What follows belongs to an exercise in optimizing a design on an open flow for small area; a production flow would make more cautious choices. RTL that was checked went through simulation tests only; none was proved equivalent to the original. Not every run is shown, and edits may drop behaviour that the tests do not exercise. No functional check of the RTL was part of run 7. Power and IR drop assume default switching activity.

==> flow/design.v <==
module clkdivider( input PCLK, input PRESERN, output wire newclk, output wire rise );
reg[1:0] counter;
always@(posedge PCLK)
begin
    if(!PRESERN)
        counter <= 2'd0;
    else
        counter <= counter + 1;
end
assign newclk = counter[1];
assign rise = (counter == 2'b01);
endmodule
module clkdivider_vgaFlash(input PCLK, input PRESERN, output wire newclk, output wire rise );
reg[19:0] counter;
always@(posedge PCLK)
begin
    if(!PRESERN)
        counter <= 20'd0;
    else
        counter <= counter + 1;
end
assign newclk = counter[19];
assign rise = (counter == 20'h7FFFF);
endmodule
module halfclk( input PCLK, input PRESERN, input en, output wire newclk, output wire rise );
reg counter;
always@(posedge PCLK)
begin
    if(!PRESERN)
        counter <= 1'b0;
    else if(en)
        counter <= counter + 1;
end
assign newclk = counter;
assign rise = en & ~counter;
endmodule
module vgacontrol(  
input PCLK, 				 
input PRESERN, 				 
input PSEL, 				 
input PENABLE, 				 
output wire PREADY, 		 
output wire PSLVERR,		 
input PWRITE,				 
input [31:0] PADDR,			 
input wire [31:0] PWDATA,	 
output reg [31:0] PRDATA,	 
output HS, 
output VS, 
output reg vga_R,
output reg vga_G,
output reg vga_B,
input SW,
input SW2,
input SW3
);
assign PSLVERR = 0;
assign PREADY = 1;
reg [31:0] player1;
reg [31:0] player2;
reg [31:0] whichplayer;
reg [31:0] winner;
wire player1_score;
wire player2_score;
wire p1_p;
wire p2_p;
wire p_u;
wire win_out;
wire pwin_out1;
wire pwin_out2;
wire player1_write = (PSEL & PENABLE & PWRITE & (PADDR[11:0] == 12'h104));
wire player2_write = (PSEL & PENABLE & PWRITE & (PADDR[11:0] == 12'h108));
wire whichplayer_write = (PSEL & PENABLE & PWRITE & (PADDR[11:0] == 12'h114));
wire winner_write = (PSEL & PENABLE & PWRITE & (PADDR[11:0] == 12'h118));
wire SWDebounce;
wire SWDebounce2;
wire SWDebounce3;
wire pwin1_out;
wire pwin2_out;
wire quarterclk, quarter_rise;
wire flashclk, flash_rise, half_flash, half_rise, quarter_flash, quarter_flash_rise;
Button_Debouncer db1(PCLK, PRESERN, SW, SWDebounce);
Button_Debouncer db2(PCLK, PRESERN, SW2, SWDebounce2);
Button_Debouncer db3(PCLK, PRESERN, SW3, SWDebounce3);
always @(posedge PCLK) 		 
begin
    if(!PRESERN)
        PRDATA <= 32'd0;
    else if(PADDR[11:0] == 12'h100)
    begin
        PRDATA[31:1] <= 31'h00000000;				 
        PRDATA[0] <= SWDebounce; 	 
    end
    else if(PADDR[11:0] == 12'h104)
    begin				
        PRDATA <= player1;
    end
    else if(PADDR[11:0] == 12'h108)
    begin				
        PRDATA <= player2;
    end
    else if(PADDR[11:0] == 12'h10C)
    begin
        PRDATA[31:1] <= 31'h00000000;				 
        PRDATA[0] <= SWDebounce2; 
    end
    else if(PADDR[11:0] == 12'h114)
    begin				 
        PRDATA <= whichplayer; 
    end
    else if(PADDR[11:0] == 12'h118)
    begin
        PRDATA[31:1] <= 31'h00000000;				 
        PRDATA[0] <= SWDebounce3; 
    end
end
always @(posedge PCLK) 		 
begin
	if(!PRESERN)
    begin
        player1 <= 32'd0;
        player2 <= 32'd0;
        whichplayer <= 32'd0;
        winner <= 32'd0;
    end
    else if(player1_write)
        player1 <= PWDATA;
	else if(player2_write)
        player2 <= PWDATA;
    else if(whichplayer_write)
        whichplayer <= PWDATA;
    else if(winner_write)
        winner <= PWDATA;
end
wire inDisplayArea;
wire [9:0] CounterX;
wire [8:0] CounterY;
hvsync_generator syncgen(.clk(PCLK), .rst(PRESERN), .en(quarter_rise), .vga_h_sync(HS), .vga_v_sync(VS), 
                            .inDisplayArea(inDisplayArea), .CounterX(CounterX), .CounterY(CounterY));
wire border = (CounterX[9:3]==0) || (CounterX[9:3]==79) || (CounterY[8:3]==0) || (CounterY[8:3]==60) || (CounterX[9:3]==40) || (CounterX[9:3]==39);
scoreDraw sd1(player1, player1_score, 32'd16, 32'd22, CounterX, CounterY, 8'd1);
scoreDraw sd2(player2, player2_score, 32'd56, 32'd22, CounterX, CounterY, 8'd1);
pscoreDraw ps1(CounterX, CounterY, 2, 2, 0, p1_p);
pscoreDraw ps2(CounterX, CounterY, 42, 2, 1, p2_p);
whichDraw wd(CounterX, CounterY, whichplayer, p_u);
pwinDraw pw1(PCLK, CounterX, CounterY, 22, 2, 1, pwin1_out);
pwinDraw pw2(PCLK, CounterX, CounterY, 22, 2, 2, pwin2_out);
winnerDraw wn(PCLK, PRESERN, flash_rise, CounterX, CounterY, 10, 40, win_out);
wire R = (winner>0) ? (win_out | ((winner == 1) ? (pwin1_out  | (~win_out&~pwin1_out&flashclk)) : (~win_out&~pwin2_out&flashclk))) : (border | player1_score | player2_score | p1_p);
wire G = (winner>0) ? (win_out | ((winner == 1) ? (~win_out&~pwin1_out&half_flash) : (~win_out&~pwin2_out&half_flash))) : (border | player1_score | player2_score | p_u);
wire B = (winner>0) ? (win_out | ((winner == 2) ? (pwin2_out  | (~win_out&~pwin2_out&quarter_flash)) : (~win_out&~pwin1_out&quarter_flash))) : (border | player1_score | player2_score | p2_p);
clkdivider cd(PCLK, PRESERN, quarterclk, quarter_rise);
clkdivider_vgaFlash cdf(PCLK, PRESERN, flashclk, flash_rise);
halfclk hc1(PCLK, PRESERN, flash_rise, half_flash, half_rise);
halfclk hc2(PCLK, PRESERN, half_rise, quarter_flash, quarter_flash_rise);
always @(posedge PCLK)
begin
  if(!PRESERN)
  begin
    vga_R <= 1'b0;
    vga_G <= 1'b0;
    vga_B <= 1'b0;
  end
  else if(quarter_rise)
  begin
    vga_R <= R & inDisplayArea;
    vga_G <= G & inDisplayArea;
    vga_B <= B & inDisplayArea;
  end
end
endmodule
module hvsync_generator(clk, rst, en, vga_h_sync, vga_v_sync, inDisplayArea, CounterX, CounterY);
input clk;
input rst;
input en;
output vga_h_sync, vga_v_sync;
output inDisplayArea;
output [9:0] CounterX;
output [8:0] CounterY;
reg [9:0] CounterX;
reg [8:0] CounterY;
wire CounterXmaxed = (CounterX==10'h2FF);
always @(posedge clk)
if(!rst)
	CounterX <= 0;
else if(en)
begin
if(CounterXmaxed)
	CounterX <= 0;
else
	CounterX <= CounterX + 1;
end
always @(posedge clk)
if(!rst)
	CounterY <= 0;
else if(en)
begin
if(CounterXmaxed) CounterY <= CounterY + 1;
end
reg	vga_HS, vga_VS;
always @(posedge clk)
if(!rst)
begin
	vga_HS <= 1'b0;
	vga_VS <= 1'b0;
end
else if(en)
begin
	vga_HS <= (CounterX[9:4]==6'h2D);  
	vga_VS <= (CounterY==500);  
end
reg inDisplayArea;
always @(posedge clk)
if(!rst)
	inDisplayArea <= 1'b0;
else if(en)
begin
if(inDisplayArea==0)
	inDisplayArea <= (CounterXmaxed) && (CounterY<480);
else
	inDisplayArea <= !(CounterX==639);
end
assign vga_h_sync = ~vga_HS;
assign vga_v_sync = ~vga_VS;
endmodule
module Button_Debouncer(
input clk,
input rst,  
input PB_in,  
output reg PB_out  
);
    reg [15:0] PB_cnt;  
    reg [1:0] sync;  
    always @(posedge clk)
        sync[1:0] <= {sync[0],~PB_in};
    wire PB_idle = (PB_out==sync[1]);  
    wire PB_cnt_max = &PB_cnt;  
    always @(posedge clk) 
    begin
        if(!rst)
        begin
            PB_cnt <= 16'd0;
            PB_out <= 1'b0;
        end
        else if(PB_idle)
            PB_cnt<= 16'd0;  
        else 
        begin
            PB_cnt<= PB_cnt + 16'd1;  
            if(PB_cnt_max)
            PB_out<= ~PB_out;  
        end
    end
endmodule
module draw(input [31:0]CounterX, input [31:0]CounterY, input [31:0]leftx, input [31:0]rightx, input [31:0]topy, input [31:0]boty, output box);  
    assign box = (((CounterX[9:3]>=leftx) && (CounterX[9:3]<(rightx))) && ((CounterY[8:3]>=topy) && (CounterY[8:3]<(boty))));
endmodule
module numbershift(input [31:0]number, output reg player_shift, input [31:0]x, input [31:0]y, input [31:0]CounterX, input [31:0]CounterY, input [7:0]scale);
    parameter S = 5; parameter C = 16; parameter O = 0; parameter R = 17; parameter E = 18; parameter P = 19; parameter Wl = 20; parameter Wr = 21; parameter N = 22;
    wire box1,box2,box3,box4,box5,box6,box7;    
    draw d1(CounterX, CounterY, x, x+(4 << scale), y, y+(1<<scale), box1);  
    draw d2(CounterX, CounterY, x, x+(4 << scale), y+(8 << scale), y+(8 << scale) + (1 << scale), box2);  
    draw d3(CounterX, CounterY, x, x+(1<<scale), y, y+(4 << scale) + (1 << scale), box3);  
    draw d4(CounterX, CounterY, x, x+(1<<scale), y+(4 << scale), y+(8 << scale) + (1 << scale), box4);  
    draw d5(CounterX, CounterY, x+(4 << scale) - (1 << scale), x+(4 << scale), y, y+(4 << scale) + (1 << scale), box5);  
    draw d6(CounterX, CounterY, x+(4 << scale) - (1 << scale), x+(4 << scale), y+(4 << scale), y+(8 << scale) + (1 << scale), box6);  
    draw d7(CounterX, CounterY, x, x+(4 << scale), y+(4 << scale), y+(4 << scale) + (1 << scale), box7);  
    always @*
    begin
        if(number == 32'd0)
            player_shift = box1 | box2 | box3 | box4 | box5 | box6;
        else if(number == 32'd1)
            player_shift = box3 | box4;
         else if(number == 32'd2)
            player_shift = box1 | box5 | box7 | box4 | box2;
         else if(number == 32'd3)
            player_shift = box1 | box5 | box7 | box6 | box2;
         else if(number == 32'd4)
            player_shift = box3 | box5 | box6 | box7;
         else if(number == 32'd5)
            player_shift = box1 | box2 | box3 | box6 | box7;        
         else if(number == 32'd6)
            player_shift = box1 | box2 | box3 | box4 | box6 | box7;        
         else if(number == 32'd7)
            player_shift = box1 | box5 | box6;        
         else if(number == 32'd8)
            player_shift = box1 | box2 | box3 | box4 | box5 | box6 | box7;        
         else if(number == 32'd9)
            player_shift = box1 | box3 | box5 | box6 | box7;
         else if(number == 32'd16)
            player_shift = box1 | box2 | box3 | box4;
         else if(number == 32'd17)
            player_shift = box1 | box3 | box4;
         else if(number == 32'd18)
            player_shift = box1 | box2 | box3 | box4 | box7;  
         else if(number == 32'd19)
            player_shift = box1 | box3 | box4 | box5 | box7;
         else if(number == 32'd20)
            player_shift = box2 | box3 | box4 | box6;
         else if(number == 32'd21)
            player_shift = box2 | box5 | box6;         
         else if(number == 32'd22)
            player_shift = box1 | box3 | box4 | box5 | box6;
         else
            player_shift = 0;
    end
endmodule
module scoreDraw(input [31:0]number, output reg player_shift, input [31:0]x, input [31:0]y, input [31:0]CounterX, input [31:0]CounterY, input [7:0]scale);
    wire player_shift1, player_shift2, player_shift3;
    numbershift n1(number, player_shift1, x, y, CounterX, CounterY, scale);
    numbershift n2(32'd1, player_shift2, x-5, y, CounterX, CounterY, scale);
    numbershift n3(number-10, player_shift3, x+5, y, CounterX, CounterY, scale);
    always @*
    begin
        if(number < 10 || number >15)
            player_shift = player_shift1;
        else
            player_shift = player_shift2 | player_shift3;
    end
endmodule
module pscoreDraw(input [31:0]CounterX, input [31:0]CounterY, input [31:0]x, input [31:0]y, input player, output player_shift);
    parameter spacing = 5;
    wire p, one_two, s, c, o, r, e;
    numbershift ns1(19, p, x, y, CounterX, CounterY, 0);  
    numbershift ns2(player+1, one_two, x+5, y, CounterX, CounterY, 0);  
    numbershift ns3(5, s, x+12, y, CounterX, CounterY, 0);  
    numbershift ns4(16, c, x+17, y, CounterX, CounterY, 0);  
    numbershift ns5(0, o, x+22, y, CounterX, CounterY, 0);  
    numbershift ns6(17, r, x+27, y, CounterX, CounterY, 0);  
    numbershift ns7(18, e, x+32, y, CounterX, CounterY, 0);  
    assign player_shift = p | one_two | s | c | o | r | e;
endmodule
module winnerDraw(input clk, input rst, input en, input [31:0]CounterX, input [31:0]CounterY, input [31:0]x, input [31:0]y, output win_out);
    wire w1, w2, i, n1, n2, e, r;
    reg tiny;
    always@(posedge clk)
    begin
        if(!rst)
            tiny <= 1'b0;
        else if(en)
            tiny <= ~tiny;
    end
    numbershift ns1(20, w1, x, y, CounterX, CounterY, 1);  
    numbershift ns2(21, w2, x+7, y, CounterX, CounterY, 1);  
    numbershift ns3(1, i, x+20, y, CounterX, CounterY, 1);  
    numbershift ns4(22, n1, x+26, y, CounterX, CounterY, 1);  
    numbershift ns5(22, n2, x+36, y, CounterX, CounterY, 1);  
    numbershift ns6(18, e, x+46, y, CounterX, CounterY, 1);  
    numbershift ns7(17, r, x+56, y, CounterX, CounterY, 1);  
    assign win_out = (w1 | w2 | i | n1 | n2 | e | r) & tiny;
endmodule
module pwinDraw(input clk, input [31:0]CounterX, input [31:0]CounterY, input [31:0]x, input [31:0]y, input [31:0]winner, output pwin_out);
    parameter spacing = 5;
    wire p, num;
    numbershift ns1(19, p, x, y, CounterX, CounterY, 2);  
    numbershift ns2(winner, num, x+24, y, CounterX, CounterY, 2);  
    assign pwin_out = (p | num);
endmodule
module whichDraw(input [31:0]CounterX, input [31:0]CounterY, input [31:0]player, output underline);
    wire box1, box2;
    draw d1(CounterX, CounterY, 2, 38, 12, 13, box1);
    draw d2(CounterX, CounterY, 43, 78, 12, 13, box2);
    assign underline = (player[0]) ? box2: box1;
endmodule
==> flow/run.sh <==
#!/bin/bash
# synth_recipe.tcl (not shown) runs the flow's synth.tcl, then flattens the netlist and writes it again
# the make line also repeats each setting of config.mk as NAME=value (left out here)
make -C /OpenROAD-flow-scripts/flow DESIGN_CONFIG=/design/flow/config.mk WORK_HOME=/design/flow/orfs CLKGATE_MAP_FILE= SYNTH_SCRIPT=/design/flow/synth_recipe.tcl finish
==> flow/config.mk <==
export PLATFORM = sky130hd
export DESIGN_NAME = vgacontrol
export DESIGN_NICKNAME = vgacontrol
export VERILOG_FILES = /design/flow/design.v
export SDC_FILE = /design/flow/constraint.sdc
export NUM_CORES = 4
export LEC_CHECK = 0
export CAP_MARGIN = 20
export CORE_MARGIN = 2
export CORE_UTILIZATION = 40
export PLACE_DENSITY = 0.6
export SLEW_MARGIN = 20
==> flow/constraint.sdc <==
create_clock -name core_clock -period 10.0 [get_ports {PCLK}]
set_input_delay 2.0000 -clock core_clock [delete_from_list [all_inputs] [get_ports {PCLK}]]
set_output_delay 2.0000 -clock core_clock [all_outputs]
set_load 0.01 [all_outputs]
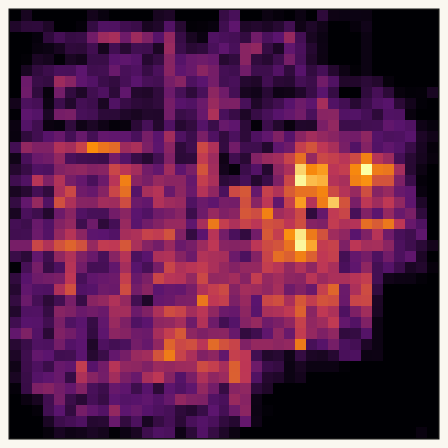
Fig. 1. Wiring heat map (run 1).
39 x 39 tiles, from black (low) to pale yellow (high), scaled to the fullest tile. Values are wire area over tile area, all layers added.
emptiest ninth of the die: south-east
nearly empty tiles: 17%
tiles over half the peak: 10%
fullest tile: 0.82
drt total wl: 46.0 mm
Overall Global Routing Usage: 0.236

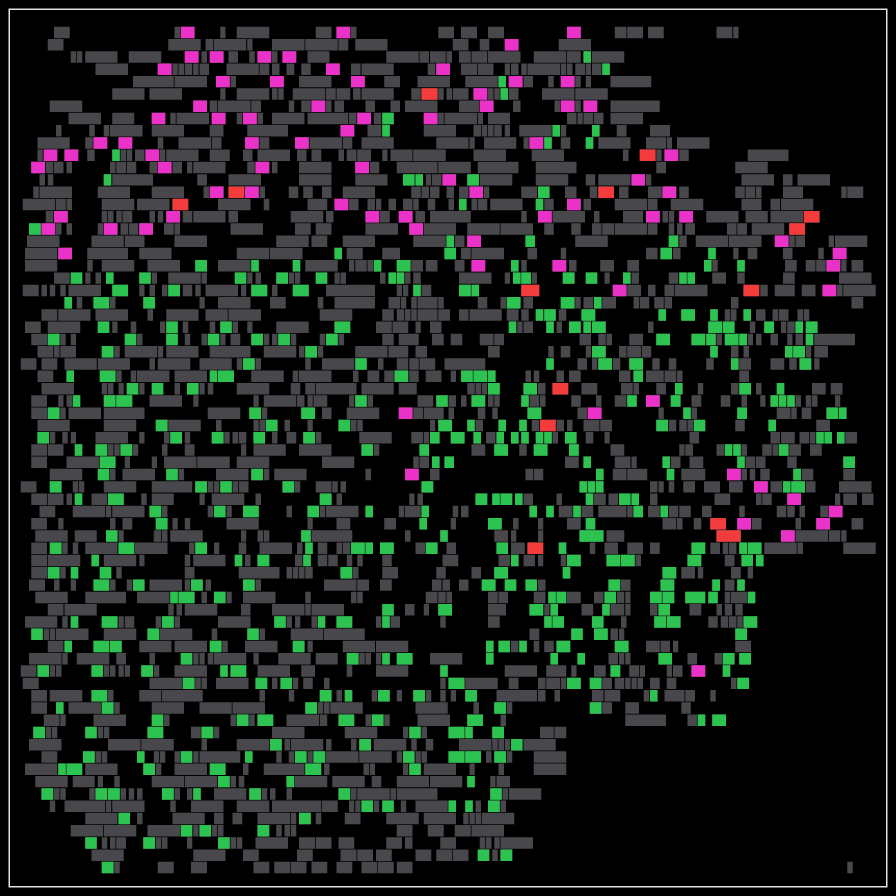
Fig. 2. Logic cells by family (run 1).
[green] inverting AOI/OAI gates | cells: 423 | most used: a21boi_0
[magenta] XOR/XNOR gates | cells: 81 | most used: xnor2_1
[red] multiplexers | cells: 14 | most used: mux2i_1
non-filler instance count after layout: 2360
multi-input gate share of the layout cell area: 0.511
commonest non-fill, non-tap cell in the layout: nand2_1

==> summary.md, run 1 <==
| Metric | Value |
|---|---|
| Power attributed to the clock group | 1.14 mW |
| Syn Area/Cell | 7.73 sq um |
| Setup slack on the worst flop-to-flop path | 5.70 ns |
| Clock network power share | 0.501 |
| Final total negative setup slack | 0 ns |
| Clock transition at the registers of the reported paths | 0.06 ns |
| Largest net degree at the start of global routing | roughly 130 |
| Fraction of the mapped netlist area in adder cells | 0.00866 |
| Critical path origin | syncgen.CounterY[7] |
| Group with the largest share of power | the clock network |
| Multi-input comb cells | between 1000 and 1500 |
| Cells along the critical path | nor2b_1, o21ai_0, a211oi_1, nor3_1, or4b_1, a21oi_1, a41oi_1, and4_1, o22ai_1 |
| Antenna violations before repair | 3 |
| Leak Pwr | between 5 and 6 nW |
| Post-Route Utilization | 0.467 |
| Reg2Reg Launch Point | syncgen.CounterY[7] |
| First-iteration detailed-routing DRC count | 1293 |
| Reg2Reg Capture Point | vga_G |
| Combinational group share of total power | 0.029 |
| Number of buffers added for setup after CTS | 0 |
| Result of the run | complete, no violations |
| Worst min-delay path category | reg2reg |
| Hold slack | 0.327 ns |
| Top-level I/O count | 111 |
| Clock tree from TritonCTS | done |
| Cell types with the largest area share after synthesis | dfxtp_1 37%, nand2_1 10%, a21boi_0 7.0% |
| Cell kind with the greatest summed area | multi-input gates |
| Max-slew headroom | 0.329 |
| Share of the synthesized area in the top cell type | 0.370 |
| Internal Dissipation | 1.79 mW |
| Pin slew with the least headroom to its limit | 0.996 ns |
| Start point of the worst min-delay path | db3.sync[0] |
| Multiplexer fraction of the synthesized cell area | 0.0101 |
| Most instantiated library cell after synthesis | nand2_1 |
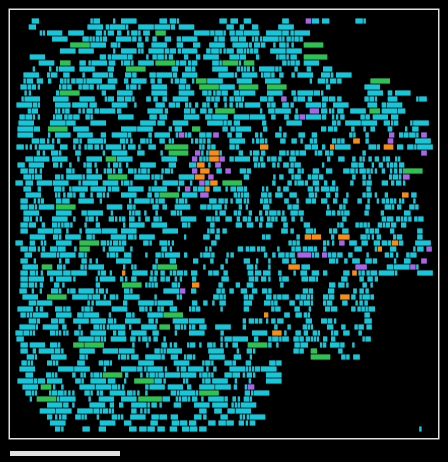
Fig. 3. Cells by drive strength (run 1).
Bar = 50 um.
[green] _6 and larger | cells: 46 | most used: clkbuf_16
[orange] _2 cells | cells: 24 | most used: nor4_2
[cyan] _0 and _1 cells | cells: 1798 | most used: nand2_1
[purple] _3 and _4 cells | cells: 30 | most used: buf_4
layout buffer count excluding clock buffers: 112
Post-Layout Inst Area: 16600 sq um
P&R area growth vs syn: 15.1%
post-route worst setup slack: 5.70 ns

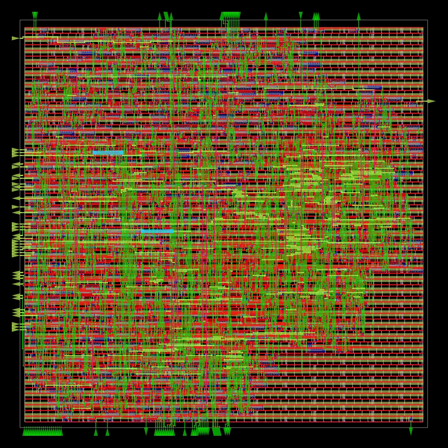
Fig. 4. Routing view (run 1).
metal3 WL: 2.70 mm
detailed-routing wirelength on met1: 20.9 mm
Vias: 13798
total met2 wirelength after detailed routing: 21.3 mm
DR WL/cell: 19.5 um

Fig. 5: run 1, final layout
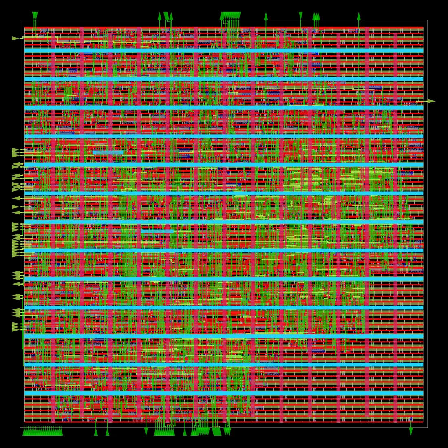

--- run 2 (changed files replaced; the others as in run 1) ---
==> flow/design.v <==
module vgacontrol(
input PCLK,
input PRESERN,
input PSEL,
input PENABLE,
output wire PREADY,
output wire PSLVERR,
input PWRITE,
input [31:0] PADDR,
input wire [31:0] PWDATA,
output reg [31:0] PRDATA,
output HS,
output VS,
output reg vga_R,
output reg vga_G,
output reg vga_B,
input SW,
input SW2,
input SW3
);
assign PSLVERR = 1'b0;
assign PREADY = 1'b1;
reg [31:0] player1, player2, whichplayer;
reg [1:0] wcls;
wire a_hi = (PADDR[11:8] == 4'h1) & (PADDR[7:5] == 3'b000) & (PADDR[1:0] == 2'b00);
wire a100 = a_hi & (PADDR[4:2] == 3'd0);
wire a104 = a_hi & (PADDR[4:2] == 3'd1);
wire a108 = a_hi & (PADDR[4:2] == 3'd2);
wire a10C = a_hi & (PADDR[4:2] == 3'd3);
wire a114 = a_hi & (PADDR[4:2] == 3'd5);
wire a118 = a_hi & (PADDR[4:2] == 3'd6);
wire wr = PSEL & PENABLE & PWRITE;
wire w_hi0 = (PWDATA[31:2] == 30'd0);
wire [1:0] wcls_new = w_hi0 ? PWDATA[1:0] : 2'd3;
wire db1, db2, db3;
always @(posedge PCLK) begin
    if (!PRESERN) begin
        player1 <= 32'd0;
        player2 <= 32'd0;
        whichplayer <= 32'd0;
        wcls <= 2'd0;
    end else if (wr) begin
        if (a104) player1 <= PWDATA;
        if (a108) player2 <= PWDATA;
        if (a114) whichplayer <= PWDATA;
        if (a118) wcls <= wcls_new;
    end
end
always @(posedge PCLK) begin
    if (!PRESERN)
        PRDATA <= 32'd0;
    else if (a100)
        PRDATA <= {31'd0, db1};
    else if (a104)
        PRDATA <= player1;
    else if (a108)
        PRDATA <= player2;
    else if (a10C)
        PRDATA <= {31'd0, db2};
    else if (a114)
        PRDATA <= whichplayer;
    else if (a118)
        PRDATA <= {31'd0, db3};
end
debounce d1(PCLK, PRESERN, SW, db1);
debounce d2(PCLK, PRESERN, SW2, db2);
debounce d3(PCLK, PRESERN, SW3, db3);
reg [21:0] fc;
always @(posedge PCLK) begin
    if (!PRESERN) fc <= 22'h180000;
    else fc <= fc + 22'd1;
end
wire tick = ~fc[1] & fc[0];
wire flash = ~fc[19];
wire half = ~fc[20];
wire quarter = fc[21];
reg [9:0] CounterX;
reg [8:0] CounterY;
reg vHS, vVS, inDisplayArea;
wire xmax = (CounterX == 10'h2FF);
always @(posedge PCLK) begin
    if (!PRESERN) begin
        CounterX <= 10'd0;
        CounterY <= 9'd0;
        vHS <= 1'b0;
        vVS <= 1'b0;
        inDisplayArea <= 1'b0;
    end else if (tick) begin
        CounterX <= xmax ? 10'd0 : CounterX + 10'd1;
        if (xmax) CounterY <= CounterY + 9'd1;
        vHS <= (CounterX[9:4] == 6'h2D);
        vVS <= (CounterY == 9'd500);
        if (!inDisplayArea) inDisplayArea <= xmax && (CounterY < 9'd480);
        else inDisplayArea <= !(CounterX == 10'd639);
    end
end
assign HS = ~vHS;
assign VS = ~vVS;
wire [6:0] X = CounterX[9:3];
wire [5:0] Y = CounterY[8:3];
wire border = (X == 7'd0) | (X == 7'd79) | (X == 7'd39) | (X == 7'd40) | (Y == 6'd0) | (Y == 6'd60);
wire sT = (Y >= 22) & (Y < 24);
wire sB = (Y >= 38) & (Y < 40);
wire sM = (Y >= 30) & (Y < 32);
wire sU = (Y >= 22) & (Y < 32);
wire sL = (Y >= 30) & (Y < 40);
wire sA = (Y >= 22) & (Y < 40);
wire [6:0] sg1, sg2;
wire tm1, tm2;
segdec sd1(player1, sg1, tm1);
segdec sd2(player2, sg2, tm2);
wire p1F = tm1 ? ((X >= 21) & (X < 29)) : ((X >= 16) & (X < 24));
wire p1L = tm1 ? ((X >= 21) & (X < 23)) : ((X >= 16) & (X < 18));
wire p1R = tm1 ? ((X >= 27) & (X < 29)) : ((X >= 22) & (X < 24));
wire p1O = tm1 & (X >= 11) & (X < 13);
wire p2F = tm2 ? ((X >= 61) & (X < 69)) : ((X >= 56) & (X < 64));
wire p2L = tm2 ? ((X >= 61) & (X < 63)) : ((X >= 56) & (X < 58));
wire p2R = tm2 ? ((X >= 67) & (X < 69)) : ((X >= 62) & (X < 64));
wire p2O = tm2 & (X >= 51) & (X < 53);
wire sc1 = (sT & p1F & sg1[0]) | (sB & p1F & sg1[1]) | (sU & p1L & sg1[2]) | (sL & p1L & sg1[3]) |
           (sU & p1R & sg1[4]) | (sL & p1R & sg1[5]) | (sM & p1F & sg1[6]) | (sA & p1O);
wire sc2 = (sT & p2F & sg2[0]) | (sB & p2F & sg2[1]) | (sU & p2L & sg2[2]) | (sL & p2L & sg2[3]) |
           (sU & p2R & sg2[4]) | (sL & p2R & sg2[5]) | (sM & p2F & sg2[6]) | (sA & p2O);
wire scores = sc1 | sc2;
wire lab1, lab2;
labels lb(X, Y, lab1, lab2);
wire uline = (Y == 6'd12) & (whichplayer[0] ? ((X >= 43) & (X < 78)) : ((X >= 2) & (X < 38)));
wire wtxt, bigP, big1, big2;
winscreen ws(X, Y, wtxt, bigP, big1, big2);
wire win = wtxt & half;
wire pw1 = bigP | big1;
wire pw2 = bigP | big2;
wire wnz = (wcls != 2'd0);
wire wis1 = (wcls == 2'd1);
wire wis2 = (wcls == 2'd2);
wire base = border | scores;
wire R = wnz ? (win | (wis1 ? (pw1 | flash) : (~pw2 & flash))) : (base | lab1);
wire G = wnz ? (win | ((wis1 ? ~pw1 : ~pw2) & half)) : (base | uline);
wire B = wnz ? (win | (wis2 ? (pw2 | quarter) : (~pw1 & quarter))) : (base | lab2);
always @(posedge PCLK) begin
    if (!PRESERN) begin
        vga_R <= 1'b0;
        vga_G <= 1'b0;
        vga_B <= 1'b0;
    end else if (tick) begin
        vga_R <= R & inDisplayArea;
        vga_G <= G & inDisplayArea;
        vga_B <= B & inDisplayArea;
    end
end
endmodule
module segdec(input [31:0] n, output reg [6:0] sg, output tm);
    wire nsmall = (n[31:5] == 27'd0);
    assign tm = nsmall & (n[4:0] >= 5'd10) & (n[4:0] <= 5'd15);
    always @* begin
        if (!nsmall) sg = 7'b0000000;
        else case (n[4:0])
            5'd0:  sg = 7'b0111111;
            5'd1:  sg = 7'b0001100;
            5'd2:  sg = 7'b1011011;
            5'd3:  sg = 7'b1110011;
            5'd4:  sg = 7'b1110100;
            5'd5:  sg = 7'b1100111;
            5'd6:  sg = 7'b1101111;
            5'd7:  sg = 7'b0110001;
            5'd8:  sg = 7'b1111111;
            5'd9:  sg = 7'b1110101;
            5'd10: sg = 7'b0111111;
            5'd11: sg = 7'b0001100;
            5'd12: sg = 7'b1011011;
            5'd13: sg = 7'b1110011;
            5'd14: sg = 7'b1110100;
            5'd15: sg = 7'b1100111;
            5'd16: sg = 7'b0001111;
            5'd17: sg = 7'b0001101;
            5'd18: sg = 7'b1001111;
            5'd19: sg = 7'b1011101;
            5'd20: sg = 7'b0101110;
            5'd21: sg = 7'b0110010;
            5'd22: sg = 7'b0111101;
            default: sg = 7'b0000000;
        endcase
    end
endmodule
module labels(input [6:0] X, input [5:0] Y, output lab1, output lab2);
    wire T = (Y == 6'd2);
    wire M = (Y == 6'd6);
    wire B = (Y == 6'd10);
    wire U = (Y >= 2) & (Y <= 6);
    wire L = (Y >= 6) & (Y <= 10);
    function f4(input [6:0] X, input [6:0] x0); f4 = (X >= x0) & (X < x0 + 7'd4); endfunction
    function c1(input [6:0] X, input [6:0] x0); c1 = (X == x0); endfunction
    function lab(input [6:0] X, input T, input M, input B, input U, input L, input [6:0] x, input two);
        reg top, bot, mid, lt, lb, rt, rb;
        begin
            top = f4(X, x) | (two & f4(X, x+5)) | f4(X, x+12) | f4(X, x+17) | f4(X, x+22) | f4(X, x+27) | f4(X, x+32);
            bot = (two & f4(X, x+5)) | f4(X, x+12) | f4(X, x+17) | f4(X, x+22) | f4(X, x+32);
            mid = f4(X, x) | (two & f4(X, x+5)) | f4(X, x+12) | f4(X, x+32);
            lt = c1(X, x) | (~two & c1(X, x+5)) | c1(X, x+12) | c1(X, x+17) | c1(X, x+22) | c1(X, x+27) | c1(X, x+32);
            lb = c1(X, x) | c1(X, x+5) | c1(X, x+17) | c1(X, x+22) | c1(X, x+27) | c1(X, x+32);
            rt = c1(X, x+3) | (two & c1(X, x+8)) | c1(X, x+25);
            rb = c1(X, x+15) | c1(X, x+25);
            lab = (T & top) | (B & bot) | (M & mid) | (U & lt) | (L & lb) | (U & rt) | (L & rb);
        end
    endfunction
    assign lab1 = lab(X, T, M, B, U, L, 7'd2, 1'b0);
    assign lab2 = lab(X, T, M, B, U, L, 7'd42, 1'b1);
endmodule
module winscreen(input [6:0] X, input [5:0] Y, output wtxt, output bigP, output big1, output big2);
    function rng(input [6:0] v, input [6:0] lo, input [6:0] hi); rng = (v >= lo) & (v < hi); endfunction
    wire T = (Y >= 40) & (Y < 42);
    wire B = (Y >= 56) & (Y < 58);
    wire M = (Y >= 48) & (Y < 50);
    wire U = (Y >= 40) & (Y < 50);
    wire L = (Y >= 48) & (Y < 58);
    wire top = rng(X, 36, 44) | rng(X, 46, 54) | rng(X, 56, 64) | rng(X, 66, 74);
    wire bot = rng(X, 10, 18) | rng(X, 17, 25) | rng(X, 56, 64);
    wire mid = rng(X, 56, 64);
    wire lt = rng(X, 10, 12) | rng(X, 30, 32) | rng(X, 36, 38) | rng(X, 46, 48) | rng(X, 56, 58) | rng(X, 66, 68);
    wire lb = lt;
    wire rt = rng(X, 23, 25) | rng(X, 42, 44) | rng(X, 52, 54);
    wire rb = rng(X, 16, 18) | rng(X, 23, 25) | rng(X, 42, 44) | rng(X, 52, 54);
    assign wtxt = (T & top) | (B & bot) | (M & mid) | (U & lt) | (L & lb) | (U & rt) | (L & rb);
    wire PT = (Y >= 2) & (Y < 6);
    wire PB = (Y >= 34) & (Y < 38);
    wire PM = (Y >= 18) & (Y < 22);
    wire PU = (Y >= 2) & (Y < 22);
    wire PL = (Y >= 18) & (Y < 38);
    assign bigP = ((PT | PM) & rng(X, 22, 38)) | ((PU | PL) & rng(X, 22, 26)) | (PU & rng(X, 34, 38));
    assign big1 = (PU | PL) & rng(X, 46, 50);
    assign big2 = ((PT | PM | PB) & rng(X, 46, 62)) | (PL & rng(X, 46, 50)) | (PU & rng(X, 58, 62));
endmodule
module debounce(input clk, input rst, input PB_in, output reg PB_out);
    reg [15:0] cnt;
    reg [1:0] sync;
    always @(posedge clk)
        sync <= {sync[0], ~PB_in};
    wire idle = (PB_out == sync[1]);
    always @(posedge clk) begin
        if (!rst) begin
            cnt <= 16'd0;
            PB_out <= 1'b0;
        end else if (idle)
            cnt <= 16'd0;
        else begin
            cnt <= cnt + 16'd1;
            if (&cnt) PB_out <= ~PB_out;
        end
    end
endmodule
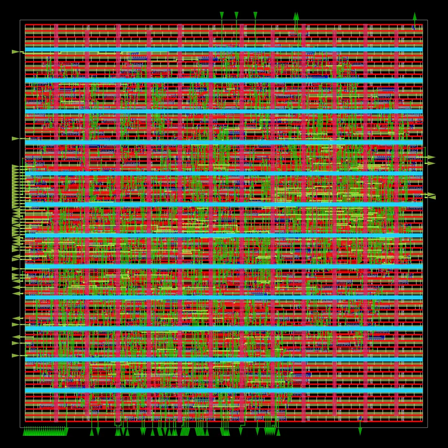
Fig. 6. Final layout (run 2).
non-filler instance count after layout: 2028
Die Y: 179 um
Post-Layout Inst Area: 14200 sq um

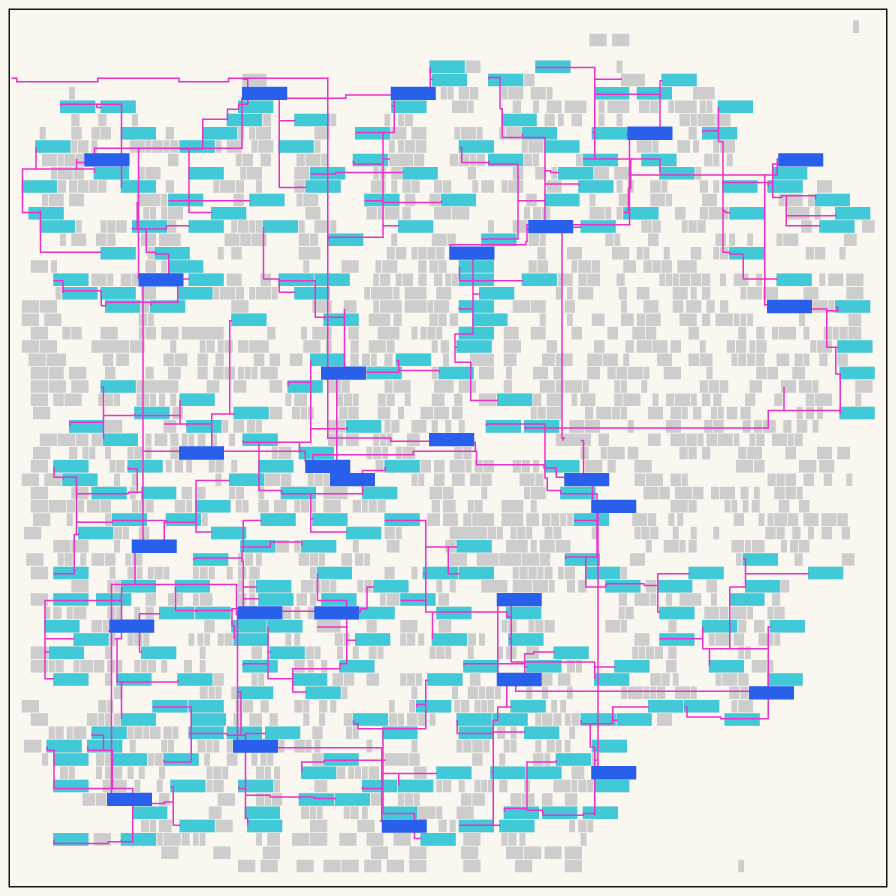
Fig. 7. Routed clock nets over the placement (run 2).
[magenta] clock wires | length: 3180 um
[blue] clock drivers | count: 27
[cyan] flip-flops | count: 248
flops lie: all over the die
clock insertion delay at the later pin of the skew report: 0.56 ns
maximum clock skew at final layout: 0.0295 ns

==> run 2 against run 1 <==
  * Clock-buffer cell count shrank 4
  * Still clean
  * Utilization about the same
  * Routed wire length is 25% lower
  * Synthesized area down 15%
  * Clock skew is 0.010 ns lower
  * Sequential power down 7%
==> summary.md, run 2 <==
| Metric | Value |
|---|---|
| Result of the run | complete, no violations (unchanged) |
| Commonest non-fill, non-tap cell in the layout | nand2_1 (unchanged) |
| Vias | 11376 (was 13798) |
| Worst min-delay path category | reg2reg (unchanged) |
| Group with the largest share of power | registers (was the clock network) |
| Largest net degree at the start of global routing | 95 (was 131) |
| Antenna violations before repair | 0 (was 3) |
| Multi-input gate share of the layout cell area | 0.474 (was 0.511) |
| Multiplexer fraction of the synthesized cell area | 0.0161 (was 0.0101) |
| Maximum count of clock buffers along a single path | 3 (unchanged) |
| Critical path origin | PADDR[5] (was syncgen.CounterY[7]) |
| Share of the synthesized area in the top cell type | 0.406 (was 0.370) |
| Setup slack on the worst flop-to-flop path | 6.94 ns (was 5.70 ns) |
| Most instantiated library cell after synthesis | nand2_1 (unchanged) |
| Pin slew with the least headroom to its limit | 1.08 ns (was 0.996 ns) |
| Clock transition at the registers of the reported paths | 0.05 ns (was 0.06 ns) |
| Top-level I/O count | 111 (unchanged) |
| Number of inverters outside the clock class in the layout | 32 (was 29) |
| Power attributed to the clock group | 0.969 mW (was 1.14 mW) |
| Cell kind with the greatest summed area | multi-input gates (unchanged) |
| Cells along the critical path | clkdlybuf4s50_1, or4_4, or3_1, nor4b_4, buf_4, nand2_1, a21oi_1, inv_1, ha_1, nor3_1, o21ai_1, a22o_1 (was nor2b_1, o21ai_0, a211oi_1, nor3_1, or4b_1, a21oi_1, a41oi_1, and4_1, o22ai_1) |
| Combinational group share of total power | 0.032 (was 0.029) |
| Leak Pwr | 4.80 nW (was 5.47 nW) |
| Sink Count | 248 (was 267) |
| Reg2Reg Capture Point | vga_G (unchanged) |
| Power in sequential cells | 0.995 mW (was 1.07 mW) |
| Overall Global Routing Usage | 0.211 (was 0.236) |
| Post-Route Utilization | 0.468 (was 0.467) |
| Final total negative setup slack | 0 ns (unchanged) |
| Start point of the worst min-delay path | d1.sync[0] (was db3.sync[0]) |
| Clock network power share | 0.477 (was 0.501) |
| Max-slew headroom | 0.279 (was 0.329) |
| Final-layout clock-cell area share | 0.0612 (was 0.0622) |
| Clock tree from TritonCTS | done (unchanged) |
| Hold slack | 0.327 ns (about the same) |
| Internal Dissipation | 1.58 mW (was 1.79 mW) |
| Number of buffers added for setup after CTS | 0 (unchanged) |
| Detailed-routing wirelength on met1 | 15.9 mm (was 20.9 mm) |
| Syn Area/Cell | 7.72 sq um (was 7.73 sq um) |
| Reg2Reg Launch Point | CounterX[6] (was syncgen.CounterY[7]) |
| Fraction of the mapped netlist area in adder cells | 0.0205 (was 0.00866) |
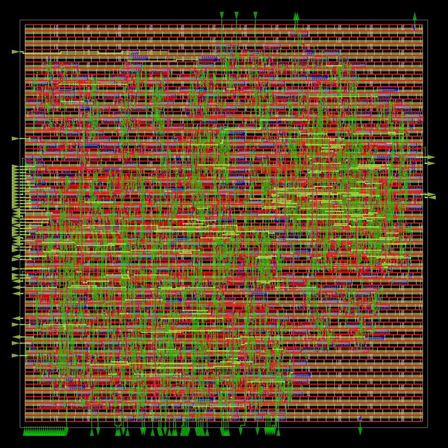
Fig. 8. Routing view (run 2).
drt total wl: 34.4 mm
uppermost metal layer occupied by signal nets: met4
metal3 WL: 2.04 mm
DR WL/cell: 17.0 um
total met2 wirelength after detailed routing: 15.6 mm

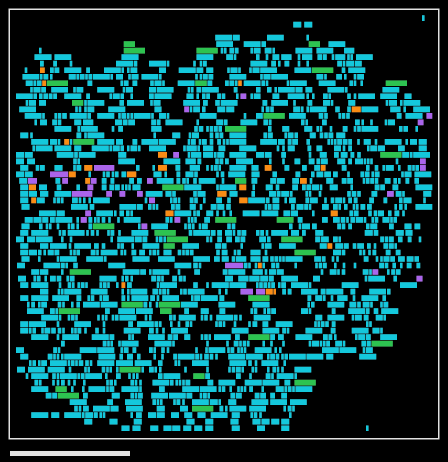
Fig. 9. Cells by drive strength (run 2).
Bar = 50 um.
[cyan] _0 and _1 cells | cells: 1540 | most used: nand2_1
[purple] _3 and _4 cells | cells: 29 | most used: buf_4
[orange] _2 cells | cells: 26 | most used: or2_2
[green] _6 and larger | cells: 37 | most used: clkbuf_16
P&R area growth vs syn: 16.1%
post-route worst setup slack: 4.70 ns
layout buffer count excluding clock buffers: 106

Fig. 10: run 2, wiring heat map
36 x 36 tiles, from black (low) to pale yellow (high), scaled to the fullest tile. Values are wire area over tile area, all layers added.
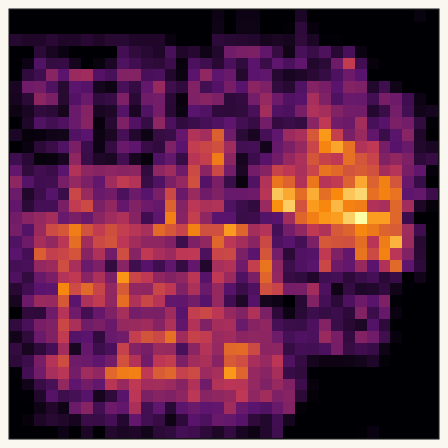

--- run 3 (diff from run 2) ---
--- a/flow/design.v
+++ b/flow/design.v
@@ -149,38 +149,18 @@
     end
 end
 endmodule
-module segdec(input [31:0] n, output reg [6:0] sg, output tm);
+module segdec(input [31:0] n, output [6:0] sg, output tm);
+    localparam [31:0] M1 = 32'h004FB7ED;
+    localparam [31:0] M2 = 32'h0035B56D;
+    localparam [31:0] M3 = 32'h005FCF73;
+    localparam [31:0] M4 = 32'h005F1D47;
+    localparam [31:0] M5 = 32'h0068779D;
+    localparam [31:0] M6 = 32'h0070E7F9;
+    localparam [31:0] M7 = 32'h000CF37C;
     wire nsmall = (n[31:5] == 27'd0);
-    assign tm = nsmall & (n[4:0] >= 5'd10) & (n[4:0] <= 5'd15);
-    always @* begin
-        if (!nsmall) sg = 7'b0000000;
-        else case (n[4:0])
-            5'd0:  sg = 7'b0111111;
-            5'd1:  sg = 7'b0001100;
-            5'd2:  sg = 7'b1011011;
-            5'd3:  sg = 7'b1110011;
-            5'd4:  sg = 7'b1110100;
-            5'd5:  sg = 7'b1100111;
-            5'd6:  sg = 7'b1101111;
-            5'd7:  sg = 7'b0110001;
-            5'd8:  sg = 7'b1111111;
-            5'd9:  sg = 7'b1110101;
-            5'd10: sg = 7'b0111111;
-            5'd11: sg = 7'b0001100;
-            5'd12: sg = 7'b1011011;
-            5'd13: sg = 7'b1110011;
-            5'd14: sg = 7'b1110100;
-            5'd15: sg = 7'b1100111;
-            5'd16: sg = 7'b0001111;
-            5'd17: sg = 7'b0001101;
-            5'd18: sg = 7'b1001111;
-            5'd19: sg = 7'b1011101;
-            5'd20: sg = 7'b0101110;
-            5'd21: sg = 7'b0110010;
-            5'd22: sg = 7'b0111101;
-            default: sg = 7'b0000000;
-        endcase
-    end
+    wire [4:0] k = n[4:0];
+    assign tm = nsmall & (k >= 5'd10) & (k <= 5'd15);
+    assign sg = {7{nsmall}} & {M7[k], M6[k], M5[k], M4[k], M3[k], M2[k], M1[k]};
 endmodule
 module labels(input [6:0] X, input [5:0] Y, output lab1, output lab2);
     wire T = (Y == 6'd2);
@@ -231,20 +211,18 @@
     assign big2 = ((PT | PM | PB) & rng(X, 46, 62)) | (PL & rng(X, 46, 50)) | (PU & rng(X, 58, 62));
 endmodule
 module debounce(input clk, input rst, input PB_in, output reg PB_out);
-    reg [15:0] cnt;
+    reg [16:0] cnt;
     reg [1:0] sync;
     always @(posedge clk)
         sync <= {sync[0], ~PB_in};
     wire idle = (PB_out == sync[1]);
+    wire term = (cnt == 17'h0AA01);
+    wire clear = !rst | idle | term;
     always @(posedge clk) begin
-        if (!rst) begin
-            cnt <= 16'd0;
+        cnt <= clear ? 17'd0 : {~cnt[15:0], cnt[16] ^ cnt[13]};
+        if (!rst)
             PB_out <= 1'b0;
-        end else if (idle)
-            cnt <= 16'd0;
-        else begin
-            cnt <= cnt + 16'd1;
-            if (&cnt) PB_out <= ~PB_out;
-        end
-    end
-endmodule
+        else if (term)
+            PB_out <= sync[1];
+    end
+endmodule
--- a/flow/config.mk
+++ b/flow/config.mk
@@ -8,5 +8,8 @@
 export CAP_MARGIN = 20
 export CORE_MARGIN = 2
 export CORE_UTILIZATION = 40
+export CTS_BUF_LIST = sky130_fd_sc_hd__clkbuf_16
+export CTS_CLUSTER_DIAMETER = 80
+export CTS_CLUSTER_SIZE = 30
 export PLACE_DENSITY = 0.6
 export SLEW_MARGIN = 20
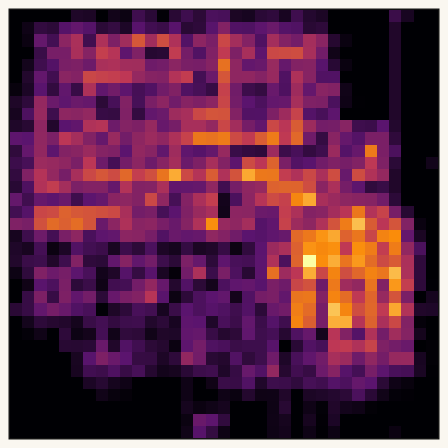
Fig. 11. Wiring heat map (run 3).
35 x 35 tiles, from black (low) to pale yellow (high), scaled to the fullest tile. Values are wire area over tile area, all layers added.
fullest tile: 0.66
mean over tiles: 0.16
densest ninth of the die: east
nearly empty tiles: 20%
emptiest ninth of the die: south-west
drt total wl: 31.2 mm
DR WL/cell: 17.8 um
Vias: 9782
Overall Global Routing Usage: 0.200

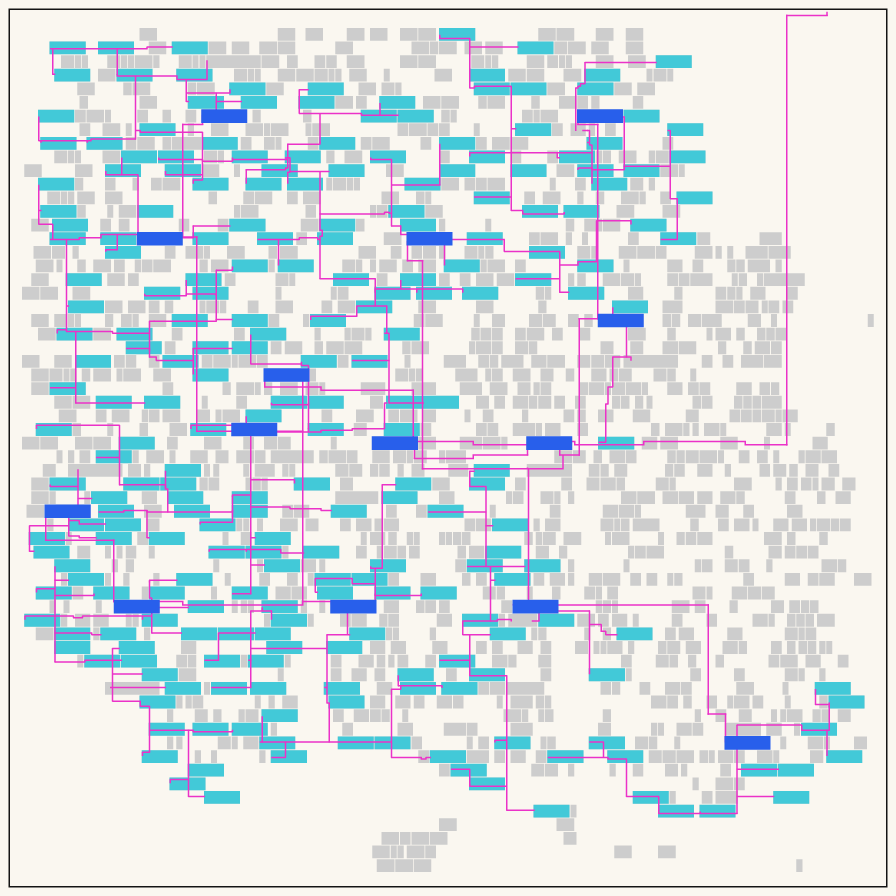
Fig. 12. Routed clock nets over the placement (run 3).
clock insertion delay at the later pin of the skew report: 0.52 ns
clock network power share: 0.405

==> run 3 against run 2 <==
  * Clock-buffer cell count is 25 lower
  * Largest power group unchanged
  * Still clean on timing, DRC and antenna
  * Cell count is 14% lower
  * Synthesized area is 4.5% lower
  * Critical path type unchanged
  * Sequential power is 2.9% lower
  * Sequential share of layout area is 0.77 points higher
  * Cell area is 6.5% lower
==> summary.md, run 3 <==
| Metric | Value |
|---|---|
| Result of the run | complete, no violations (unchanged) |
| Reg2Reg Capture Point | vga_R (was vga_G) |
| Largest net degree at the start of global routing | 89 (was 95) |
| Power in sequential cells | 0.966 mW (was 0.995 mW) |
| Commonest non-fill, non-tap cell in the layout | dfxtp_1 (was nand2_1) |
| Share of the synthesized area in the top cell type | 0.406 (about the same) |
| Internal Dissipation | 1.34 mW (was 1.58 mW) |
| Max-slew headroom | 0.252 (was 0.279) |
| Arrival time reported for the critical path endpoint | 5.17 ns (was 5.71 ns) |
| Antenna violations before repair | 0 (unchanged) |
| Worst min-delay path category | reg2reg (unchanged) |
| Cell kind with the greatest summed area | multi-input gates (unchanged) |
| Fraction of the mapped netlist area in adder cells | 0.0182 (was 0.0205) |
| Final-layout clock-cell area share | 0.0407 (was 0.0612) |
| Critical path origin | PADDR[10] (was PADDR[5]) |
| Layout buffer count excluding clock buffers | 101 (was 106) |
| Multiplexer fraction of the synthesized cell area | 0.0733 (was 0.0161) |
| Busiest grt layer | met2 (unchanged) |
| Final total negative setup slack | 0 ns (unchanged) |
| Multi-input comb cells | 982 (was 1200) |
| Post-Route Utilization | 0.462 (was 0.468) |
| Clock transition at the registers of the reported paths | 0.11 ns (was 0.05 ns) |
| Start point of the worst min-delay path | d2.sync[0] (was d1.sync[0]) |
| Sink Count | 237 (was 248) |
| Starting density of the core | 0.407 (was 0.403) |
| Reg2Reg Launch Point | player1[0] (was CounterX[6]) |
| P&R area growth vs syn | 13.6% (was 16.1%) |
| Syn Area/Cell | 8.66 sq um (was 7.72 sq um) |
| Multi-input gate share of the layout cell area | 0.484 (was 0.474) |
| Combinational group share of total power | 0.040 (was 0.032) |
| Post-Layout Inst Area | 13300 sq um (was 14200 sq um) |
| Maximum count of clock buffers along a single path | 3 (unchanged) |
| Group with the largest share of power | registers (unchanged) |
| Power attributed to the clock group | 0.706 mW (was 0.969 mW) |
| Post-route fraction of the period consumed by the critical path | 0.477 (was 0.530) |
| Post-route worst setup slack | 5.23 ns (was 4.70 ns) |
| Cells along the critical path | clkdlybuf4s50_1, nor4_1, nand4_1, nor4b_4, buf_4, nor2b_4, buf_4, mux2i_1, nor2b_1 (was clkdlybuf4s50_1, or4_4, or3_1, nor4b_4, buf_4, nand2_1, a21oi_1, inv_1, ha_1, nor3_1, o21ai_1, a22o_1) |
| Number of inverters outside the clock class in the layout | 28 (was 32) |
| Leak Pwr | 4.33 nW (was 4.80 nW) |
| Hold slack | 0.310 ns (was 0.327 ns) |
| First-iteration detailed-routing DRC count | 941 (was 1026) |
| Placed wire-length estimate | 21.1 mm (was 22.6 mm) |
| Cell taking the most area after synthesis | dfxtp_1 (unchanged) |
| Maximum clock skew at final layout | 0.0406 ns (was 0.0295 ns) |
| Number of clock-tree buffers in the layout | 15 (was 40) |
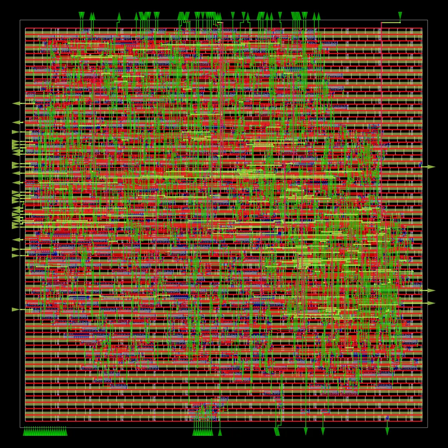
Fig. 13. Routing view (run 3).
metal3 WL: 1.72 mm
detailed-routing wirelength on met1: 14.9 mm
total met2 wirelength after detailed routing: 13.8 mm

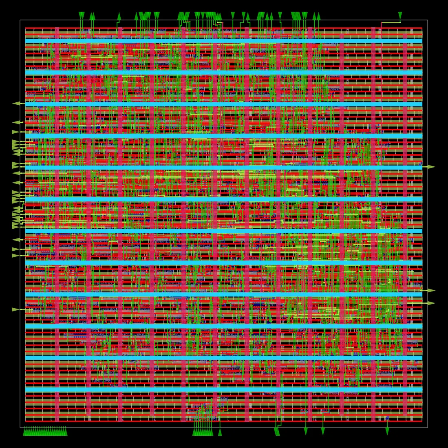
Fig. 14. Final layout (run 3).
cell row count: 62
full die area: 30600 sq um
top-level I/O count: 111
floorplan die width: 175 um

Fig. 15: run 3, cells by drive strength
Bar = 50 um.
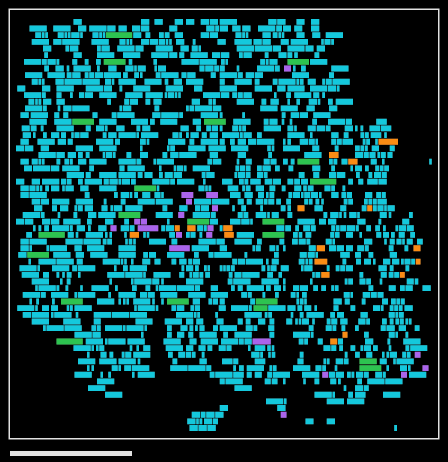

--- run 4 (diff from run 3) ---
--- a/flow/config.mk
+++ b/flow/config.mk
@@ -8,8 +8,5 @@
 export CAP_MARGIN = 20
 export CORE_MARGIN = 2
 export CORE_UTILIZATION = 40
-export CTS_BUF_LIST = sky130_fd_sc_hd__clkbuf_16
-export CTS_CLUSTER_DIAMETER = 80
-export CTS_CLUSTER_SIZE = 30
 export PLACE_DENSITY = 0.6
 export SLEW_MARGIN = 20
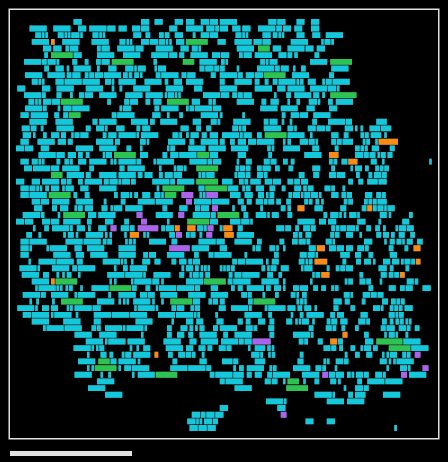
Fig. 16. Cells by drive strength (run 4).
Bar = 50 um.
[orange] _2 cells | cells: 21 | most used: or2_2
[cyan] _0 and _1 cells | cells: 1317 | most used: dfxtp_1
[green] _6 and larger | cells: 37 | most used: clkbuf_16
[purple] _3 and _4 cells | cells: 19 | most used: buf_4
Post-Layout Inst Area: 13600 sq um
post-route worst setup slack: 5.25 ns
P&R area growth vs syn: 16.6%
layout buffer count excluding clock buffers: 101

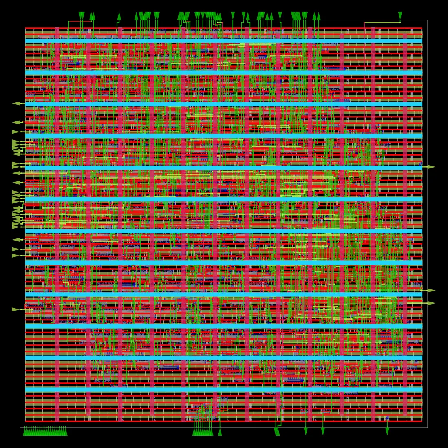
Fig. 17. Final layout (run 4).
Post-Route Utilization: 0.474
drt total wl: 31.6 mm
Die Y: 175 um
non-filler instance count after layout: 1778

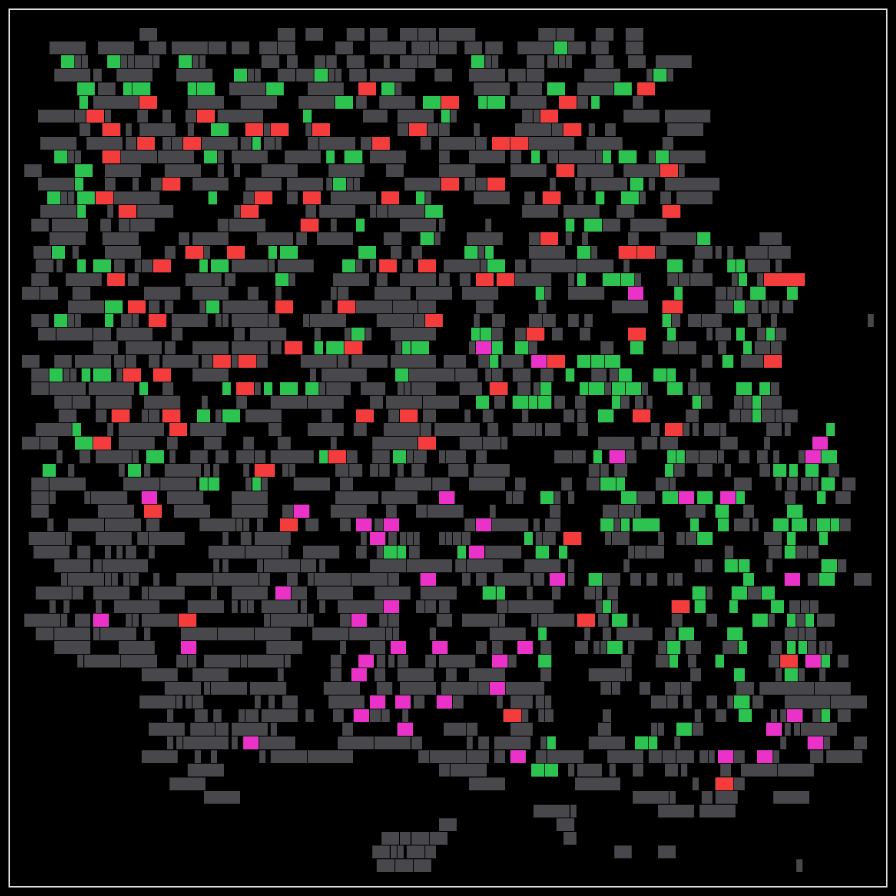
Fig. 18. Logic cells by family (run 4).
[red] multiplexers | cells: 84 | most used: mux2i_1
[green] inverting AOI/OAI gates | cells: 225 | most used: a21oi_1
[magenta] XOR/XNOR gates | cells: 44 | most used: xnor2_1
multi-input gate share of the layout cell area: 0.472
commonest non-fill, non-tap cell in the layout: dfxtp_1

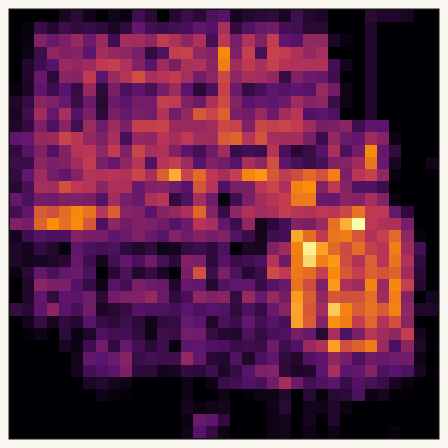
Fig. 19. Wiring heat map (run 4).
35 x 35 tiles, from black (low) to pale yellow (high), scaled to the fullest tile. Values are wire area over tile area, all layers added.
densest ninth of the die: east
fullest tile: 0.66
tiles over half the peak: 13%
Vias: 9906
DR WL/cell: 17.8 um
Overall Global Routing Usage: 0.203

==> run 4 against run 3 <==
  * Still clean on timing, DRC and antenna
  * Utilization is 1.2 points higher
  * Critical path depth unchanged
  * Fmax grew 0.37%
  * Worst setup slack improved by 0.018 ns
  * Cell area up 2.6%
  * Routed wire length is 1.3% higher
  * Sequential share of layout area fell by 0.90 points
  * Cell count up 1.4%
  * Synthesized cell count did not move
  * Via count up 1.3%
  * Synthesized area is the same
  * Largest cell class unchanged
  * Highest routed layer unchanged
==> summary.md, run 4 <==
| Metric | Value |
|---|---|
| Number of buffers added for setup after CTS | 0 (unchanged) |
| Cell kind with the greatest summed area | multi-input gates (unchanged) |
| Starting density of the core | 0.407 (unchanged) |
| Leak Pwr | 4.51 nW (was 4.33 nW) |
| Antenna violations before repair | 0 (unchanged) |
| Clock transition at the registers of the reported paths | 0.06 ns (was 0.11 ns) |
| Critical path fanouts, max | 32 (unchanged) |
| Largest net degree at the start of global routing | 89 (unchanged) |
| Reg2Reg Launch Point | player1[0] (unchanged) |
| Post-route fraction of the period consumed by the critical path | 0.475 (was 0.477) |
| Multiplexer fraction of the synthesized cell area | 0.0733 (unchanged) |
| Busiest grt layer | met2 (unchanged) |
| Clock tree from TritonCTS | done (unchanged) |
| Placed wire-length estimate | 21.1 mm (unchanged) |
| Reg2Reg Capture Point | vga_R (unchanged) |
| Share of the synthesized area in the top cell type | 0.406 (unchanged) |
| Cell taking the most area after synthesis | dfxtp_1 (unchanged) |
| Full die area | 30600 sq um (unchanged) |
| Power in sequential cells | 0.967 mW (was 0.966 mW) |
| Number of clock-tree buffers in the layout | 41 (was 15) |
| Uppermost metal layer occupied by signal nets | met4 (unchanged) |
| Combinational group share of total power | 0.034 (was 0.040) |
| Max-slew headroom | 0.236 (was 0.252) |
| Cells along the critical path | clkdlybuf4s50_1, nor4_1, nand4_1, nor4b_4, buf_4, nor2b_4, buf_4, mux2i_1, nor2b_1 (unchanged) |
| Number of inverters outside the clock class in the layout | 28 (unchanged) |
| Critical path origin | PADDR[10] (unchanged) |
| End of the worst hold path | d1.sync[1] (was d2.sync[1]) |
| Syn Area/Cell | 8.66 sq um (unchanged) |
| Result of the run | complete, no violations (unchanged) |
| Multi-input comb cells | 982 (unchanged) |
| Placed Instances | 1732 (unchanged) |
| Cell types with the largest area share after synthesis | dfxtp_1 41%, mux2i_1 6.9%, nor2b_1 4.9% (unchanged) |
| Hold slack | 0.321 ns (was 0.310 ns) |
| Setup slack on the worst flop-to-flop path | 6.61 ns (was 6.62 ns) |
| Arrival time reported for the critical path endpoint | 5.17 ns (about the same) |
| Group with the largest share of power | the clock network (was registers) |
| Detailed-routing wirelength on met1 | 15.2 mm (was 14.9 mm) |
| Maximum count of clock buffers along a single path | 3 (unchanged) |
| Sink Count | 237 (unchanged) |
| Top-level I/O count | 111 (unchanged) |
| Clock insertion delay at the later pin of the skew report | 0.52 ns (about the same) |
| Clock network power share | 0.485 (was 0.405) |
| Metal3 WL | 1.70 mm (was 1.72 mm) |
| Final-layout clock-cell area share | 0.0649 (was 0.0407) |
| Internal Dissipation | 1.59 mW (was 1.34 mW) |
| Start point of the worst min-delay path | d1.sync[0] (was d2.sync[0]) |
| Power attributed to the clock group | 0.977 mW (was 0.706 mW) |
| Pin slew with the least headroom to its limit | 1.12 ns (was 1.09 ns) |
| Final total negative setup slack | 0 ns (unchanged) |
| Cell row count | 62 (unchanged) |
| Number of cells on the worst hold path | 0 (unchanged) |
Fig. 20: run 4, routed clock nets over the placement
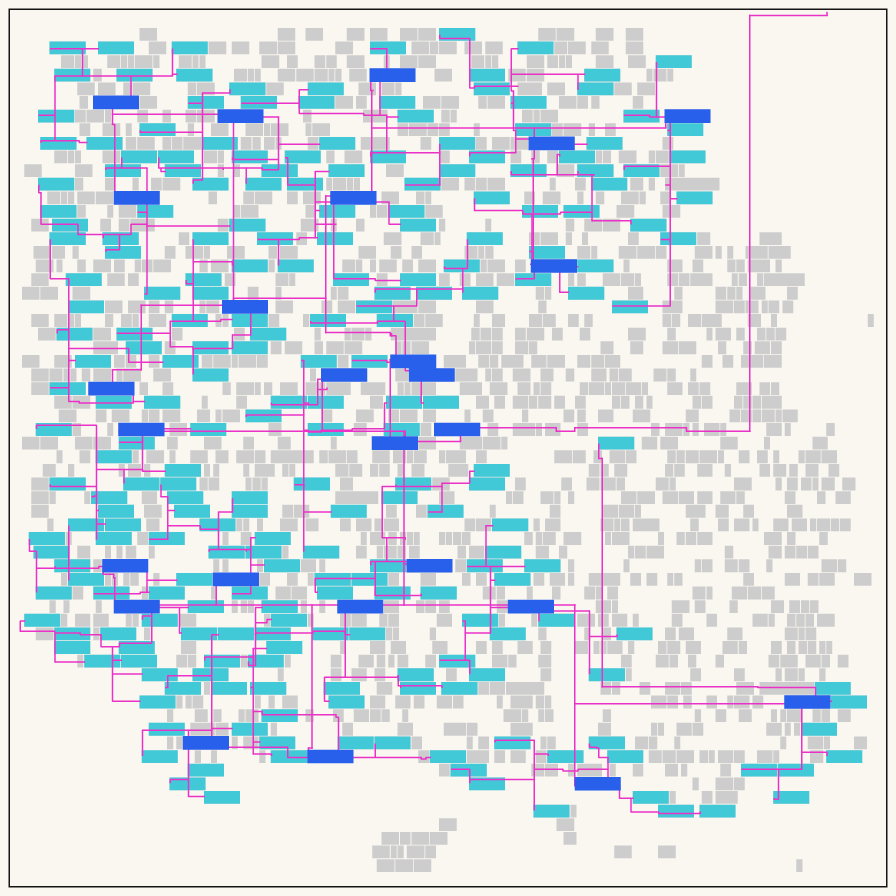

--- run 5 (diff from run 4) ---
--- a/flow/config.mk
+++ b/flow/config.mk
@@ -8,5 +8,8 @@
 export CAP_MARGIN = 20
 export CORE_MARGIN = 2
 export CORE_UTILIZATION = 40
+export CTS_BUF_LIST = sky130_fd_sc_hd__clkbuf_8
+export CTS_CLUSTER_DIAMETER = 60
+export CTS_CLUSTER_SIZE = 18
 export PLACE_DENSITY = 0.6
 export SLEW_MARGIN = 20
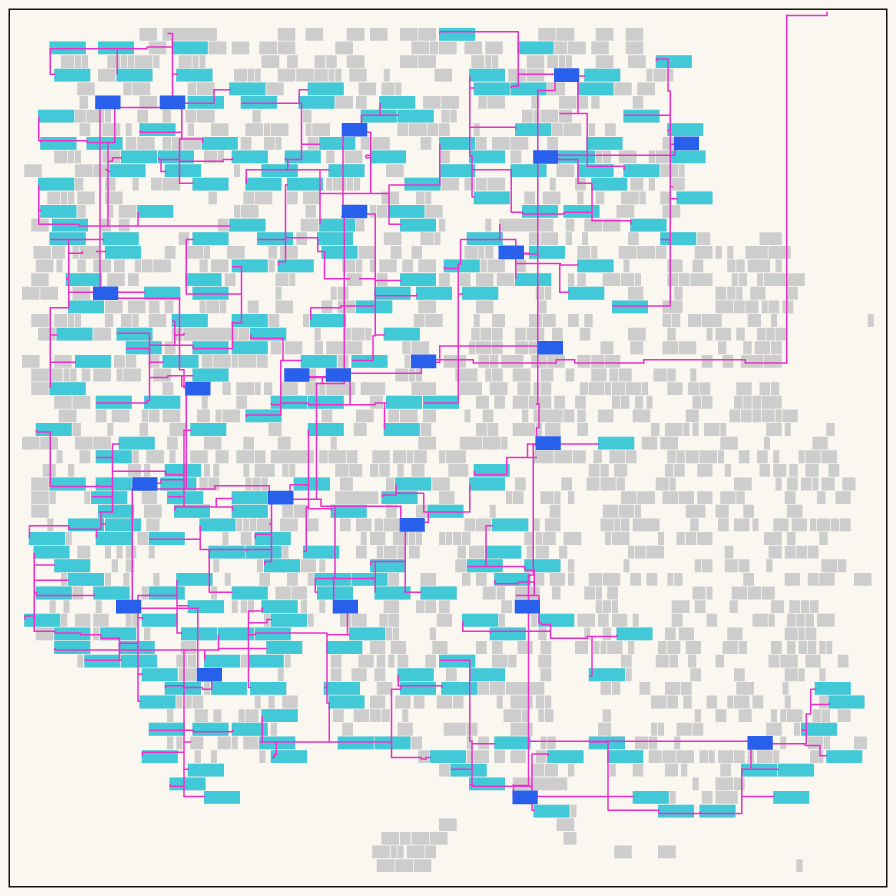
Fig. 21. Routed clock nets over the placement (run 5).
maximum clock skew at final layout: 0.0564 ns
clock network power share: 0.410
clock insertion delay at the later pin of the skew report: 0.58 ns

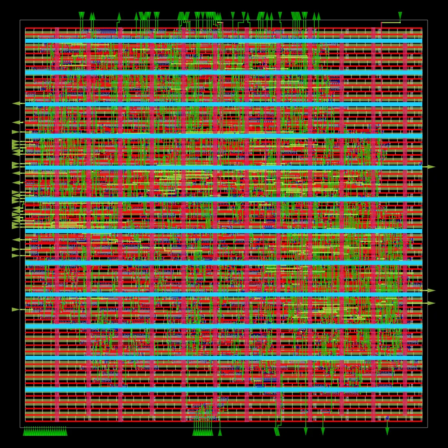
Fig. 22. Final layout (run 5).
Post-Route Utilization: 0.464
non-filler instance count after layout: 1773
Post-Layout Inst Area: 13300 sq um

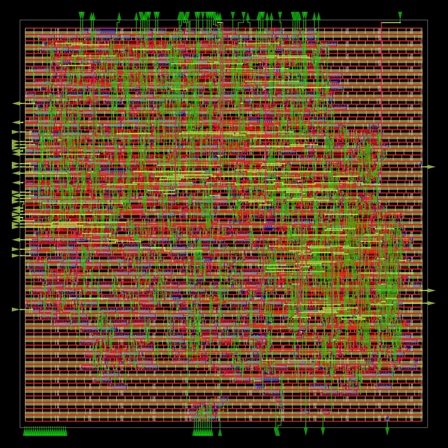
Fig. 23. Routing view (run 5).
detailed-routing wirelength on met1: 14.9 mm
Overall Global Routing Usage: 0.201
metal3 WL: 1.77 mm
DR WL/cell: 17.7 um
total met2 wirelength after detailed routing: 13.8 mm

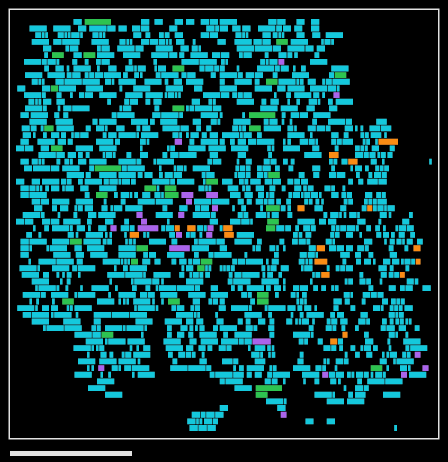
Fig. 24. Cells by drive strength (run 5).
Bar = 50 um.
[purple] _3 and _4 cells | cells: 23 | most used: buf_4
[green] _6 and larger | cells: 36 | most used: clkbuf_8
[cyan] _0 and _1 cells | cells: 1312 | most used: dfxtp_1
[orange] _2 cells | cells: 18 | most used: or2_2
P&R area growth vs syn: 14.0%
post-route worst setup slack: 5.26 ns

==> run 5 against run 4 <==
  * Clock-buffer cell count decreased by 16
  * Utilization decreased by 1.1 points
  * Non-clock buffer count unchanged
  * Worst hold slack improved by 0.017 ns
  * Power shrank 13%
  * Via count fell by 0.52%
==> summary.md, run 5 <==
| Metric | Value |
|---|---|
| Reg2Reg Capture Point | vga_R (unchanged) |
| End of the worst hold path | d1.sync[1] (unchanged) |
| Leak Pwr | 4.36 nW (was 4.51 nW) |
| Clock tree from TritonCTS | done (unchanged) |
| Clock transition at the registers of the reported paths | 0.10 ns (was 0.06 ns) |
| Full die area | 30600 sq um (unchanged) |
| Max-slew headroom | 0.254 (was 0.236) |
| Commonest non-fill, non-tap cell in the layout | dfxtp_1 (unchanged) |
| Syn Area/Cell | 8.66 sq um (unchanged) |
| Hold slack | 0.338 ns (was 0.321 ns) |
| Setup slack on the worst flop-to-flop path | 6.58 ns (was 6.61 ns) |
| Synth cell types | 79 (unchanged) |
| Number of inverters outside the clock class in the layout | 28 (unchanged) |
| Start point of the worst min-delay path | d1.sync[0] (unchanged) |
| Multi-input gate share of the layout cell area | 0.483 (was 0.472) |
| Vias | 9854 (was 9906) |
| Placed Instances | 1732 (unchanged) |
| First-iteration detailed-routing DRC count | 1001 (was 1000) |
| Sink Count | 237 (unchanged) |
| Uppermost metal layer occupied by signal nets | met4 (unchanged) |
| Cells along the critical path | clkdlybuf4s50_1, nor4_1, nand4_1, nor4b_4, buf_4, nor2b_4, buf_4, mux2i_1, nor2b_1 (unchanged) |
| Arrival time reported for the critical path endpoint | 5.17 ns (about the same) |
| Cell row count | 62 (unchanged) |
| Result of the run | complete, no violations (unchanged) |
| Cell kind with the greatest summed area | multi-input gates (unchanged) |
| Power attributed to the clock group | 0.721 mW (was 0.977 mW) |
| Multiplexer fraction of the synthesized cell area | 0.0733 (unchanged) |
| Maximum count of clock buffers along a single path | 3 (unchanged) |
| Multi-input comb cells | 982 (unchanged) |
| Die Y | 175 um (unchanged) |
| Antenna violations before repair | 0 (unchanged) |
| Most instantiated library cell after synthesis | dfxtp_1 (unchanged) |
| Worst min-delay path category | reg2reg (unchanged) |
| Largest net degree at the start of global routing | 89 (unchanged) |
| Number of cells on the worst hold path | 0 (unchanged) |
| Final-layout clock-cell area share | 0.0436 (was 0.0649) |
| Number of buffers added for setup after CTS | 0 (unchanged) |
| Post-route fraction of the period consumed by the critical path | 0.474 (was 0.475) |
| Critical path fanouts, max | 32 (unchanged) |
| Busiest grt layer | met2 (unchanged) |
| Critical path origin | PADDR[10] (unchanged) |
| Top-level I/O count | 111 (unchanged) |
| Layout buffer count excluding clock buffers | 101 (unchanged) |
| Share of the synthesized area in the top cell type | 0.406 (unchanged) |
| Floorplan die width | 175 um (unchanged) |
| Drt total wl | 31.3 mm (was 31.6 mm) |
| Group with the largest share of power | registers (was the clock network) |
| Placed wire-length estimate | 21.1 mm (unchanged) |
Fig. 25: run 5, wiring heat map
35 x 35 tiles, from black (low) to pale yellow (high), scaled to the fullest tile. Values are wire area over tile area, all layers added.
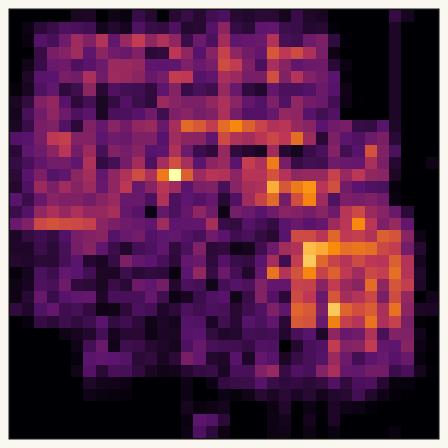

--- run 6 (diff from run 5) ---
--- a/flow/design.v
+++ b/flow/design.v
@@ -65,15 +65,30 @@
 debounce d1(PCLK, PRESERN, SW, db1);
 debounce d2(PCLK, PRESERN, SW2, db2);
 debounce d3(PCLK, PRESERN, SW3, db3);
-reg [21:0] fc;
-always @(posedge PCLK) begin
-    if (!PRESERN) fc <= 22'h180000;
-    else fc <= fc + 22'd1;
-end
-wire tick = ~fc[1] & fc[0];
-wire flash = ~fc[19];
-wire half = ~fc[20];
-wire quarter = fc[21];
+reg [1:0] pc;
+reg [19:0] fl;
+reg flash, half, quarter;
+wire fl_wrap = (fl == 20'hD55FF);
+always @(posedge PCLK) begin
+    if (!PRESERN) begin
+        pc <= 2'd0;
+        fl <= 20'd0;
+        flash <= 1'b0;
+        half <= 1'b0;
+        quarter <= 1'b0;
+    end else begin
+        pc <= pc + 2'd1;
+        fl <= fl_wrap ? 20'd0 : {~fl[18:0], fl[19] ^ fl[16]};
+        if (fl_wrap) begin
+            flash <= ~flash;
+            if (!flash) begin
+                half <= ~half;
+                if (!half) quarter <= ~quarter;
+            end
+        end
+    end
+end
+wire tick = ~pc[1] & pc[0];
 reg [9:0] CounterX;
 reg [8:0] CounterY;
 reg vHS, vVS, inDisplayArea;
==> flow/flow/run.sh (new file) <==
#!/bin/bash
# Own layout flow: the standard synthesis, then an area-oriented re-mapping of its
# combinational logic (registers kept as the standard synthesis made them), then the
# standard layout with single-strength port buffers.
set -euo pipefail
WORK=$PWD
R=$WORK/orfs/results/$FLOW_PLATFORM/vgacontrol/base
YOSYS=$FLOW_HOME/../tools/install/yosys/bin/yosys
LIB=$FLOW_HOME/platforms/$FLOW_PLATFORM/lib/sky130_fd_sc_hd__tt_025C_1v80.lib

# 1. standard synthesis
bash standard.sh synth > $WORK/1_standard_synth.log 2>&1
cp $R/1_2_yosys.v $WORK/1_2_yosys_standard.v

# 2. re-map the combinational logic for area; flip-flops and tie cells stay as they are
DU=$(sed -n '/DONT_USE_CELLS +=/,/^$/p' $FLOW_HOME/platforms/$FLOW_PLATFORM/config.mk | grep -o 'sky130_fd_sc_hd__[a-z0-9_]*' | sed 's/^/-dont_use /' | tr '\n' ' ')
echo "strash; &get -n; &deepsyn -T ${REMAP_SECONDS:-60}; &put; dch; map -a; topo" > $WORK/remap.abc
cat > $WORK/remap.ys <<EOY
read_liberty -ignore_miss_func $LIB
blackbox sky130_fd_sc_hd__df* sky130_fd_sc_hd__edf* sky130_fd_sc_hd__sdf* sky130_fd_sc_hd__conb_1
read_verilog $WORK/1_2_yosys_standard.v
hierarchy -top $FLOW_TOP
flatten
opt_clean
opt -fast
abc -liberty $LIB $DU -script $WORK/remap.abc
opt_clean
setundef -zero
hilomap -singleton -hicell sky130_fd_sc_hd__conb_1 HI -locell sky130_fd_sc_hd__conb_1 LO
splitnets
opt_clean -purge
insbuf -buf sky130_fd_sc_hd__buf_4 A X
stat -liberty $LIB
write_verilog -noattr -noexpr -nohex -nodec $WORK/1_2_yosys_remap.v
EOY
$YOSYS -q -l $WORK/2_remap.log -s $WORK/remap.ys > /dev/null
cp $WORK/1_2_yosys_remap.v $R/1_2_yosys.v
touch $R/1_2_yosys.v

# 3. the standard layout from the re-mapped netlist, port buffers of the smallest size
export BUFFER_PORTS_ARGS="-buffer_cell sky130_fd_sc_hd__buf_1"
bash standard.sh > $WORK/3_standard_layout.log 2>&1
==> flow/standard.sh (new file) <==
#!/bin/bash
# synth_recipe.tcl (not shown) runs the flow's synth.tcl, then flattens the netlist and writes it again
# the make line also repeats each setting of config.mk as NAME=value (left out here)
make -C /OpenROAD-flow-scripts/flow DESIGN_CONFIG=/design/flow/config.mk WORK_HOME=/design/flow/orfs CLKGATE_MAP_FILE= SYNTH_SCRIPT=/design/flow/synth_recipe.tcl "${@:-finish}"
--- a/flow/config.mk
+++ b/flow/config.mk
@@ -8,8 +8,8 @@
 export CAP_MARGIN = 20
 export CORE_MARGIN = 2
 export CORE_UTILIZATION = 40
-export CTS_BUF_LIST = sky130_fd_sc_hd__clkbuf_8
-export CTS_CLUSTER_DIAMETER = 60
-export CTS_CLUSTER_SIZE = 18
+export CTS_BUF_LIST = sky130_fd_sc_hd__clkbuf_16
+export CTS_CLUSTER_DIAMETER = 80
+export CTS_CLUSTER_SIZE = 30
 export PLACE_DENSITY = 0.6
 export SLEW_MARGIN = 20
removed: flow/run.sh
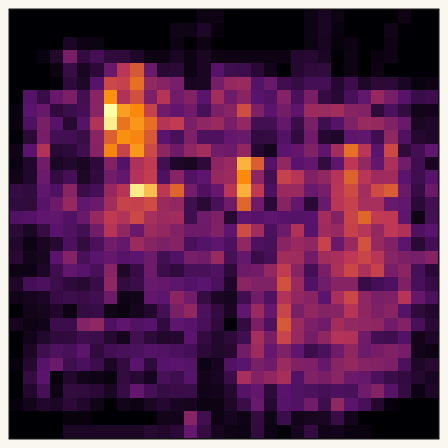
Fig. 26. Wiring heat map (run 6).
32 x 32 tiles, from black (low) to pale yellow (high), scaled to the fullest tile. Values are wire area over tile area, all layers added.
DR WL/cell: 16.7 um
drt total wl: 27.0 mm

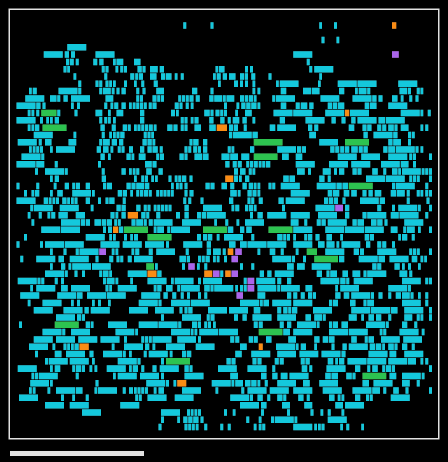
Fig. 27. Cells by drive strength (run 6).
Bar = 50 um.
P&R area growth vs syn: 10.2%
post-route worst setup slack: 5.67 ns
Post-Layout Inst Area: 10600 sq um
layout buffer count excluding clock buffers: 98

==> run 6 against run 5 <==
  * Combinational power down 14%
  * Sequential cell count up 3
  * Worst hold slack better by 0.0014 ns
==> summary.md, run 6 <==
| Metric | Value |
|---|---|
| Result of the run | complete, no violations (unchanged) |
| Starting density of the core | 0.409 (was 0.407) |
| Setup slack on the worst flop-to-flop path | 6.31 ns (was 6.58 ns) |
| Via count of the first global-routing pass | 8050 (was 9215) |
| Hold slack | 0.339 ns (was 0.338 ns) |
| Number of buffers added for setup after CTS | 0 (unchanged) |
| Metal3 WL | 1.43 mm (was 1.77 mm) |
| Busiest grt layer | met2 (unchanged) |
| Multi-input comb cells | 733 (was 982) |
| Arrival time reported for the critical path endpoint | 4.64 ns (was 5.17 ns) |
| Reg2Reg Launch Point | CounterX[4] (was player1[0]) |
| Vias | 8700 (was 9854) |
| Max-slew headroom | 0.389 (was 0.254) |
| Final hold violations | 0 (unchanged) |
| Final-layout clock-cell area share | 0.0385 (was 0.0436) |
| Critical path origin | PRESERN (was PADDR[10]) |
| Placed wire-length estimate | 19.4 mm (was 21.1 mm) |
| Non-filler instance count after layout | 1622 (was 1773) |
| Full die area | 25400 sq um (was 30600 sq um) |
| Total met2 wirelength after detailed routing | 12.2 mm (was 13.8 mm) |
| Slowest stage cell on the critical path | nand2_1 (was buf_4) |
| Clock tree from TritonCTS | done (unchanged) |
| Combinational group share of total power | 0.037 (was 0.039) |
| Weighted congestion reported at the end of routability-driven placement | 0.931 (was 0.928) |
| End of the worst hold path | d2.sync[1] (was d1.sync[1]) |
| First-iteration detailed-routing DRC count | 761 (was 1001) |
| Top library cells by usage in the layout, fill and taps aside | 240 x dfxtp_1, 212 x clkinv_1, 194 x nor2_1, 89 x o21ai_0, 87 x buf_1 (was 237 x dfxtp_1, 146 x nand2_1, 105 x nor2_1, 89 x nor2b_1, 87 x clkdlybuf4s50_1) |
| Overall Global Routing Usage | 0.209 (was 0.201) |
| Internal Dissipation | 1.25 mW (was 1.35 mW) |
| H-tree lvl count | 1 (unchanged) |
| Detailed-routing wirelength on met1 | 12.9 mm (was 14.9 mm) |
| Critical path fanouts, max | 47 (was 32) |
| Uppermost metal layer occupied by signal nets | met4 (unchanged) |
| Multi-input gate share of the layout cell area | 0.360 (was 0.483) |
| Start point of the worst min-delay path | d2.sync[0] (was d1.sync[0]) |
| Placed Instances | 1602 (was 1732) |
| Number of clock-tree buffers in the layout | 13 (was 25) |
| Number of inverters outside the clock class in the layout | 212 (was 28) |
| Post-route fraction of the period consumed by the critical path | 0.433 (was 0.474) |
| Commonest non-fill, non-tap cell in the layout | dfxtp_1 (unchanged) |
| Leak Pwr | 3.62 nW (was 4.36 nW) |
| Reg2Reg Capture Point | CounterY[8] (was vga_R) |
| Syn Area/Cell | 7.94 sq um (was 8.66 sq um) |
| Largest net degree at the start of global routing | 50 (was 89) |
| Pin slew with the least headroom to its limit | 0.914 ns (was 1.09 ns) |
| Number of cells on the worst hold path | 0 (unchanged) |
| Maximum count of clock buffers along a single path | 3 (unchanged) |
| Worst min-delay path category | reg2reg (unchanged) |
| Core ar. | 23600 sq um (was 28700 sq um) |
| Top-level I/O count | 111 (unchanged) |
| Final total negative setup slack | 0 ns (unchanged) |
| Cells along the critical path | clkbuf_2, buf_4, clkinv_1, nor2_1, nand2_1, nor2_2, buf_4, nand2_1, buf_4, nand2_1, o22ai_1 (was clkdlybuf4s50_1, nor4_1, nand4_1, nor4b_4, buf_4, nor2b_4, buf_4, mux2i_1, nor2b_1) |
| Sink Count | 240 (was 237) |
| Antenna violations before repair | 0 (unchanged) |
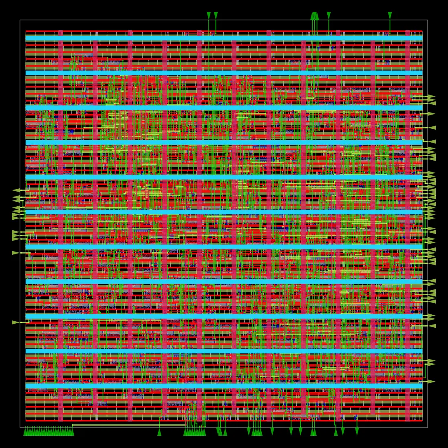
Fig. 28. Final layout (run 6).
Post-Route Utilization: 0.451
Die Y: 159 um
cell row count: 56
floorplan die width: 159 um

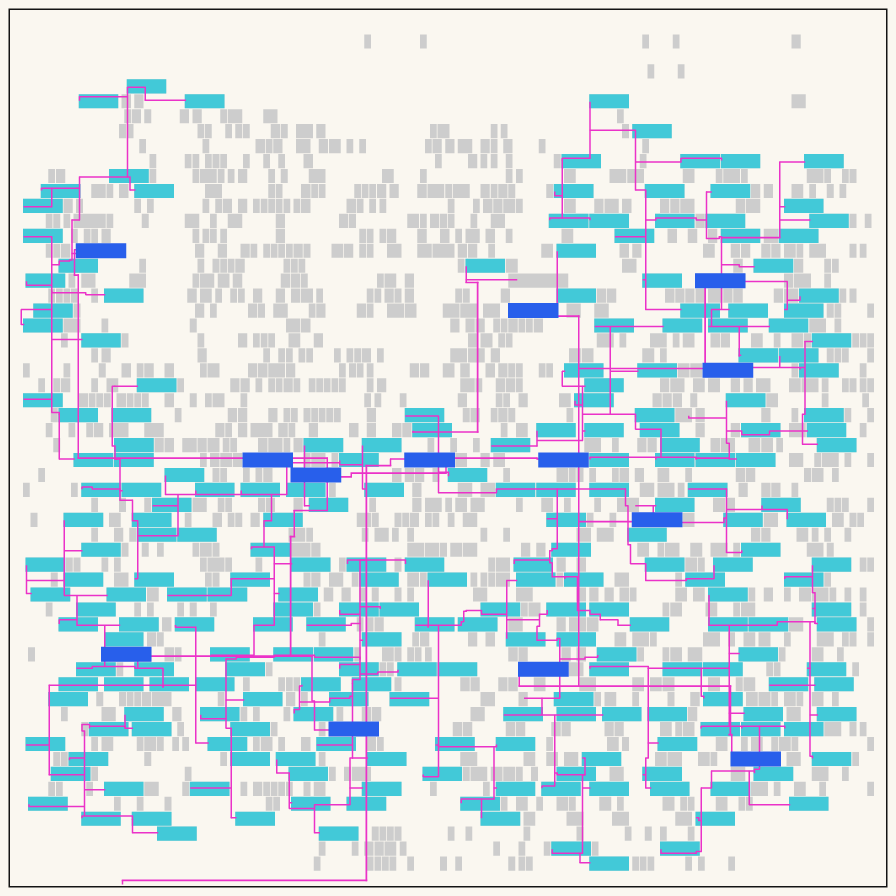
Fig. 29. Routed clock nets over the placement (run 6).
[cyan] flip-flops | count: 240
[blue] clock drivers | count: 13
[magenta] clock wires | length: 2530 um
routed clock nets: 14
clock network power share: 0.358
maximum clock skew at final layout: 0.0242 ns
power attributed to the clock group: 0.583 mW
clock insertion delay at the later pin of the skew report: 0.49 ns

Fig. 30: run 6, logic cells by family
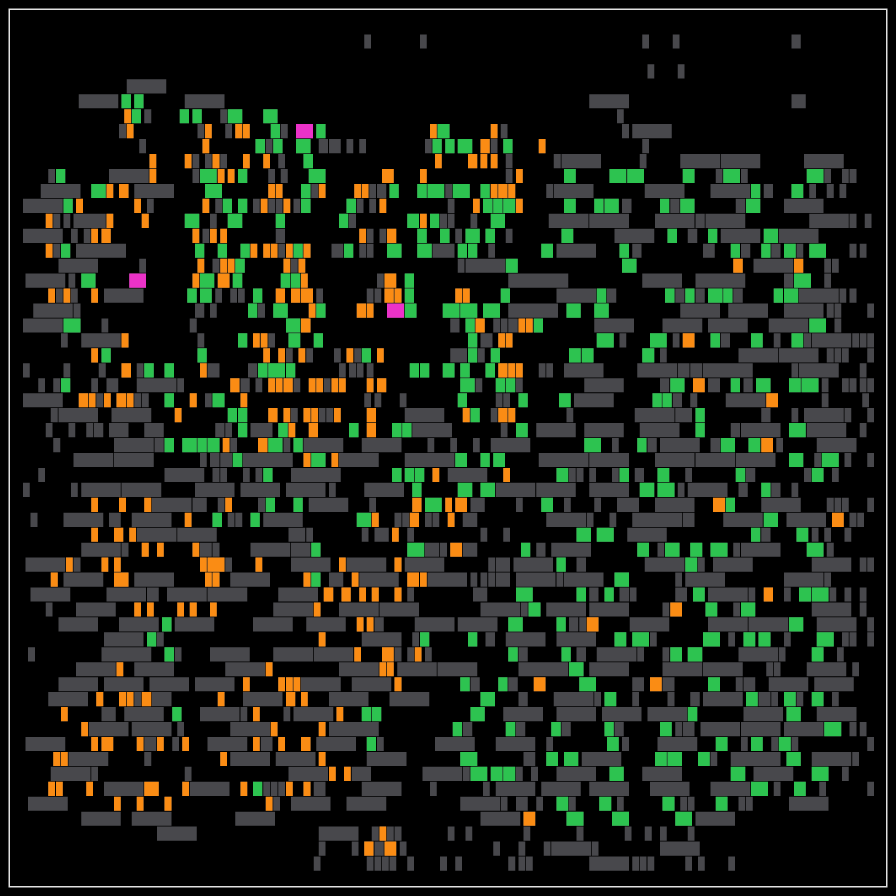

--- run 7 (diff from run 6) ---
--- a/flow/design.v
+++ b/flow/design.v
@@ -33,62 +33,35 @@
 wire w_hi0 = (PWDATA[31:2] == 30'd0);
 wire [1:0] wcls_new = w_hi0 ? PWDATA[1:0] : 2'd3;
 wire db1, db2, db3;
-always @(posedge PCLK) begin
-    if (!PRESERN) begin
-        player1 <= 32'd0;
-        player2 <= 32'd0;
-        whichplayer <= 32'd0;
-        wcls <= 2'd0;
-    end else if (wr) begin
-        if (a104) player1 <= PWDATA;
-        if (a108) player2 <= PWDATA;
-        if (a114) whichplayer <= PWDATA;
-        if (a118) wcls <= wcls_new;
-    end
-end
-always @(posedge PCLK) begin
-    if (!PRESERN)
-        PRDATA <= 32'd0;
-    else if (a100)
-        PRDATA <= {31'd0, db1};
-    else if (a104)
-        PRDATA <= player1;
-    else if (a108)
-        PRDATA <= player2;
-    else if (a10C)
-        PRDATA <= {31'd0, db2};
-    else if (a114)
-        PRDATA <= whichplayer;
-    else if (a118)
-        PRDATA <= {31'd0, db3};
+wire [31:0] wd = PWDATA & {32{PRESERN}};
+wire l1 = ~PRESERN | (wr & a104);
+wire l2 = ~PRESERN | (wr & a108);
+wire l3 = ~PRESERN | (wr & a114);
+wire l4 = ~PRESERN | (wr & a118);
+always @(posedge PCLK) begin
+    if (l1) player1 <= wd;
+    if (l2) player2 <= wd;
+    if (l3) whichplayer <= wd;
+    if (l4) wcls <= {2{PRESERN}} & wcls_new;
+end
+wire rsel = a100 | a104 | a108 | a10C | a114 | a118;
+wire [31:0] rd = ({32{a104}} & player1) | ({32{a108}} & player2) | ({32{a114}} & whichplayer) |
+                 {31'd0, (a100 & db1) | (a10C & db2) | (a118 & db3)};
+always @(posedge PCLK) begin
+    if (~PRESERN | rsel) PRDATA <= rd & {32{PRESERN}};
 end
 debounce d1(PCLK, PRESERN, SW, db1);
 debounce d2(PCLK, PRESERN, SW2, db2);
 debounce d3(PCLK, PRESERN, SW3, db3);
-reg [1:0] pc;
-reg [19:0] fl;
-reg flash, half, quarter;
-wire fl_wrap = (fl == 20'hD55FF);
-always @(posedge PCLK) begin
-    if (!PRESERN) begin
-        pc <= 2'd0;
-        fl <= 20'd0;
-        flash <= 1'b0;
-        half <= 1'b0;
-        quarter <= 1'b0;
-    end else begin
-        pc <= pc + 2'd1;
-        fl <= fl_wrap ? 20'd0 : {~fl[18:0], fl[19] ^ fl[16]};
-        if (fl_wrap) begin
-            flash <= ~flash;
-            if (!flash) begin
-                half <= ~half;
-                if (!half) quarter <= ~quarter;
-            end
-        end
-    end
-end
-wire tick = ~pc[1] & pc[0];
+reg [21:0] fc;
+always @(posedge PCLK) begin
+    if (!PRESERN) fc <= 22'h180000;
+    else fc <= fc + 22'd1;
+end
+wire tick = ~fc[1] & fc[0];
+wire flash = ~fc[19];
+wire half = ~fc[20];
+wire quarter = fc[21];
 reg [9:0] CounterX;
 reg [8:0] CounterY;
 reg vHS, vVS, inDisplayArea;
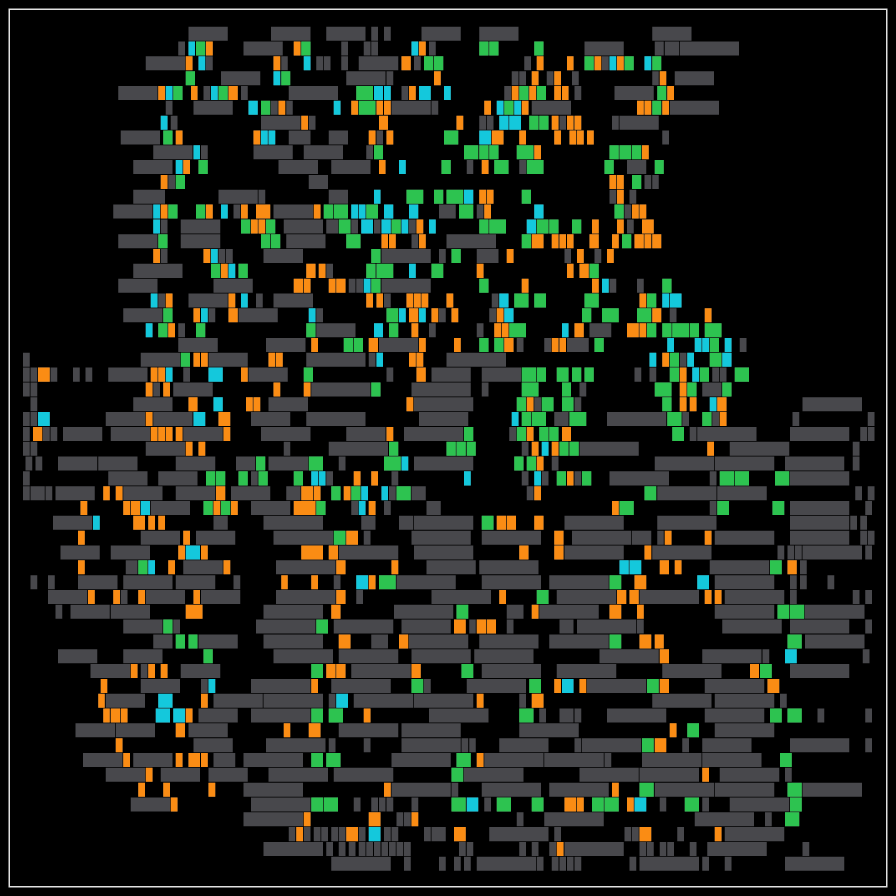
Fig. 31. Logic cells by family (run 7).
[green] inverting AOI/OAI gates | cells: 214 | most used: o21ai_0
[cyan] NAND gates | cells: 102 | most used: nand2_1
[orange] NOR gates | cells: 302 | most used: nor2_1
multi-input gate share of the layout cell area: 0.286
non-filler instance count after layout: 1484
commonest non-fill, non-tap cell in the layout: nor2_1

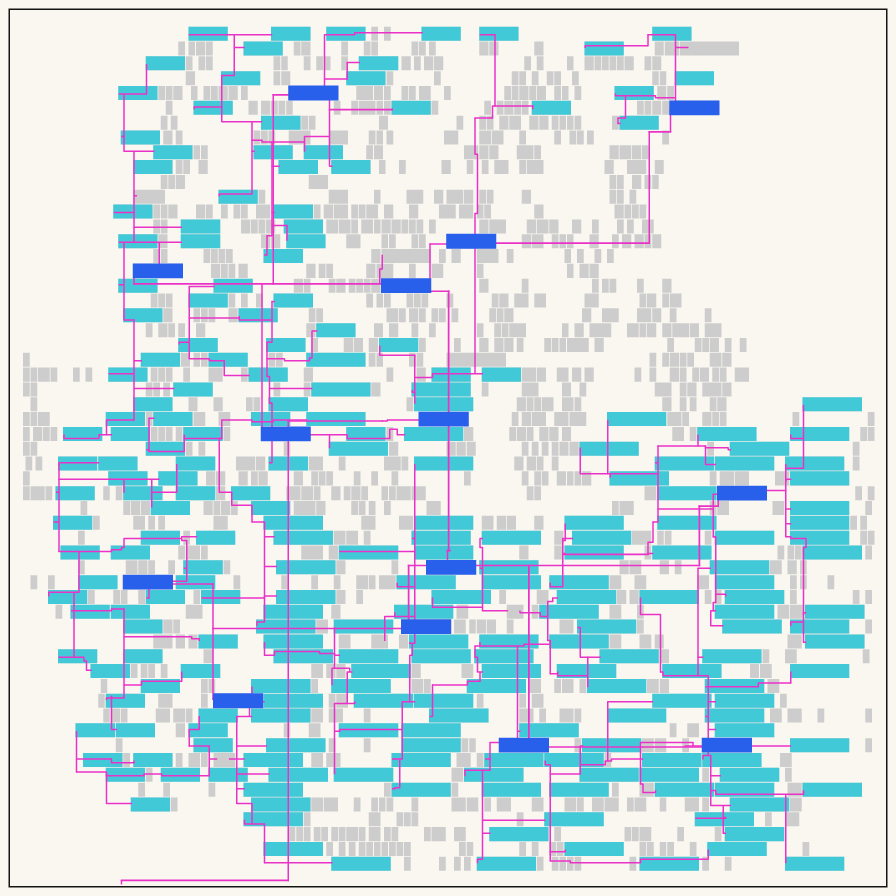
Fig. 32. Routed clock nets over the placement (run 7).
[cyan] flip-flops | count: 237
[magenta] clock wires | length: 2570 um
[blue] clock drivers | count: 14
routed clock nets: 15
flops lie: all over the die
maximum clock skew at final layout: 0.0253 ns
power attributed to the clock group: 0.649 mW
clock insertion delay at the later pin of the skew report: 0.51 ns
clock network power share: 0.348

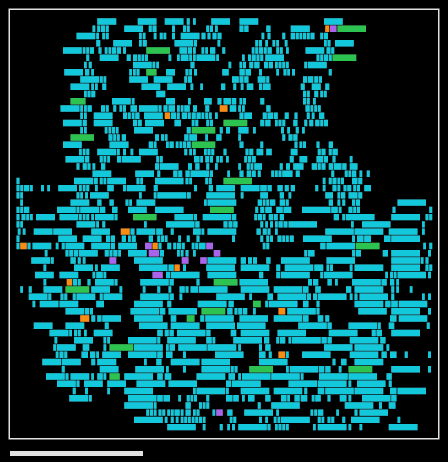
Fig. 33. Cells by drive strength (run 7).
Bar = 50 um.
[orange] _2 cells | cells: 11
[cyan] _0 and _1 cells | cells: 1117 | most used: nor2_1
[green] _6 and larger | cells: 22 | most used: clkbuf_16
[purple] _3 and _4 cells | cells: 10 | most used: buf_4
post-route worst setup slack: 5.35 ns
P&R area growth vs syn: 13.4%
Post-Layout Inst Area: 11100 sq um

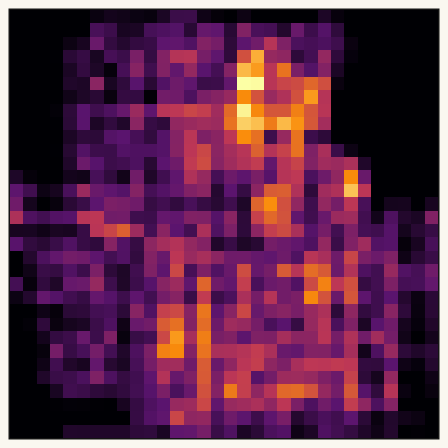
Fig. 34. Wiring heat map (run 7).
32 x 32 tiles, from black (low) to pale yellow (high), scaled to the fullest tile. Values are wire area over tile area, all layers added.
tiles over half the peak: 10%
nearly empty tiles: 21%
fullest tile: 0.67
mean over tiles: 0.15
DR WL/cell: 16.7 um
Overall Global Routing Usage: 0.191
drt total wl: 24.7 mm
Vias: 7822

==> run 7 against run 6 <==
  * Still clean
  * Sequential share of layout area is 9.1 points higher
  * First-iteration DRC count is 17% lower
  * Die area is 1.7% higher
  * Synthesized area is 1.7% higher
  * Largest power group unchanged
  * Clock power is 11% higher
  * Clock skew is 0.0011 ns higher
==> summary.md, run 7 <==
| Metric | Value |
|---|---|
| Cell row count | 57 (was 56) |
| Power in sequential cells | 1.10 mW (was 0.985 mW) |
| Post-Route Utilization | 0.460 (was 0.451) |
| Via count of the first global-routing pass | 7434 (was 8050) |
| Setup slack on the worst flop-to-flop path | 6.19 ns (was 6.31 ns) |
| Number of inverters outside the clock class in the layout | 165 (was 212) |
| H-tree lvl count | 1 (unchanged) |
| Full die area | 25800 sq um (was 25400 sq um) |
| Busiest grt layer | met2 (unchanged) |
| Starting density of the core | 0.405 (was 0.409) |
| Number of cells on the worst hold path | 0 (unchanged) |
| Result of the run | complete, no violations (unchanged) |
| Internal Dissipation | 1.41 mW (was 1.25 mW) |
| Worst min-delay path category | reg2reg (unchanged) |
| Placed wire-length estimate | 17.5 mm (was 19.4 mm) |
| Floorplan die width | 161 um (was 159 um) |
| Hold slack | 0.321 ns (was 0.339 ns) |
| Final total negative setup slack | 0 ns (unchanged) |
| Slowest stage cell on the critical path | nor2_4 (was nand2_1) |
| Layout buffer count excluding clock buffers | 96 (was 98) |
| Reg2Reg Launch Point | CounterX[3] (was CounterX[4]) |
| Number of clock-tree buffers in the layout | 15 (was 13) |
| Critical path fanouts, max | 32 (was 47) |
| Clock transition at the registers of the reported paths | 0.10 ns (was 0.11 ns) |
| Maximum count of clock buffers along a single path | 3 (unchanged) |
| Pin slew with the least headroom to its limit | 1.05 ns (was 0.914 ns) |
| End of the worst hold path | d2.sync[1] (unchanged) |
| Sink Count | 237 (was 240) |
| Die Y | 161 um (was 159 um) |
| Uppermost metal layer occupied by signal nets | met5 (was met4) |
| Total met2 wirelength after detailed routing | 11.0 mm (was 12.2 mm) |
| First-iteration detailed-routing DRC count | 631 (was 761) |
| Top-level I/O count | 111 (unchanged) |
| Weighted congestion reported at the end of routability-driven placement | 0.894 (was 0.931) |
| Final hold violations | 0 (unchanged) |
| Antenna violations before repair | 1 (was 0) |
| Max-slew headroom | 0.299 (was 0.389) |
| Arrival time reported for the critical path endpoint | 4.75 ns (was 4.64 ns) |
| Detailed-routing wirelength on met1 | 11.7 mm (was 12.9 mm) |
| Leak Pwr | 3.67 nW (was 3.62 nW) |
| Multi-input comb cells | 638 (was 733) |
| Largest net degree at the start of global routing | 46 (was 50) |
| Critical path origin | PADDR[2] (was PRESERN) |
| Placed Instances | 1460 (was 1602) |
| Cells along the critical path | buf_1, buf_4, clkinv_1, nor2_1, clkinv_1, nor2_1, nor2_1, nor2_4 (was clkbuf_2, buf_4, clkinv_1, nor2_1, nand2_1, nor2_2, buf_4, nand2_1, buf_4, nand2_1, o22ai_1) |
Fig. 35: run 7, final layout
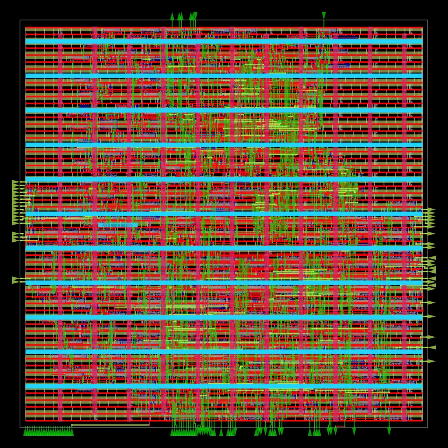

--- run 8 (diff from run 7) ---
--- a/flow/design.v
+++ b/flow/design.v
@@ -33,35 +33,62 @@
 wire w_hi0 = (PWDATA[31:2] == 30'd0);
 wire [1:0] wcls_new = w_hi0 ? PWDATA[1:0] : 2'd3;
 wire db1, db2, db3;
-wire [31:0] wd = PWDATA & {32{PRESERN}};
-wire l1 = ~PRESERN | (wr & a104);
-wire l2 = ~PRESERN | (wr & a108);
-wire l3 = ~PRESERN | (wr & a114);
-wire l4 = ~PRESERN | (wr & a118);
-always @(posedge PCLK) begin
-    if (l1) player1 <= wd;
-    if (l2) player2 <= wd;
-    if (l3) whichplayer <= wd;
-    if (l4) wcls <= {2{PRESERN}} & wcls_new;
-end
-wire rsel = a100 | a104 | a108 | a10C | a114 | a118;
-wire [31:0] rd = ({32{a104}} & player1) | ({32{a108}} & player2) | ({32{a114}} & whichplayer) |
-                 {31'd0, (a100 & db1) | (a10C & db2) | (a118 & db3)};
-always @(posedge PCLK) begin
-    if (~PRESERN | rsel) PRDATA <= rd & {32{PRESERN}};
+always @(posedge PCLK) begin
+    if (!PRESERN) begin
+        player1 <= 32'd0;
+        player2 <= 32'd0;
+        whichplayer <= 32'd0;
+        wcls <= 2'd0;
+    end else if (wr) begin
+        if (a104) player1 <= PWDATA;
+        if (a108) player2 <= PWDATA;
+        if (a114) whichplayer <= PWDATA;
+        if (a118) wcls <= wcls_new;
+    end
+end
+always @(posedge PCLK) begin
+    if (!PRESERN)
+        PRDATA <= 32'd0;
+    else if (a100)
+        PRDATA <= {31'd0, db1};
+    else if (a104)
+        PRDATA <= player1;
+    else if (a108)
+        PRDATA <= player2;
+    else if (a10C)
+        PRDATA <= {31'd0, db2};
+    else if (a114)
+        PRDATA <= whichplayer;
+    else if (a118)
+        PRDATA <= {31'd0, db3};
 end
 debounce d1(PCLK, PRESERN, SW, db1);
 debounce d2(PCLK, PRESERN, SW2, db2);
 debounce d3(PCLK, PRESERN, SW3, db3);
-reg [21:0] fc;
-always @(posedge PCLK) begin
-    if (!PRESERN) fc <= 22'h180000;
-    else fc <= fc + 22'd1;
-end
-wire tick = ~fc[1] & fc[0];
-wire flash = ~fc[19];
-wire half = ~fc[20];
-wire quarter = fc[21];
+reg [1:0] pc;
+reg [19:0] fl;
+reg flash, half, quarter;
+wire fl_wrap = (fl == 20'hD55FF);
+always @(posedge PCLK) begin
+    if (!PRESERN) begin
+        pc <= 2'd0;
+        fl <= 20'd0;
+        flash <= 1'b0;
+        half <= 1'b0;
+        quarter <= 1'b0;
+    end else begin
+        pc <= pc + 2'd1;
+        fl <= fl_wrap ? 20'd0 : {~fl[18:0], fl[19] ^ fl[16]};
+        if (fl_wrap) begin
+            flash <= ~flash;
+            if (!flash) begin
+                half <= ~half;
+                if (!half) quarter <= ~quarter;
+            end
+        end
+    end
+end
+wire tick = ~pc[1] & pc[0];
 reg [9:0] CounterX;
 reg [8:0] CounterY;
 reg vHS, vVS, inDisplayArea;
==> flow/flow/run.sh (replaced) <==
#!/bin/bash
# Own layout flow: the standard synthesis, then an area-oriented re-mapping of its
# combinational logic (every register kept as the standard synthesis made it, checked
# equivalent by SAT with the registers cut), then the standard layout with
# single-strength port buffers.
set -euo pipefail
WORK=$PWD
FLOWDIR=$WORK/flow
R=$WORK/orfs/results/$FLOW_PLATFORM/vgacontrol/base
YOSYS=$FLOW_HOME/../tools/install/yosys/bin/yosys
LIB=$FLOW_HOME/platforms/$FLOW_PLATFORM/lib/sky130_fd_sc_hd__tt_025C_1v80.lib

# 1. standard synthesis
bash standard.sh synth > $WORK/1_standard_synth.log 2>&1
cp $R/1_2_yosys.v $WORK/1_2_yosys_standard.v

# 2. re-map the combinational logic for area with a few ABC runs; flip-flops and tie cells
#    stay as they are
DU=$(sed -n '/DONT_USE_CELLS +=/,/^$/p' $FLOW_HOME/platforms/$FLOW_PLATFORM/config.mk | grep -o 'sky130_fd_sc_hd__[a-z0-9_]*' | sed 's/^/-dont_use /' | tr '\n' ' ')
NF="&dch -f; &nf -R 1000"
remap() {  # remap NAME ABC_SCRIPT
  echo "$2" > $WORK/remap_$1.abc
  cat > $WORK/remap_$1.ys <<EOY
read_liberty -ignore_miss_func $LIB
blackbox sky130_fd_sc_hd__df* sky130_fd_sc_hd__edf* sky130_fd_sc_hd__sdf* sky130_fd_sc_hd__conb_1
read_verilog $WORK/1_2_yosys_standard.v
hierarchy -top $FLOW_TOP
flatten
opt_clean
opt -fast
abc -liberty $LIB $DU -script $WORK/remap_$1.abc
opt_clean
setundef -zero
hilomap -singleton -hicell sky130_fd_sc_hd__conb_1 HI -locell sky130_fd_sc_hd__conb_1 LO
splitnets
opt_clean -purge
insbuf -buf sky130_fd_sc_hd__buf_4 A X
tee -o $WORK/remap_$1.stat stat -liberty $LIB
write_verilog -noattr -noexpr -nohex -nodec $WORK/remap_$1.v
EOY
  $YOSYS -q -l $WORK/2_remap_$1.log -s $WORK/remap_$1.ys > /dev/null 2>&1 || return 0
  # equivalence with the standard netlist, registers cut into ports at the same names
  python3 $FLOWDIR/cut.py $WORK/1_2_yosys_standard.v $WORK/eq_gold_$1.v 2>> $WORK/2_eq_$1.log
  python3 $FLOWDIR/cut.py $WORK/remap_$1.v $WORK/eq_gate_$1.v 2>> $WORK/2_eq_$1.log
  if $YOSYS -q -l $WORK/2_eq_$1.log -p "read_liberty -ignore_miss_func $LIB; read_verilog $WORK/eq_gold_$1.v; rename $FLOW_TOP gold; read_verilog $WORK/eq_gate_$1.v; rename $FLOW_TOP gate; flatten; opt_clean; miter -equiv -flatten -make_assert gold gate miter; hierarchy -top miter; sat -verify -prove-asserts miter" > /dev/null 2>&1; then
    awk '/Chip area/ {print $NF}' $WORK/remap_$1.stat > $WORK/remap_$1.area
  fi
  rm -f $WORK/eq_gold_$1.v $WORK/eq_gate_$1.v
}
remap s0 "strash; &get -n; &deepsyn -I 1 -J 20 -S 0; $NF; $NF; &put; topo" &
remap s1 "strash; &get -n; &deepsyn -I 1 -J 20 -S 1; $NF; $NF; &put; topo" &
remap s2 "strash; &get -n; &deepsyn -I 1 -J 20 -S 2; $NF; $NF; &put; topo" &
remap s3 "strash; &get -n; &deepsyn -I 1 -J 20 -S 3; $NF; &st; &deepsyn -I 1 -J 20 -S 3; $NF; $NF; &put; topo" &
wait
BEST=""
for f in $WORK/remap_*.area; do
  [ -s "$f" ] || continue
  a=$(cat $f); n=$(basename $f .area)
  echo "$n $a" >> $WORK/2_remap_choice.log
  if [ -z "$BEST" ] || awk -v a=$a -v b=$BESTA 'BEGIN{exit !(a<b)}'; then BEST=$n; BESTA=$a; fi
done
if [ -n "$BEST" ]; then
  echo "chosen $BEST $BESTA" >> $WORK/2_remap_choice.log
  cp $WORK/$BEST.v $R/1_2_yosys.v
  touch $R/1_2_yosys.v
else
  echo "no re-mapping proved equivalent; standard netlist kept" >> $WORK/2_remap_choice.log
fi

# 3. the standard layout from the chosen netlist, port buffers of the smallest size
export BUFFER_PORTS_ARGS="-buffer_cell sky130_fd_sc_hd__buf_1"
bash standard.sh > $WORK/3_standard_layout.log 2>&1
==> flow/flow/cut.py (new file) <==
import re,sys
# replace each flip-flop instance by ports: its Q becomes an input, its D/DE become outputs
src=open(sys.argv[1]).read()
m=re.search(r'module\s+(\w+)\s*\((.*?)\);',src,re.S)
newports=[];decls=[];assigns=[]
def repl(mm):
    cell,name,body=mm.group(1),mm.group(2),mm.group(3)
    pins=dict((p,n.strip()) for p,n in re.findall(r'\.(\w+)\(([^()]*)\)',body))
    key=re.sub(r'[^A-Za-z0-9_]','_',name.strip().lstrip('\\'))
    key=re.sub(r'_(S?DFF|DFFE|SDFFE|SDFFCE)\w*$','',key)
    for p,n in pins.items():
        if p in ('CLK',): continue
        if p in ('Q','Q_N'):
            pn=f'q_{key}_{p}'; newports.append(pn); decls.append(f'input {pn};'); assigns.append(f'assign {n} = {pn} ;')
        else:
            pn=f'o_{key}_{p}'; newports.append(pn); decls.append(f'output {pn};'); assigns.append(f'assign {pn} = {n} ;')
    return ''
body=re.sub(r'(sky130_fd_sc_hd__e?dfx\w+)\s+(\S+)\s*\((.*?)\);',repl,src,flags=re.S)
hdr=m.group(0)
newhdr=hdr[:-2]+(', ' if m.group(2).strip() else '')+', '.join(newports)+');'
body=body.replace(hdr,newhdr+'\n'+'\n'.join(decls),1)
body=body.replace('endmodule','\n'.join(assigns)+'\nendmodule',1)
open(sys.argv[2],'w').write(body)
print(len(newports),'ports added', file=sys.stderr)
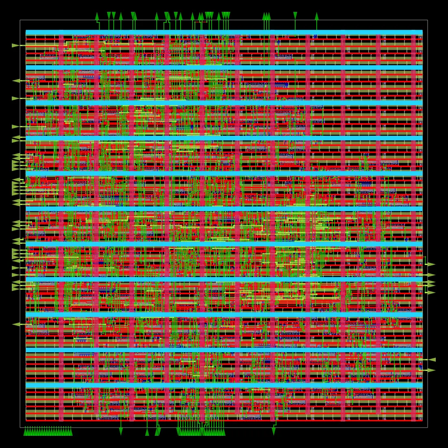
Fig. 36. Final layout (run 8).
full die area: 24700 sq um
floorplan die width: 157 um
Post-Route Utilization: 0.455
Die Y: 157 um
non-filler instance count after layout: 1389

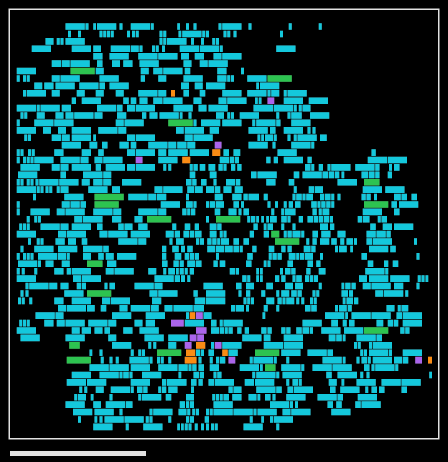
Fig. 37. Cells by drive strength (run 8).
Bar = 50 um.
[green] _6 and larger | cells: 19 | most used: clkbuf_16
[purple] _3 and _4 cells | cells: 12 | most used: buf_4
[orange] _2 cells | cells: 9
[cyan] _0 and _1 cells | cells: 1036 | most used: dfxtp_1
layout buffer count excluding clock buffers: 97
P&R area growth vs syn: 11.0%
post-route worst setup slack: 5.46 ns
Post-Layout Inst Area: 10400 sq um

==> run 8 against run 7 <==
  * Largest cell class unchanged
  * Power down 11%
  * Sequential cell count is 3 higher
  * Worst hold slack improved by 0.021 ns
  * Sequential power decreased by about 10%
  * Clock skew up 0.0012 ns
  * First-iteration DRC count is 34% higher
  * Highest routed layer is now met4
  * Register-to-register slack got worse by 0.15 ns
  * Fmax grew 2.2%
  * Critical path depth increased by 4
  * Routed wire length increased by 0.22%
  * Still clean
==> summary.md, run 8 <==
| Metric | Value |
|---|---|
| Result of the run | complete, no violations (unchanged) |
| Final total negative setup slack | 0 ns (unchanged) |
| Antenna violations before repair | 0 (was 1) |
| Power attributed to the clock group | 0.619 mW (was 0.649 mW) |
| Cell kind with the greatest summed area | sequential cells (unchanged) |
| Starting density of the core | 0.410 (was 0.405) |
| Post-route fraction of the period consumed by the critical path | 0.454 (was 0.465) |
| Largest net degree at the start of global routing | 53 (was 46) |
| Internal Dissipation | 1.27 mW (was 1.41 mW) |
| Number of buffers added for setup after CTS | 0 (unchanged) |
| End of the worst hold path | d2.sync[1] (unchanged) |
| Uppermost metal layer occupied by signal nets | met4 (was met5) |
| Cells along the critical path | buf_1, nor4b_1, nand3_1, nor2_1, and3_1, buf_4, clkinv_1, nor2_2, buf_4, nor2b_2, buf_4, a22o_1 (was buf_1, buf_4, clkinv_1, nor2_1, clkinv_1, nor2_1, nor2_1, nor2_4) |
| Clock tree from TritonCTS | done (unchanged) |
| Syn Area/Cell | 9.47 sq um (was 9.45 sq um) |
| Weighted congestion reported at the end of routability-driven placement | 0.923 (was 0.894) |
| Worst min-delay path category | reg2reg (unchanged) |
| Via count of the first global-routing pass | 7360 (was 7434) |
| Final-layout clock-cell area share | 0.0419 (was 0.0448) |
| Sink Count | 240 (was 237) |
| Core ar. | 22800 sq um (was 24200 sq um) |
| Start point of the worst min-delay path | d2.sync[0] (unchanged) |
| Number of cells on the worst hold path | 0 (unchanged) |
| Reg2Reg Capture Point | vga_G (was CounterY[8]) |
| Power in sequential cells | 0.987 mW (was 1.10 mW) |
| Cell row count | 55 (was 57) |
| Number of inverters outside the clock class in the layout | 13 (was 165) |
| Hold slack | 0.342 ns (was 0.321 ns) |
| Number of clock-tree buffers in the layout | 13 (was 15) |
| Detailed-routing wirelength on met1 | 11.8 mm (was 11.7 mm) |
| Clock insertion delay at the later pin of the skew report | 0.50 ns (was 0.51 ns) |
| Placed wire-length estimate | 16.4 mm (was 17.5 mm) |
| Maximum clock skew at final layout | 0.0266 ns (was 0.0253 ns) |
| Critical path fanouts, max | 33 (was 32) |
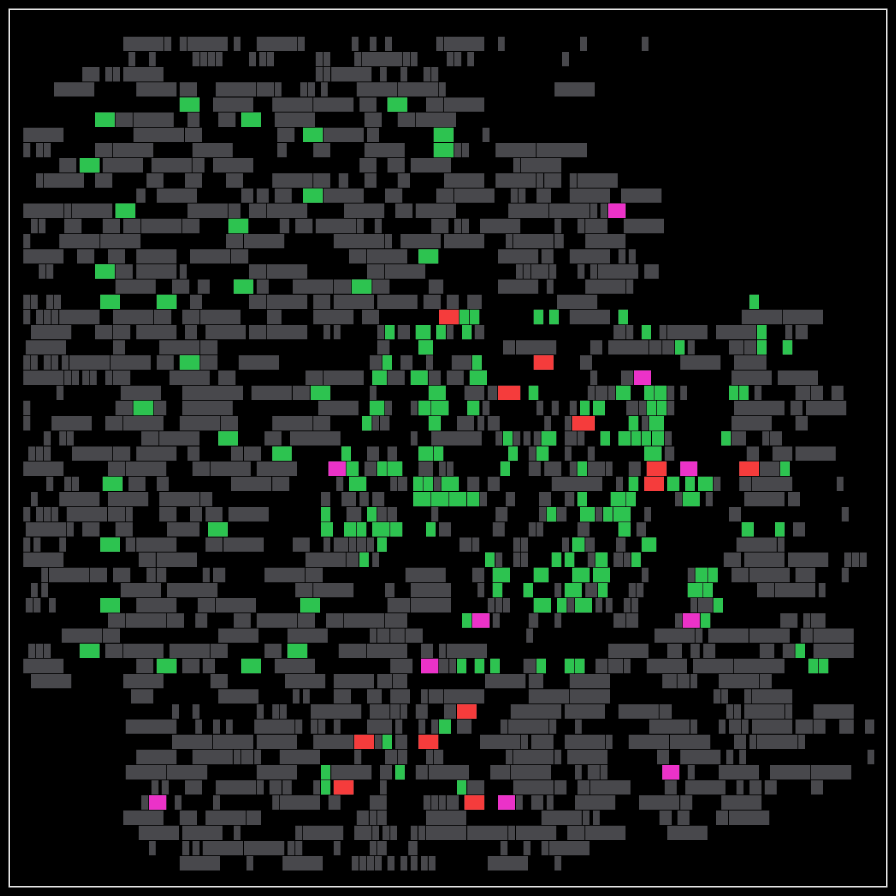
Fig. 38. Logic cells by family (run 8).
commonest non-fill, non-tap cell in the layout: dfxtp_1
multi-input gate share of the layout cell area: 0.415

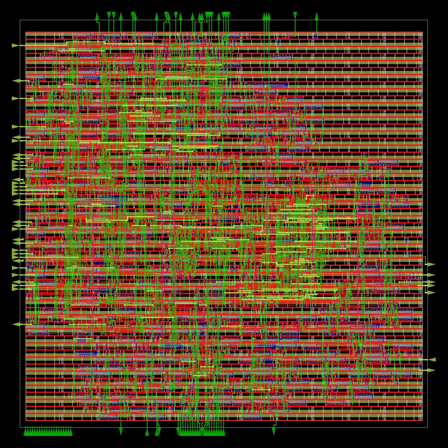
Fig. 39. Routing view (run 8).
Vias: 7868
metal3 WL: 1.39 mm


==> notes/layouts.md <==
Pictures saved along the way, in no particular order.

Routing view.
shot_01.png
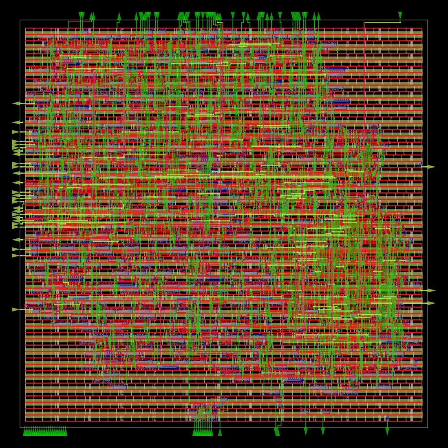
shot_02.png
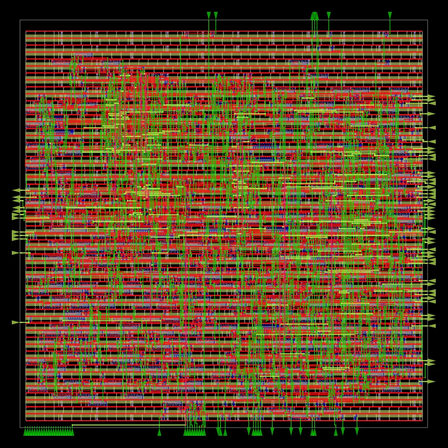
shot_03.png
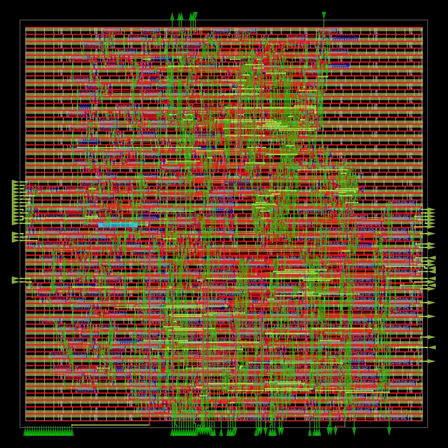
Of these, most wire: shot_01.png
shot_02.png comes from run 6.
shot_03.png comes from run 7.
shot_01.png comes from run 4.


==> notes/layouts.md <==
Pictures saved along the way, in no particular order.

Logic cells by family.
picture 1
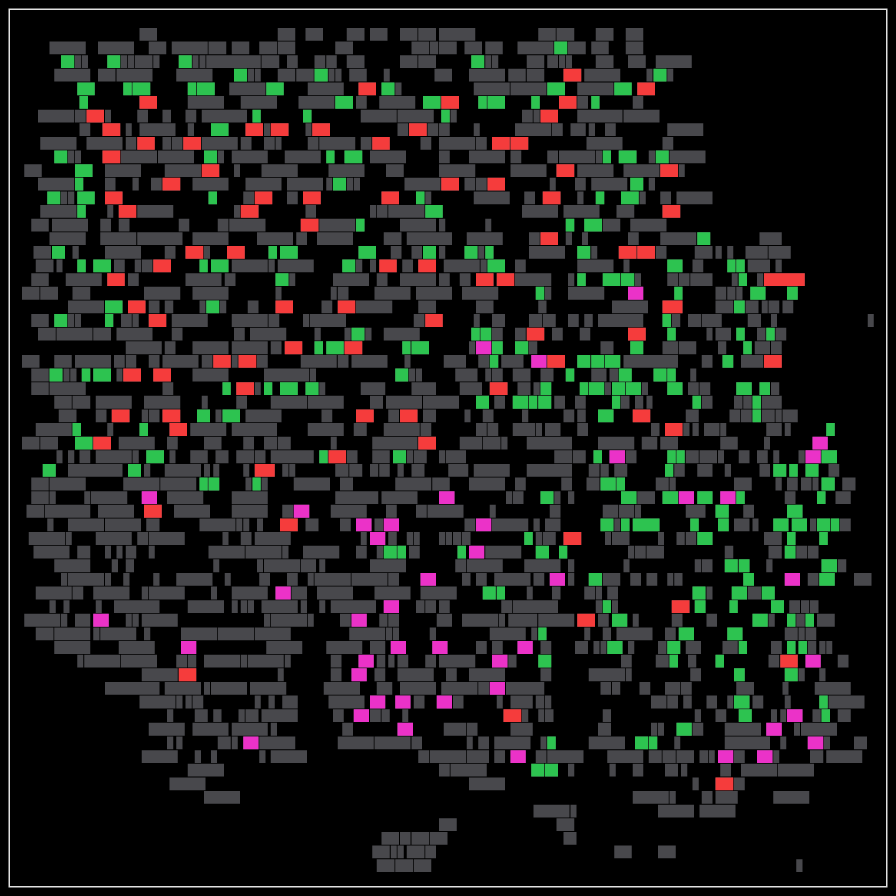
picture 2
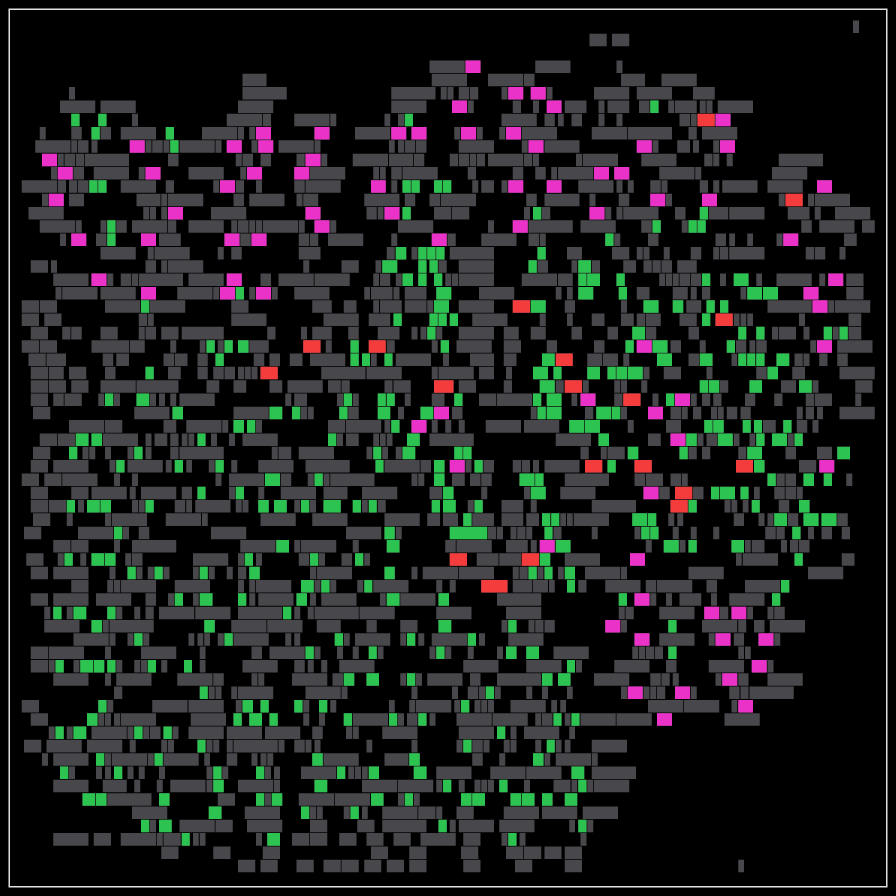
The one with the most cells is picture 2.
| picture | from |
|---|---|
| picture 1 | run 3 |
| picture 2 | run 2 |

Key to picture 2:
[green] inverting AOI/OAI gates | cells: 333 | most used: a21oi_1
[red] multiplexers | cells: 19 | most used: mux2i_1
[magenta] XOR/XNOR gates | cells: 80 | most used: xor2_1

re-timing with driven ports:
Ports are ideal in the flow. The routed layouts listed here were re-timed in OpenROAD.
Step 1: set_driving_cell puts a clkbuf_16 on PCLK and a buf_2 on each other input, an assumption about the parent block.
Step 2 moves the port delays by t, midway between the first and last clock arrival at a register: inputs arrive t later, outputs are due t later. That takes back most of the time a late clock gives input paths.
Slacks: no drivers / after step 1 / after step 2; pairs: no drivers / after step 1.
| run | shift t [ns] | setup WS [ns] | clock arrival spread, ns |
|---|---|---|---|
| run 1 | 0.618 | 5.700 / 5.700 / 5.220 | 0.042 / 0.042 |
| run 2 | 0.590 | 4.700 / 4.723 / 4.133 | 0.031 / 0.030 |
| run 3 | 0.544 | 5.228 / 5.252 / 4.708 | 0.047 / 0.047 |
| run 4 | 0.566 | 5.245 / 5.268 / 4.703 | 0.011 / 0.011 |
| run 5 | 0.593 | 5.256 / 5.274 / 4.681 | 0.057 / 0.057 |
| run 6 | 0.520 | 5.675 / 5.694 / 5.174 | 0.026 / 0.026 |
| run 7 | 0.530 | 5.354 / 5.371 / 4.842 | 0.043 / 0.043 |
| run 8 | 0.536 | 5.456 / 5.476 / 4.940 | 0.030 / 0.030 |
After both steps every run listed still meets setup and hold. The setup slack of run 5, which loses most, moves by +0.018 ns with the drivers and by -0.575 ns with both steps.
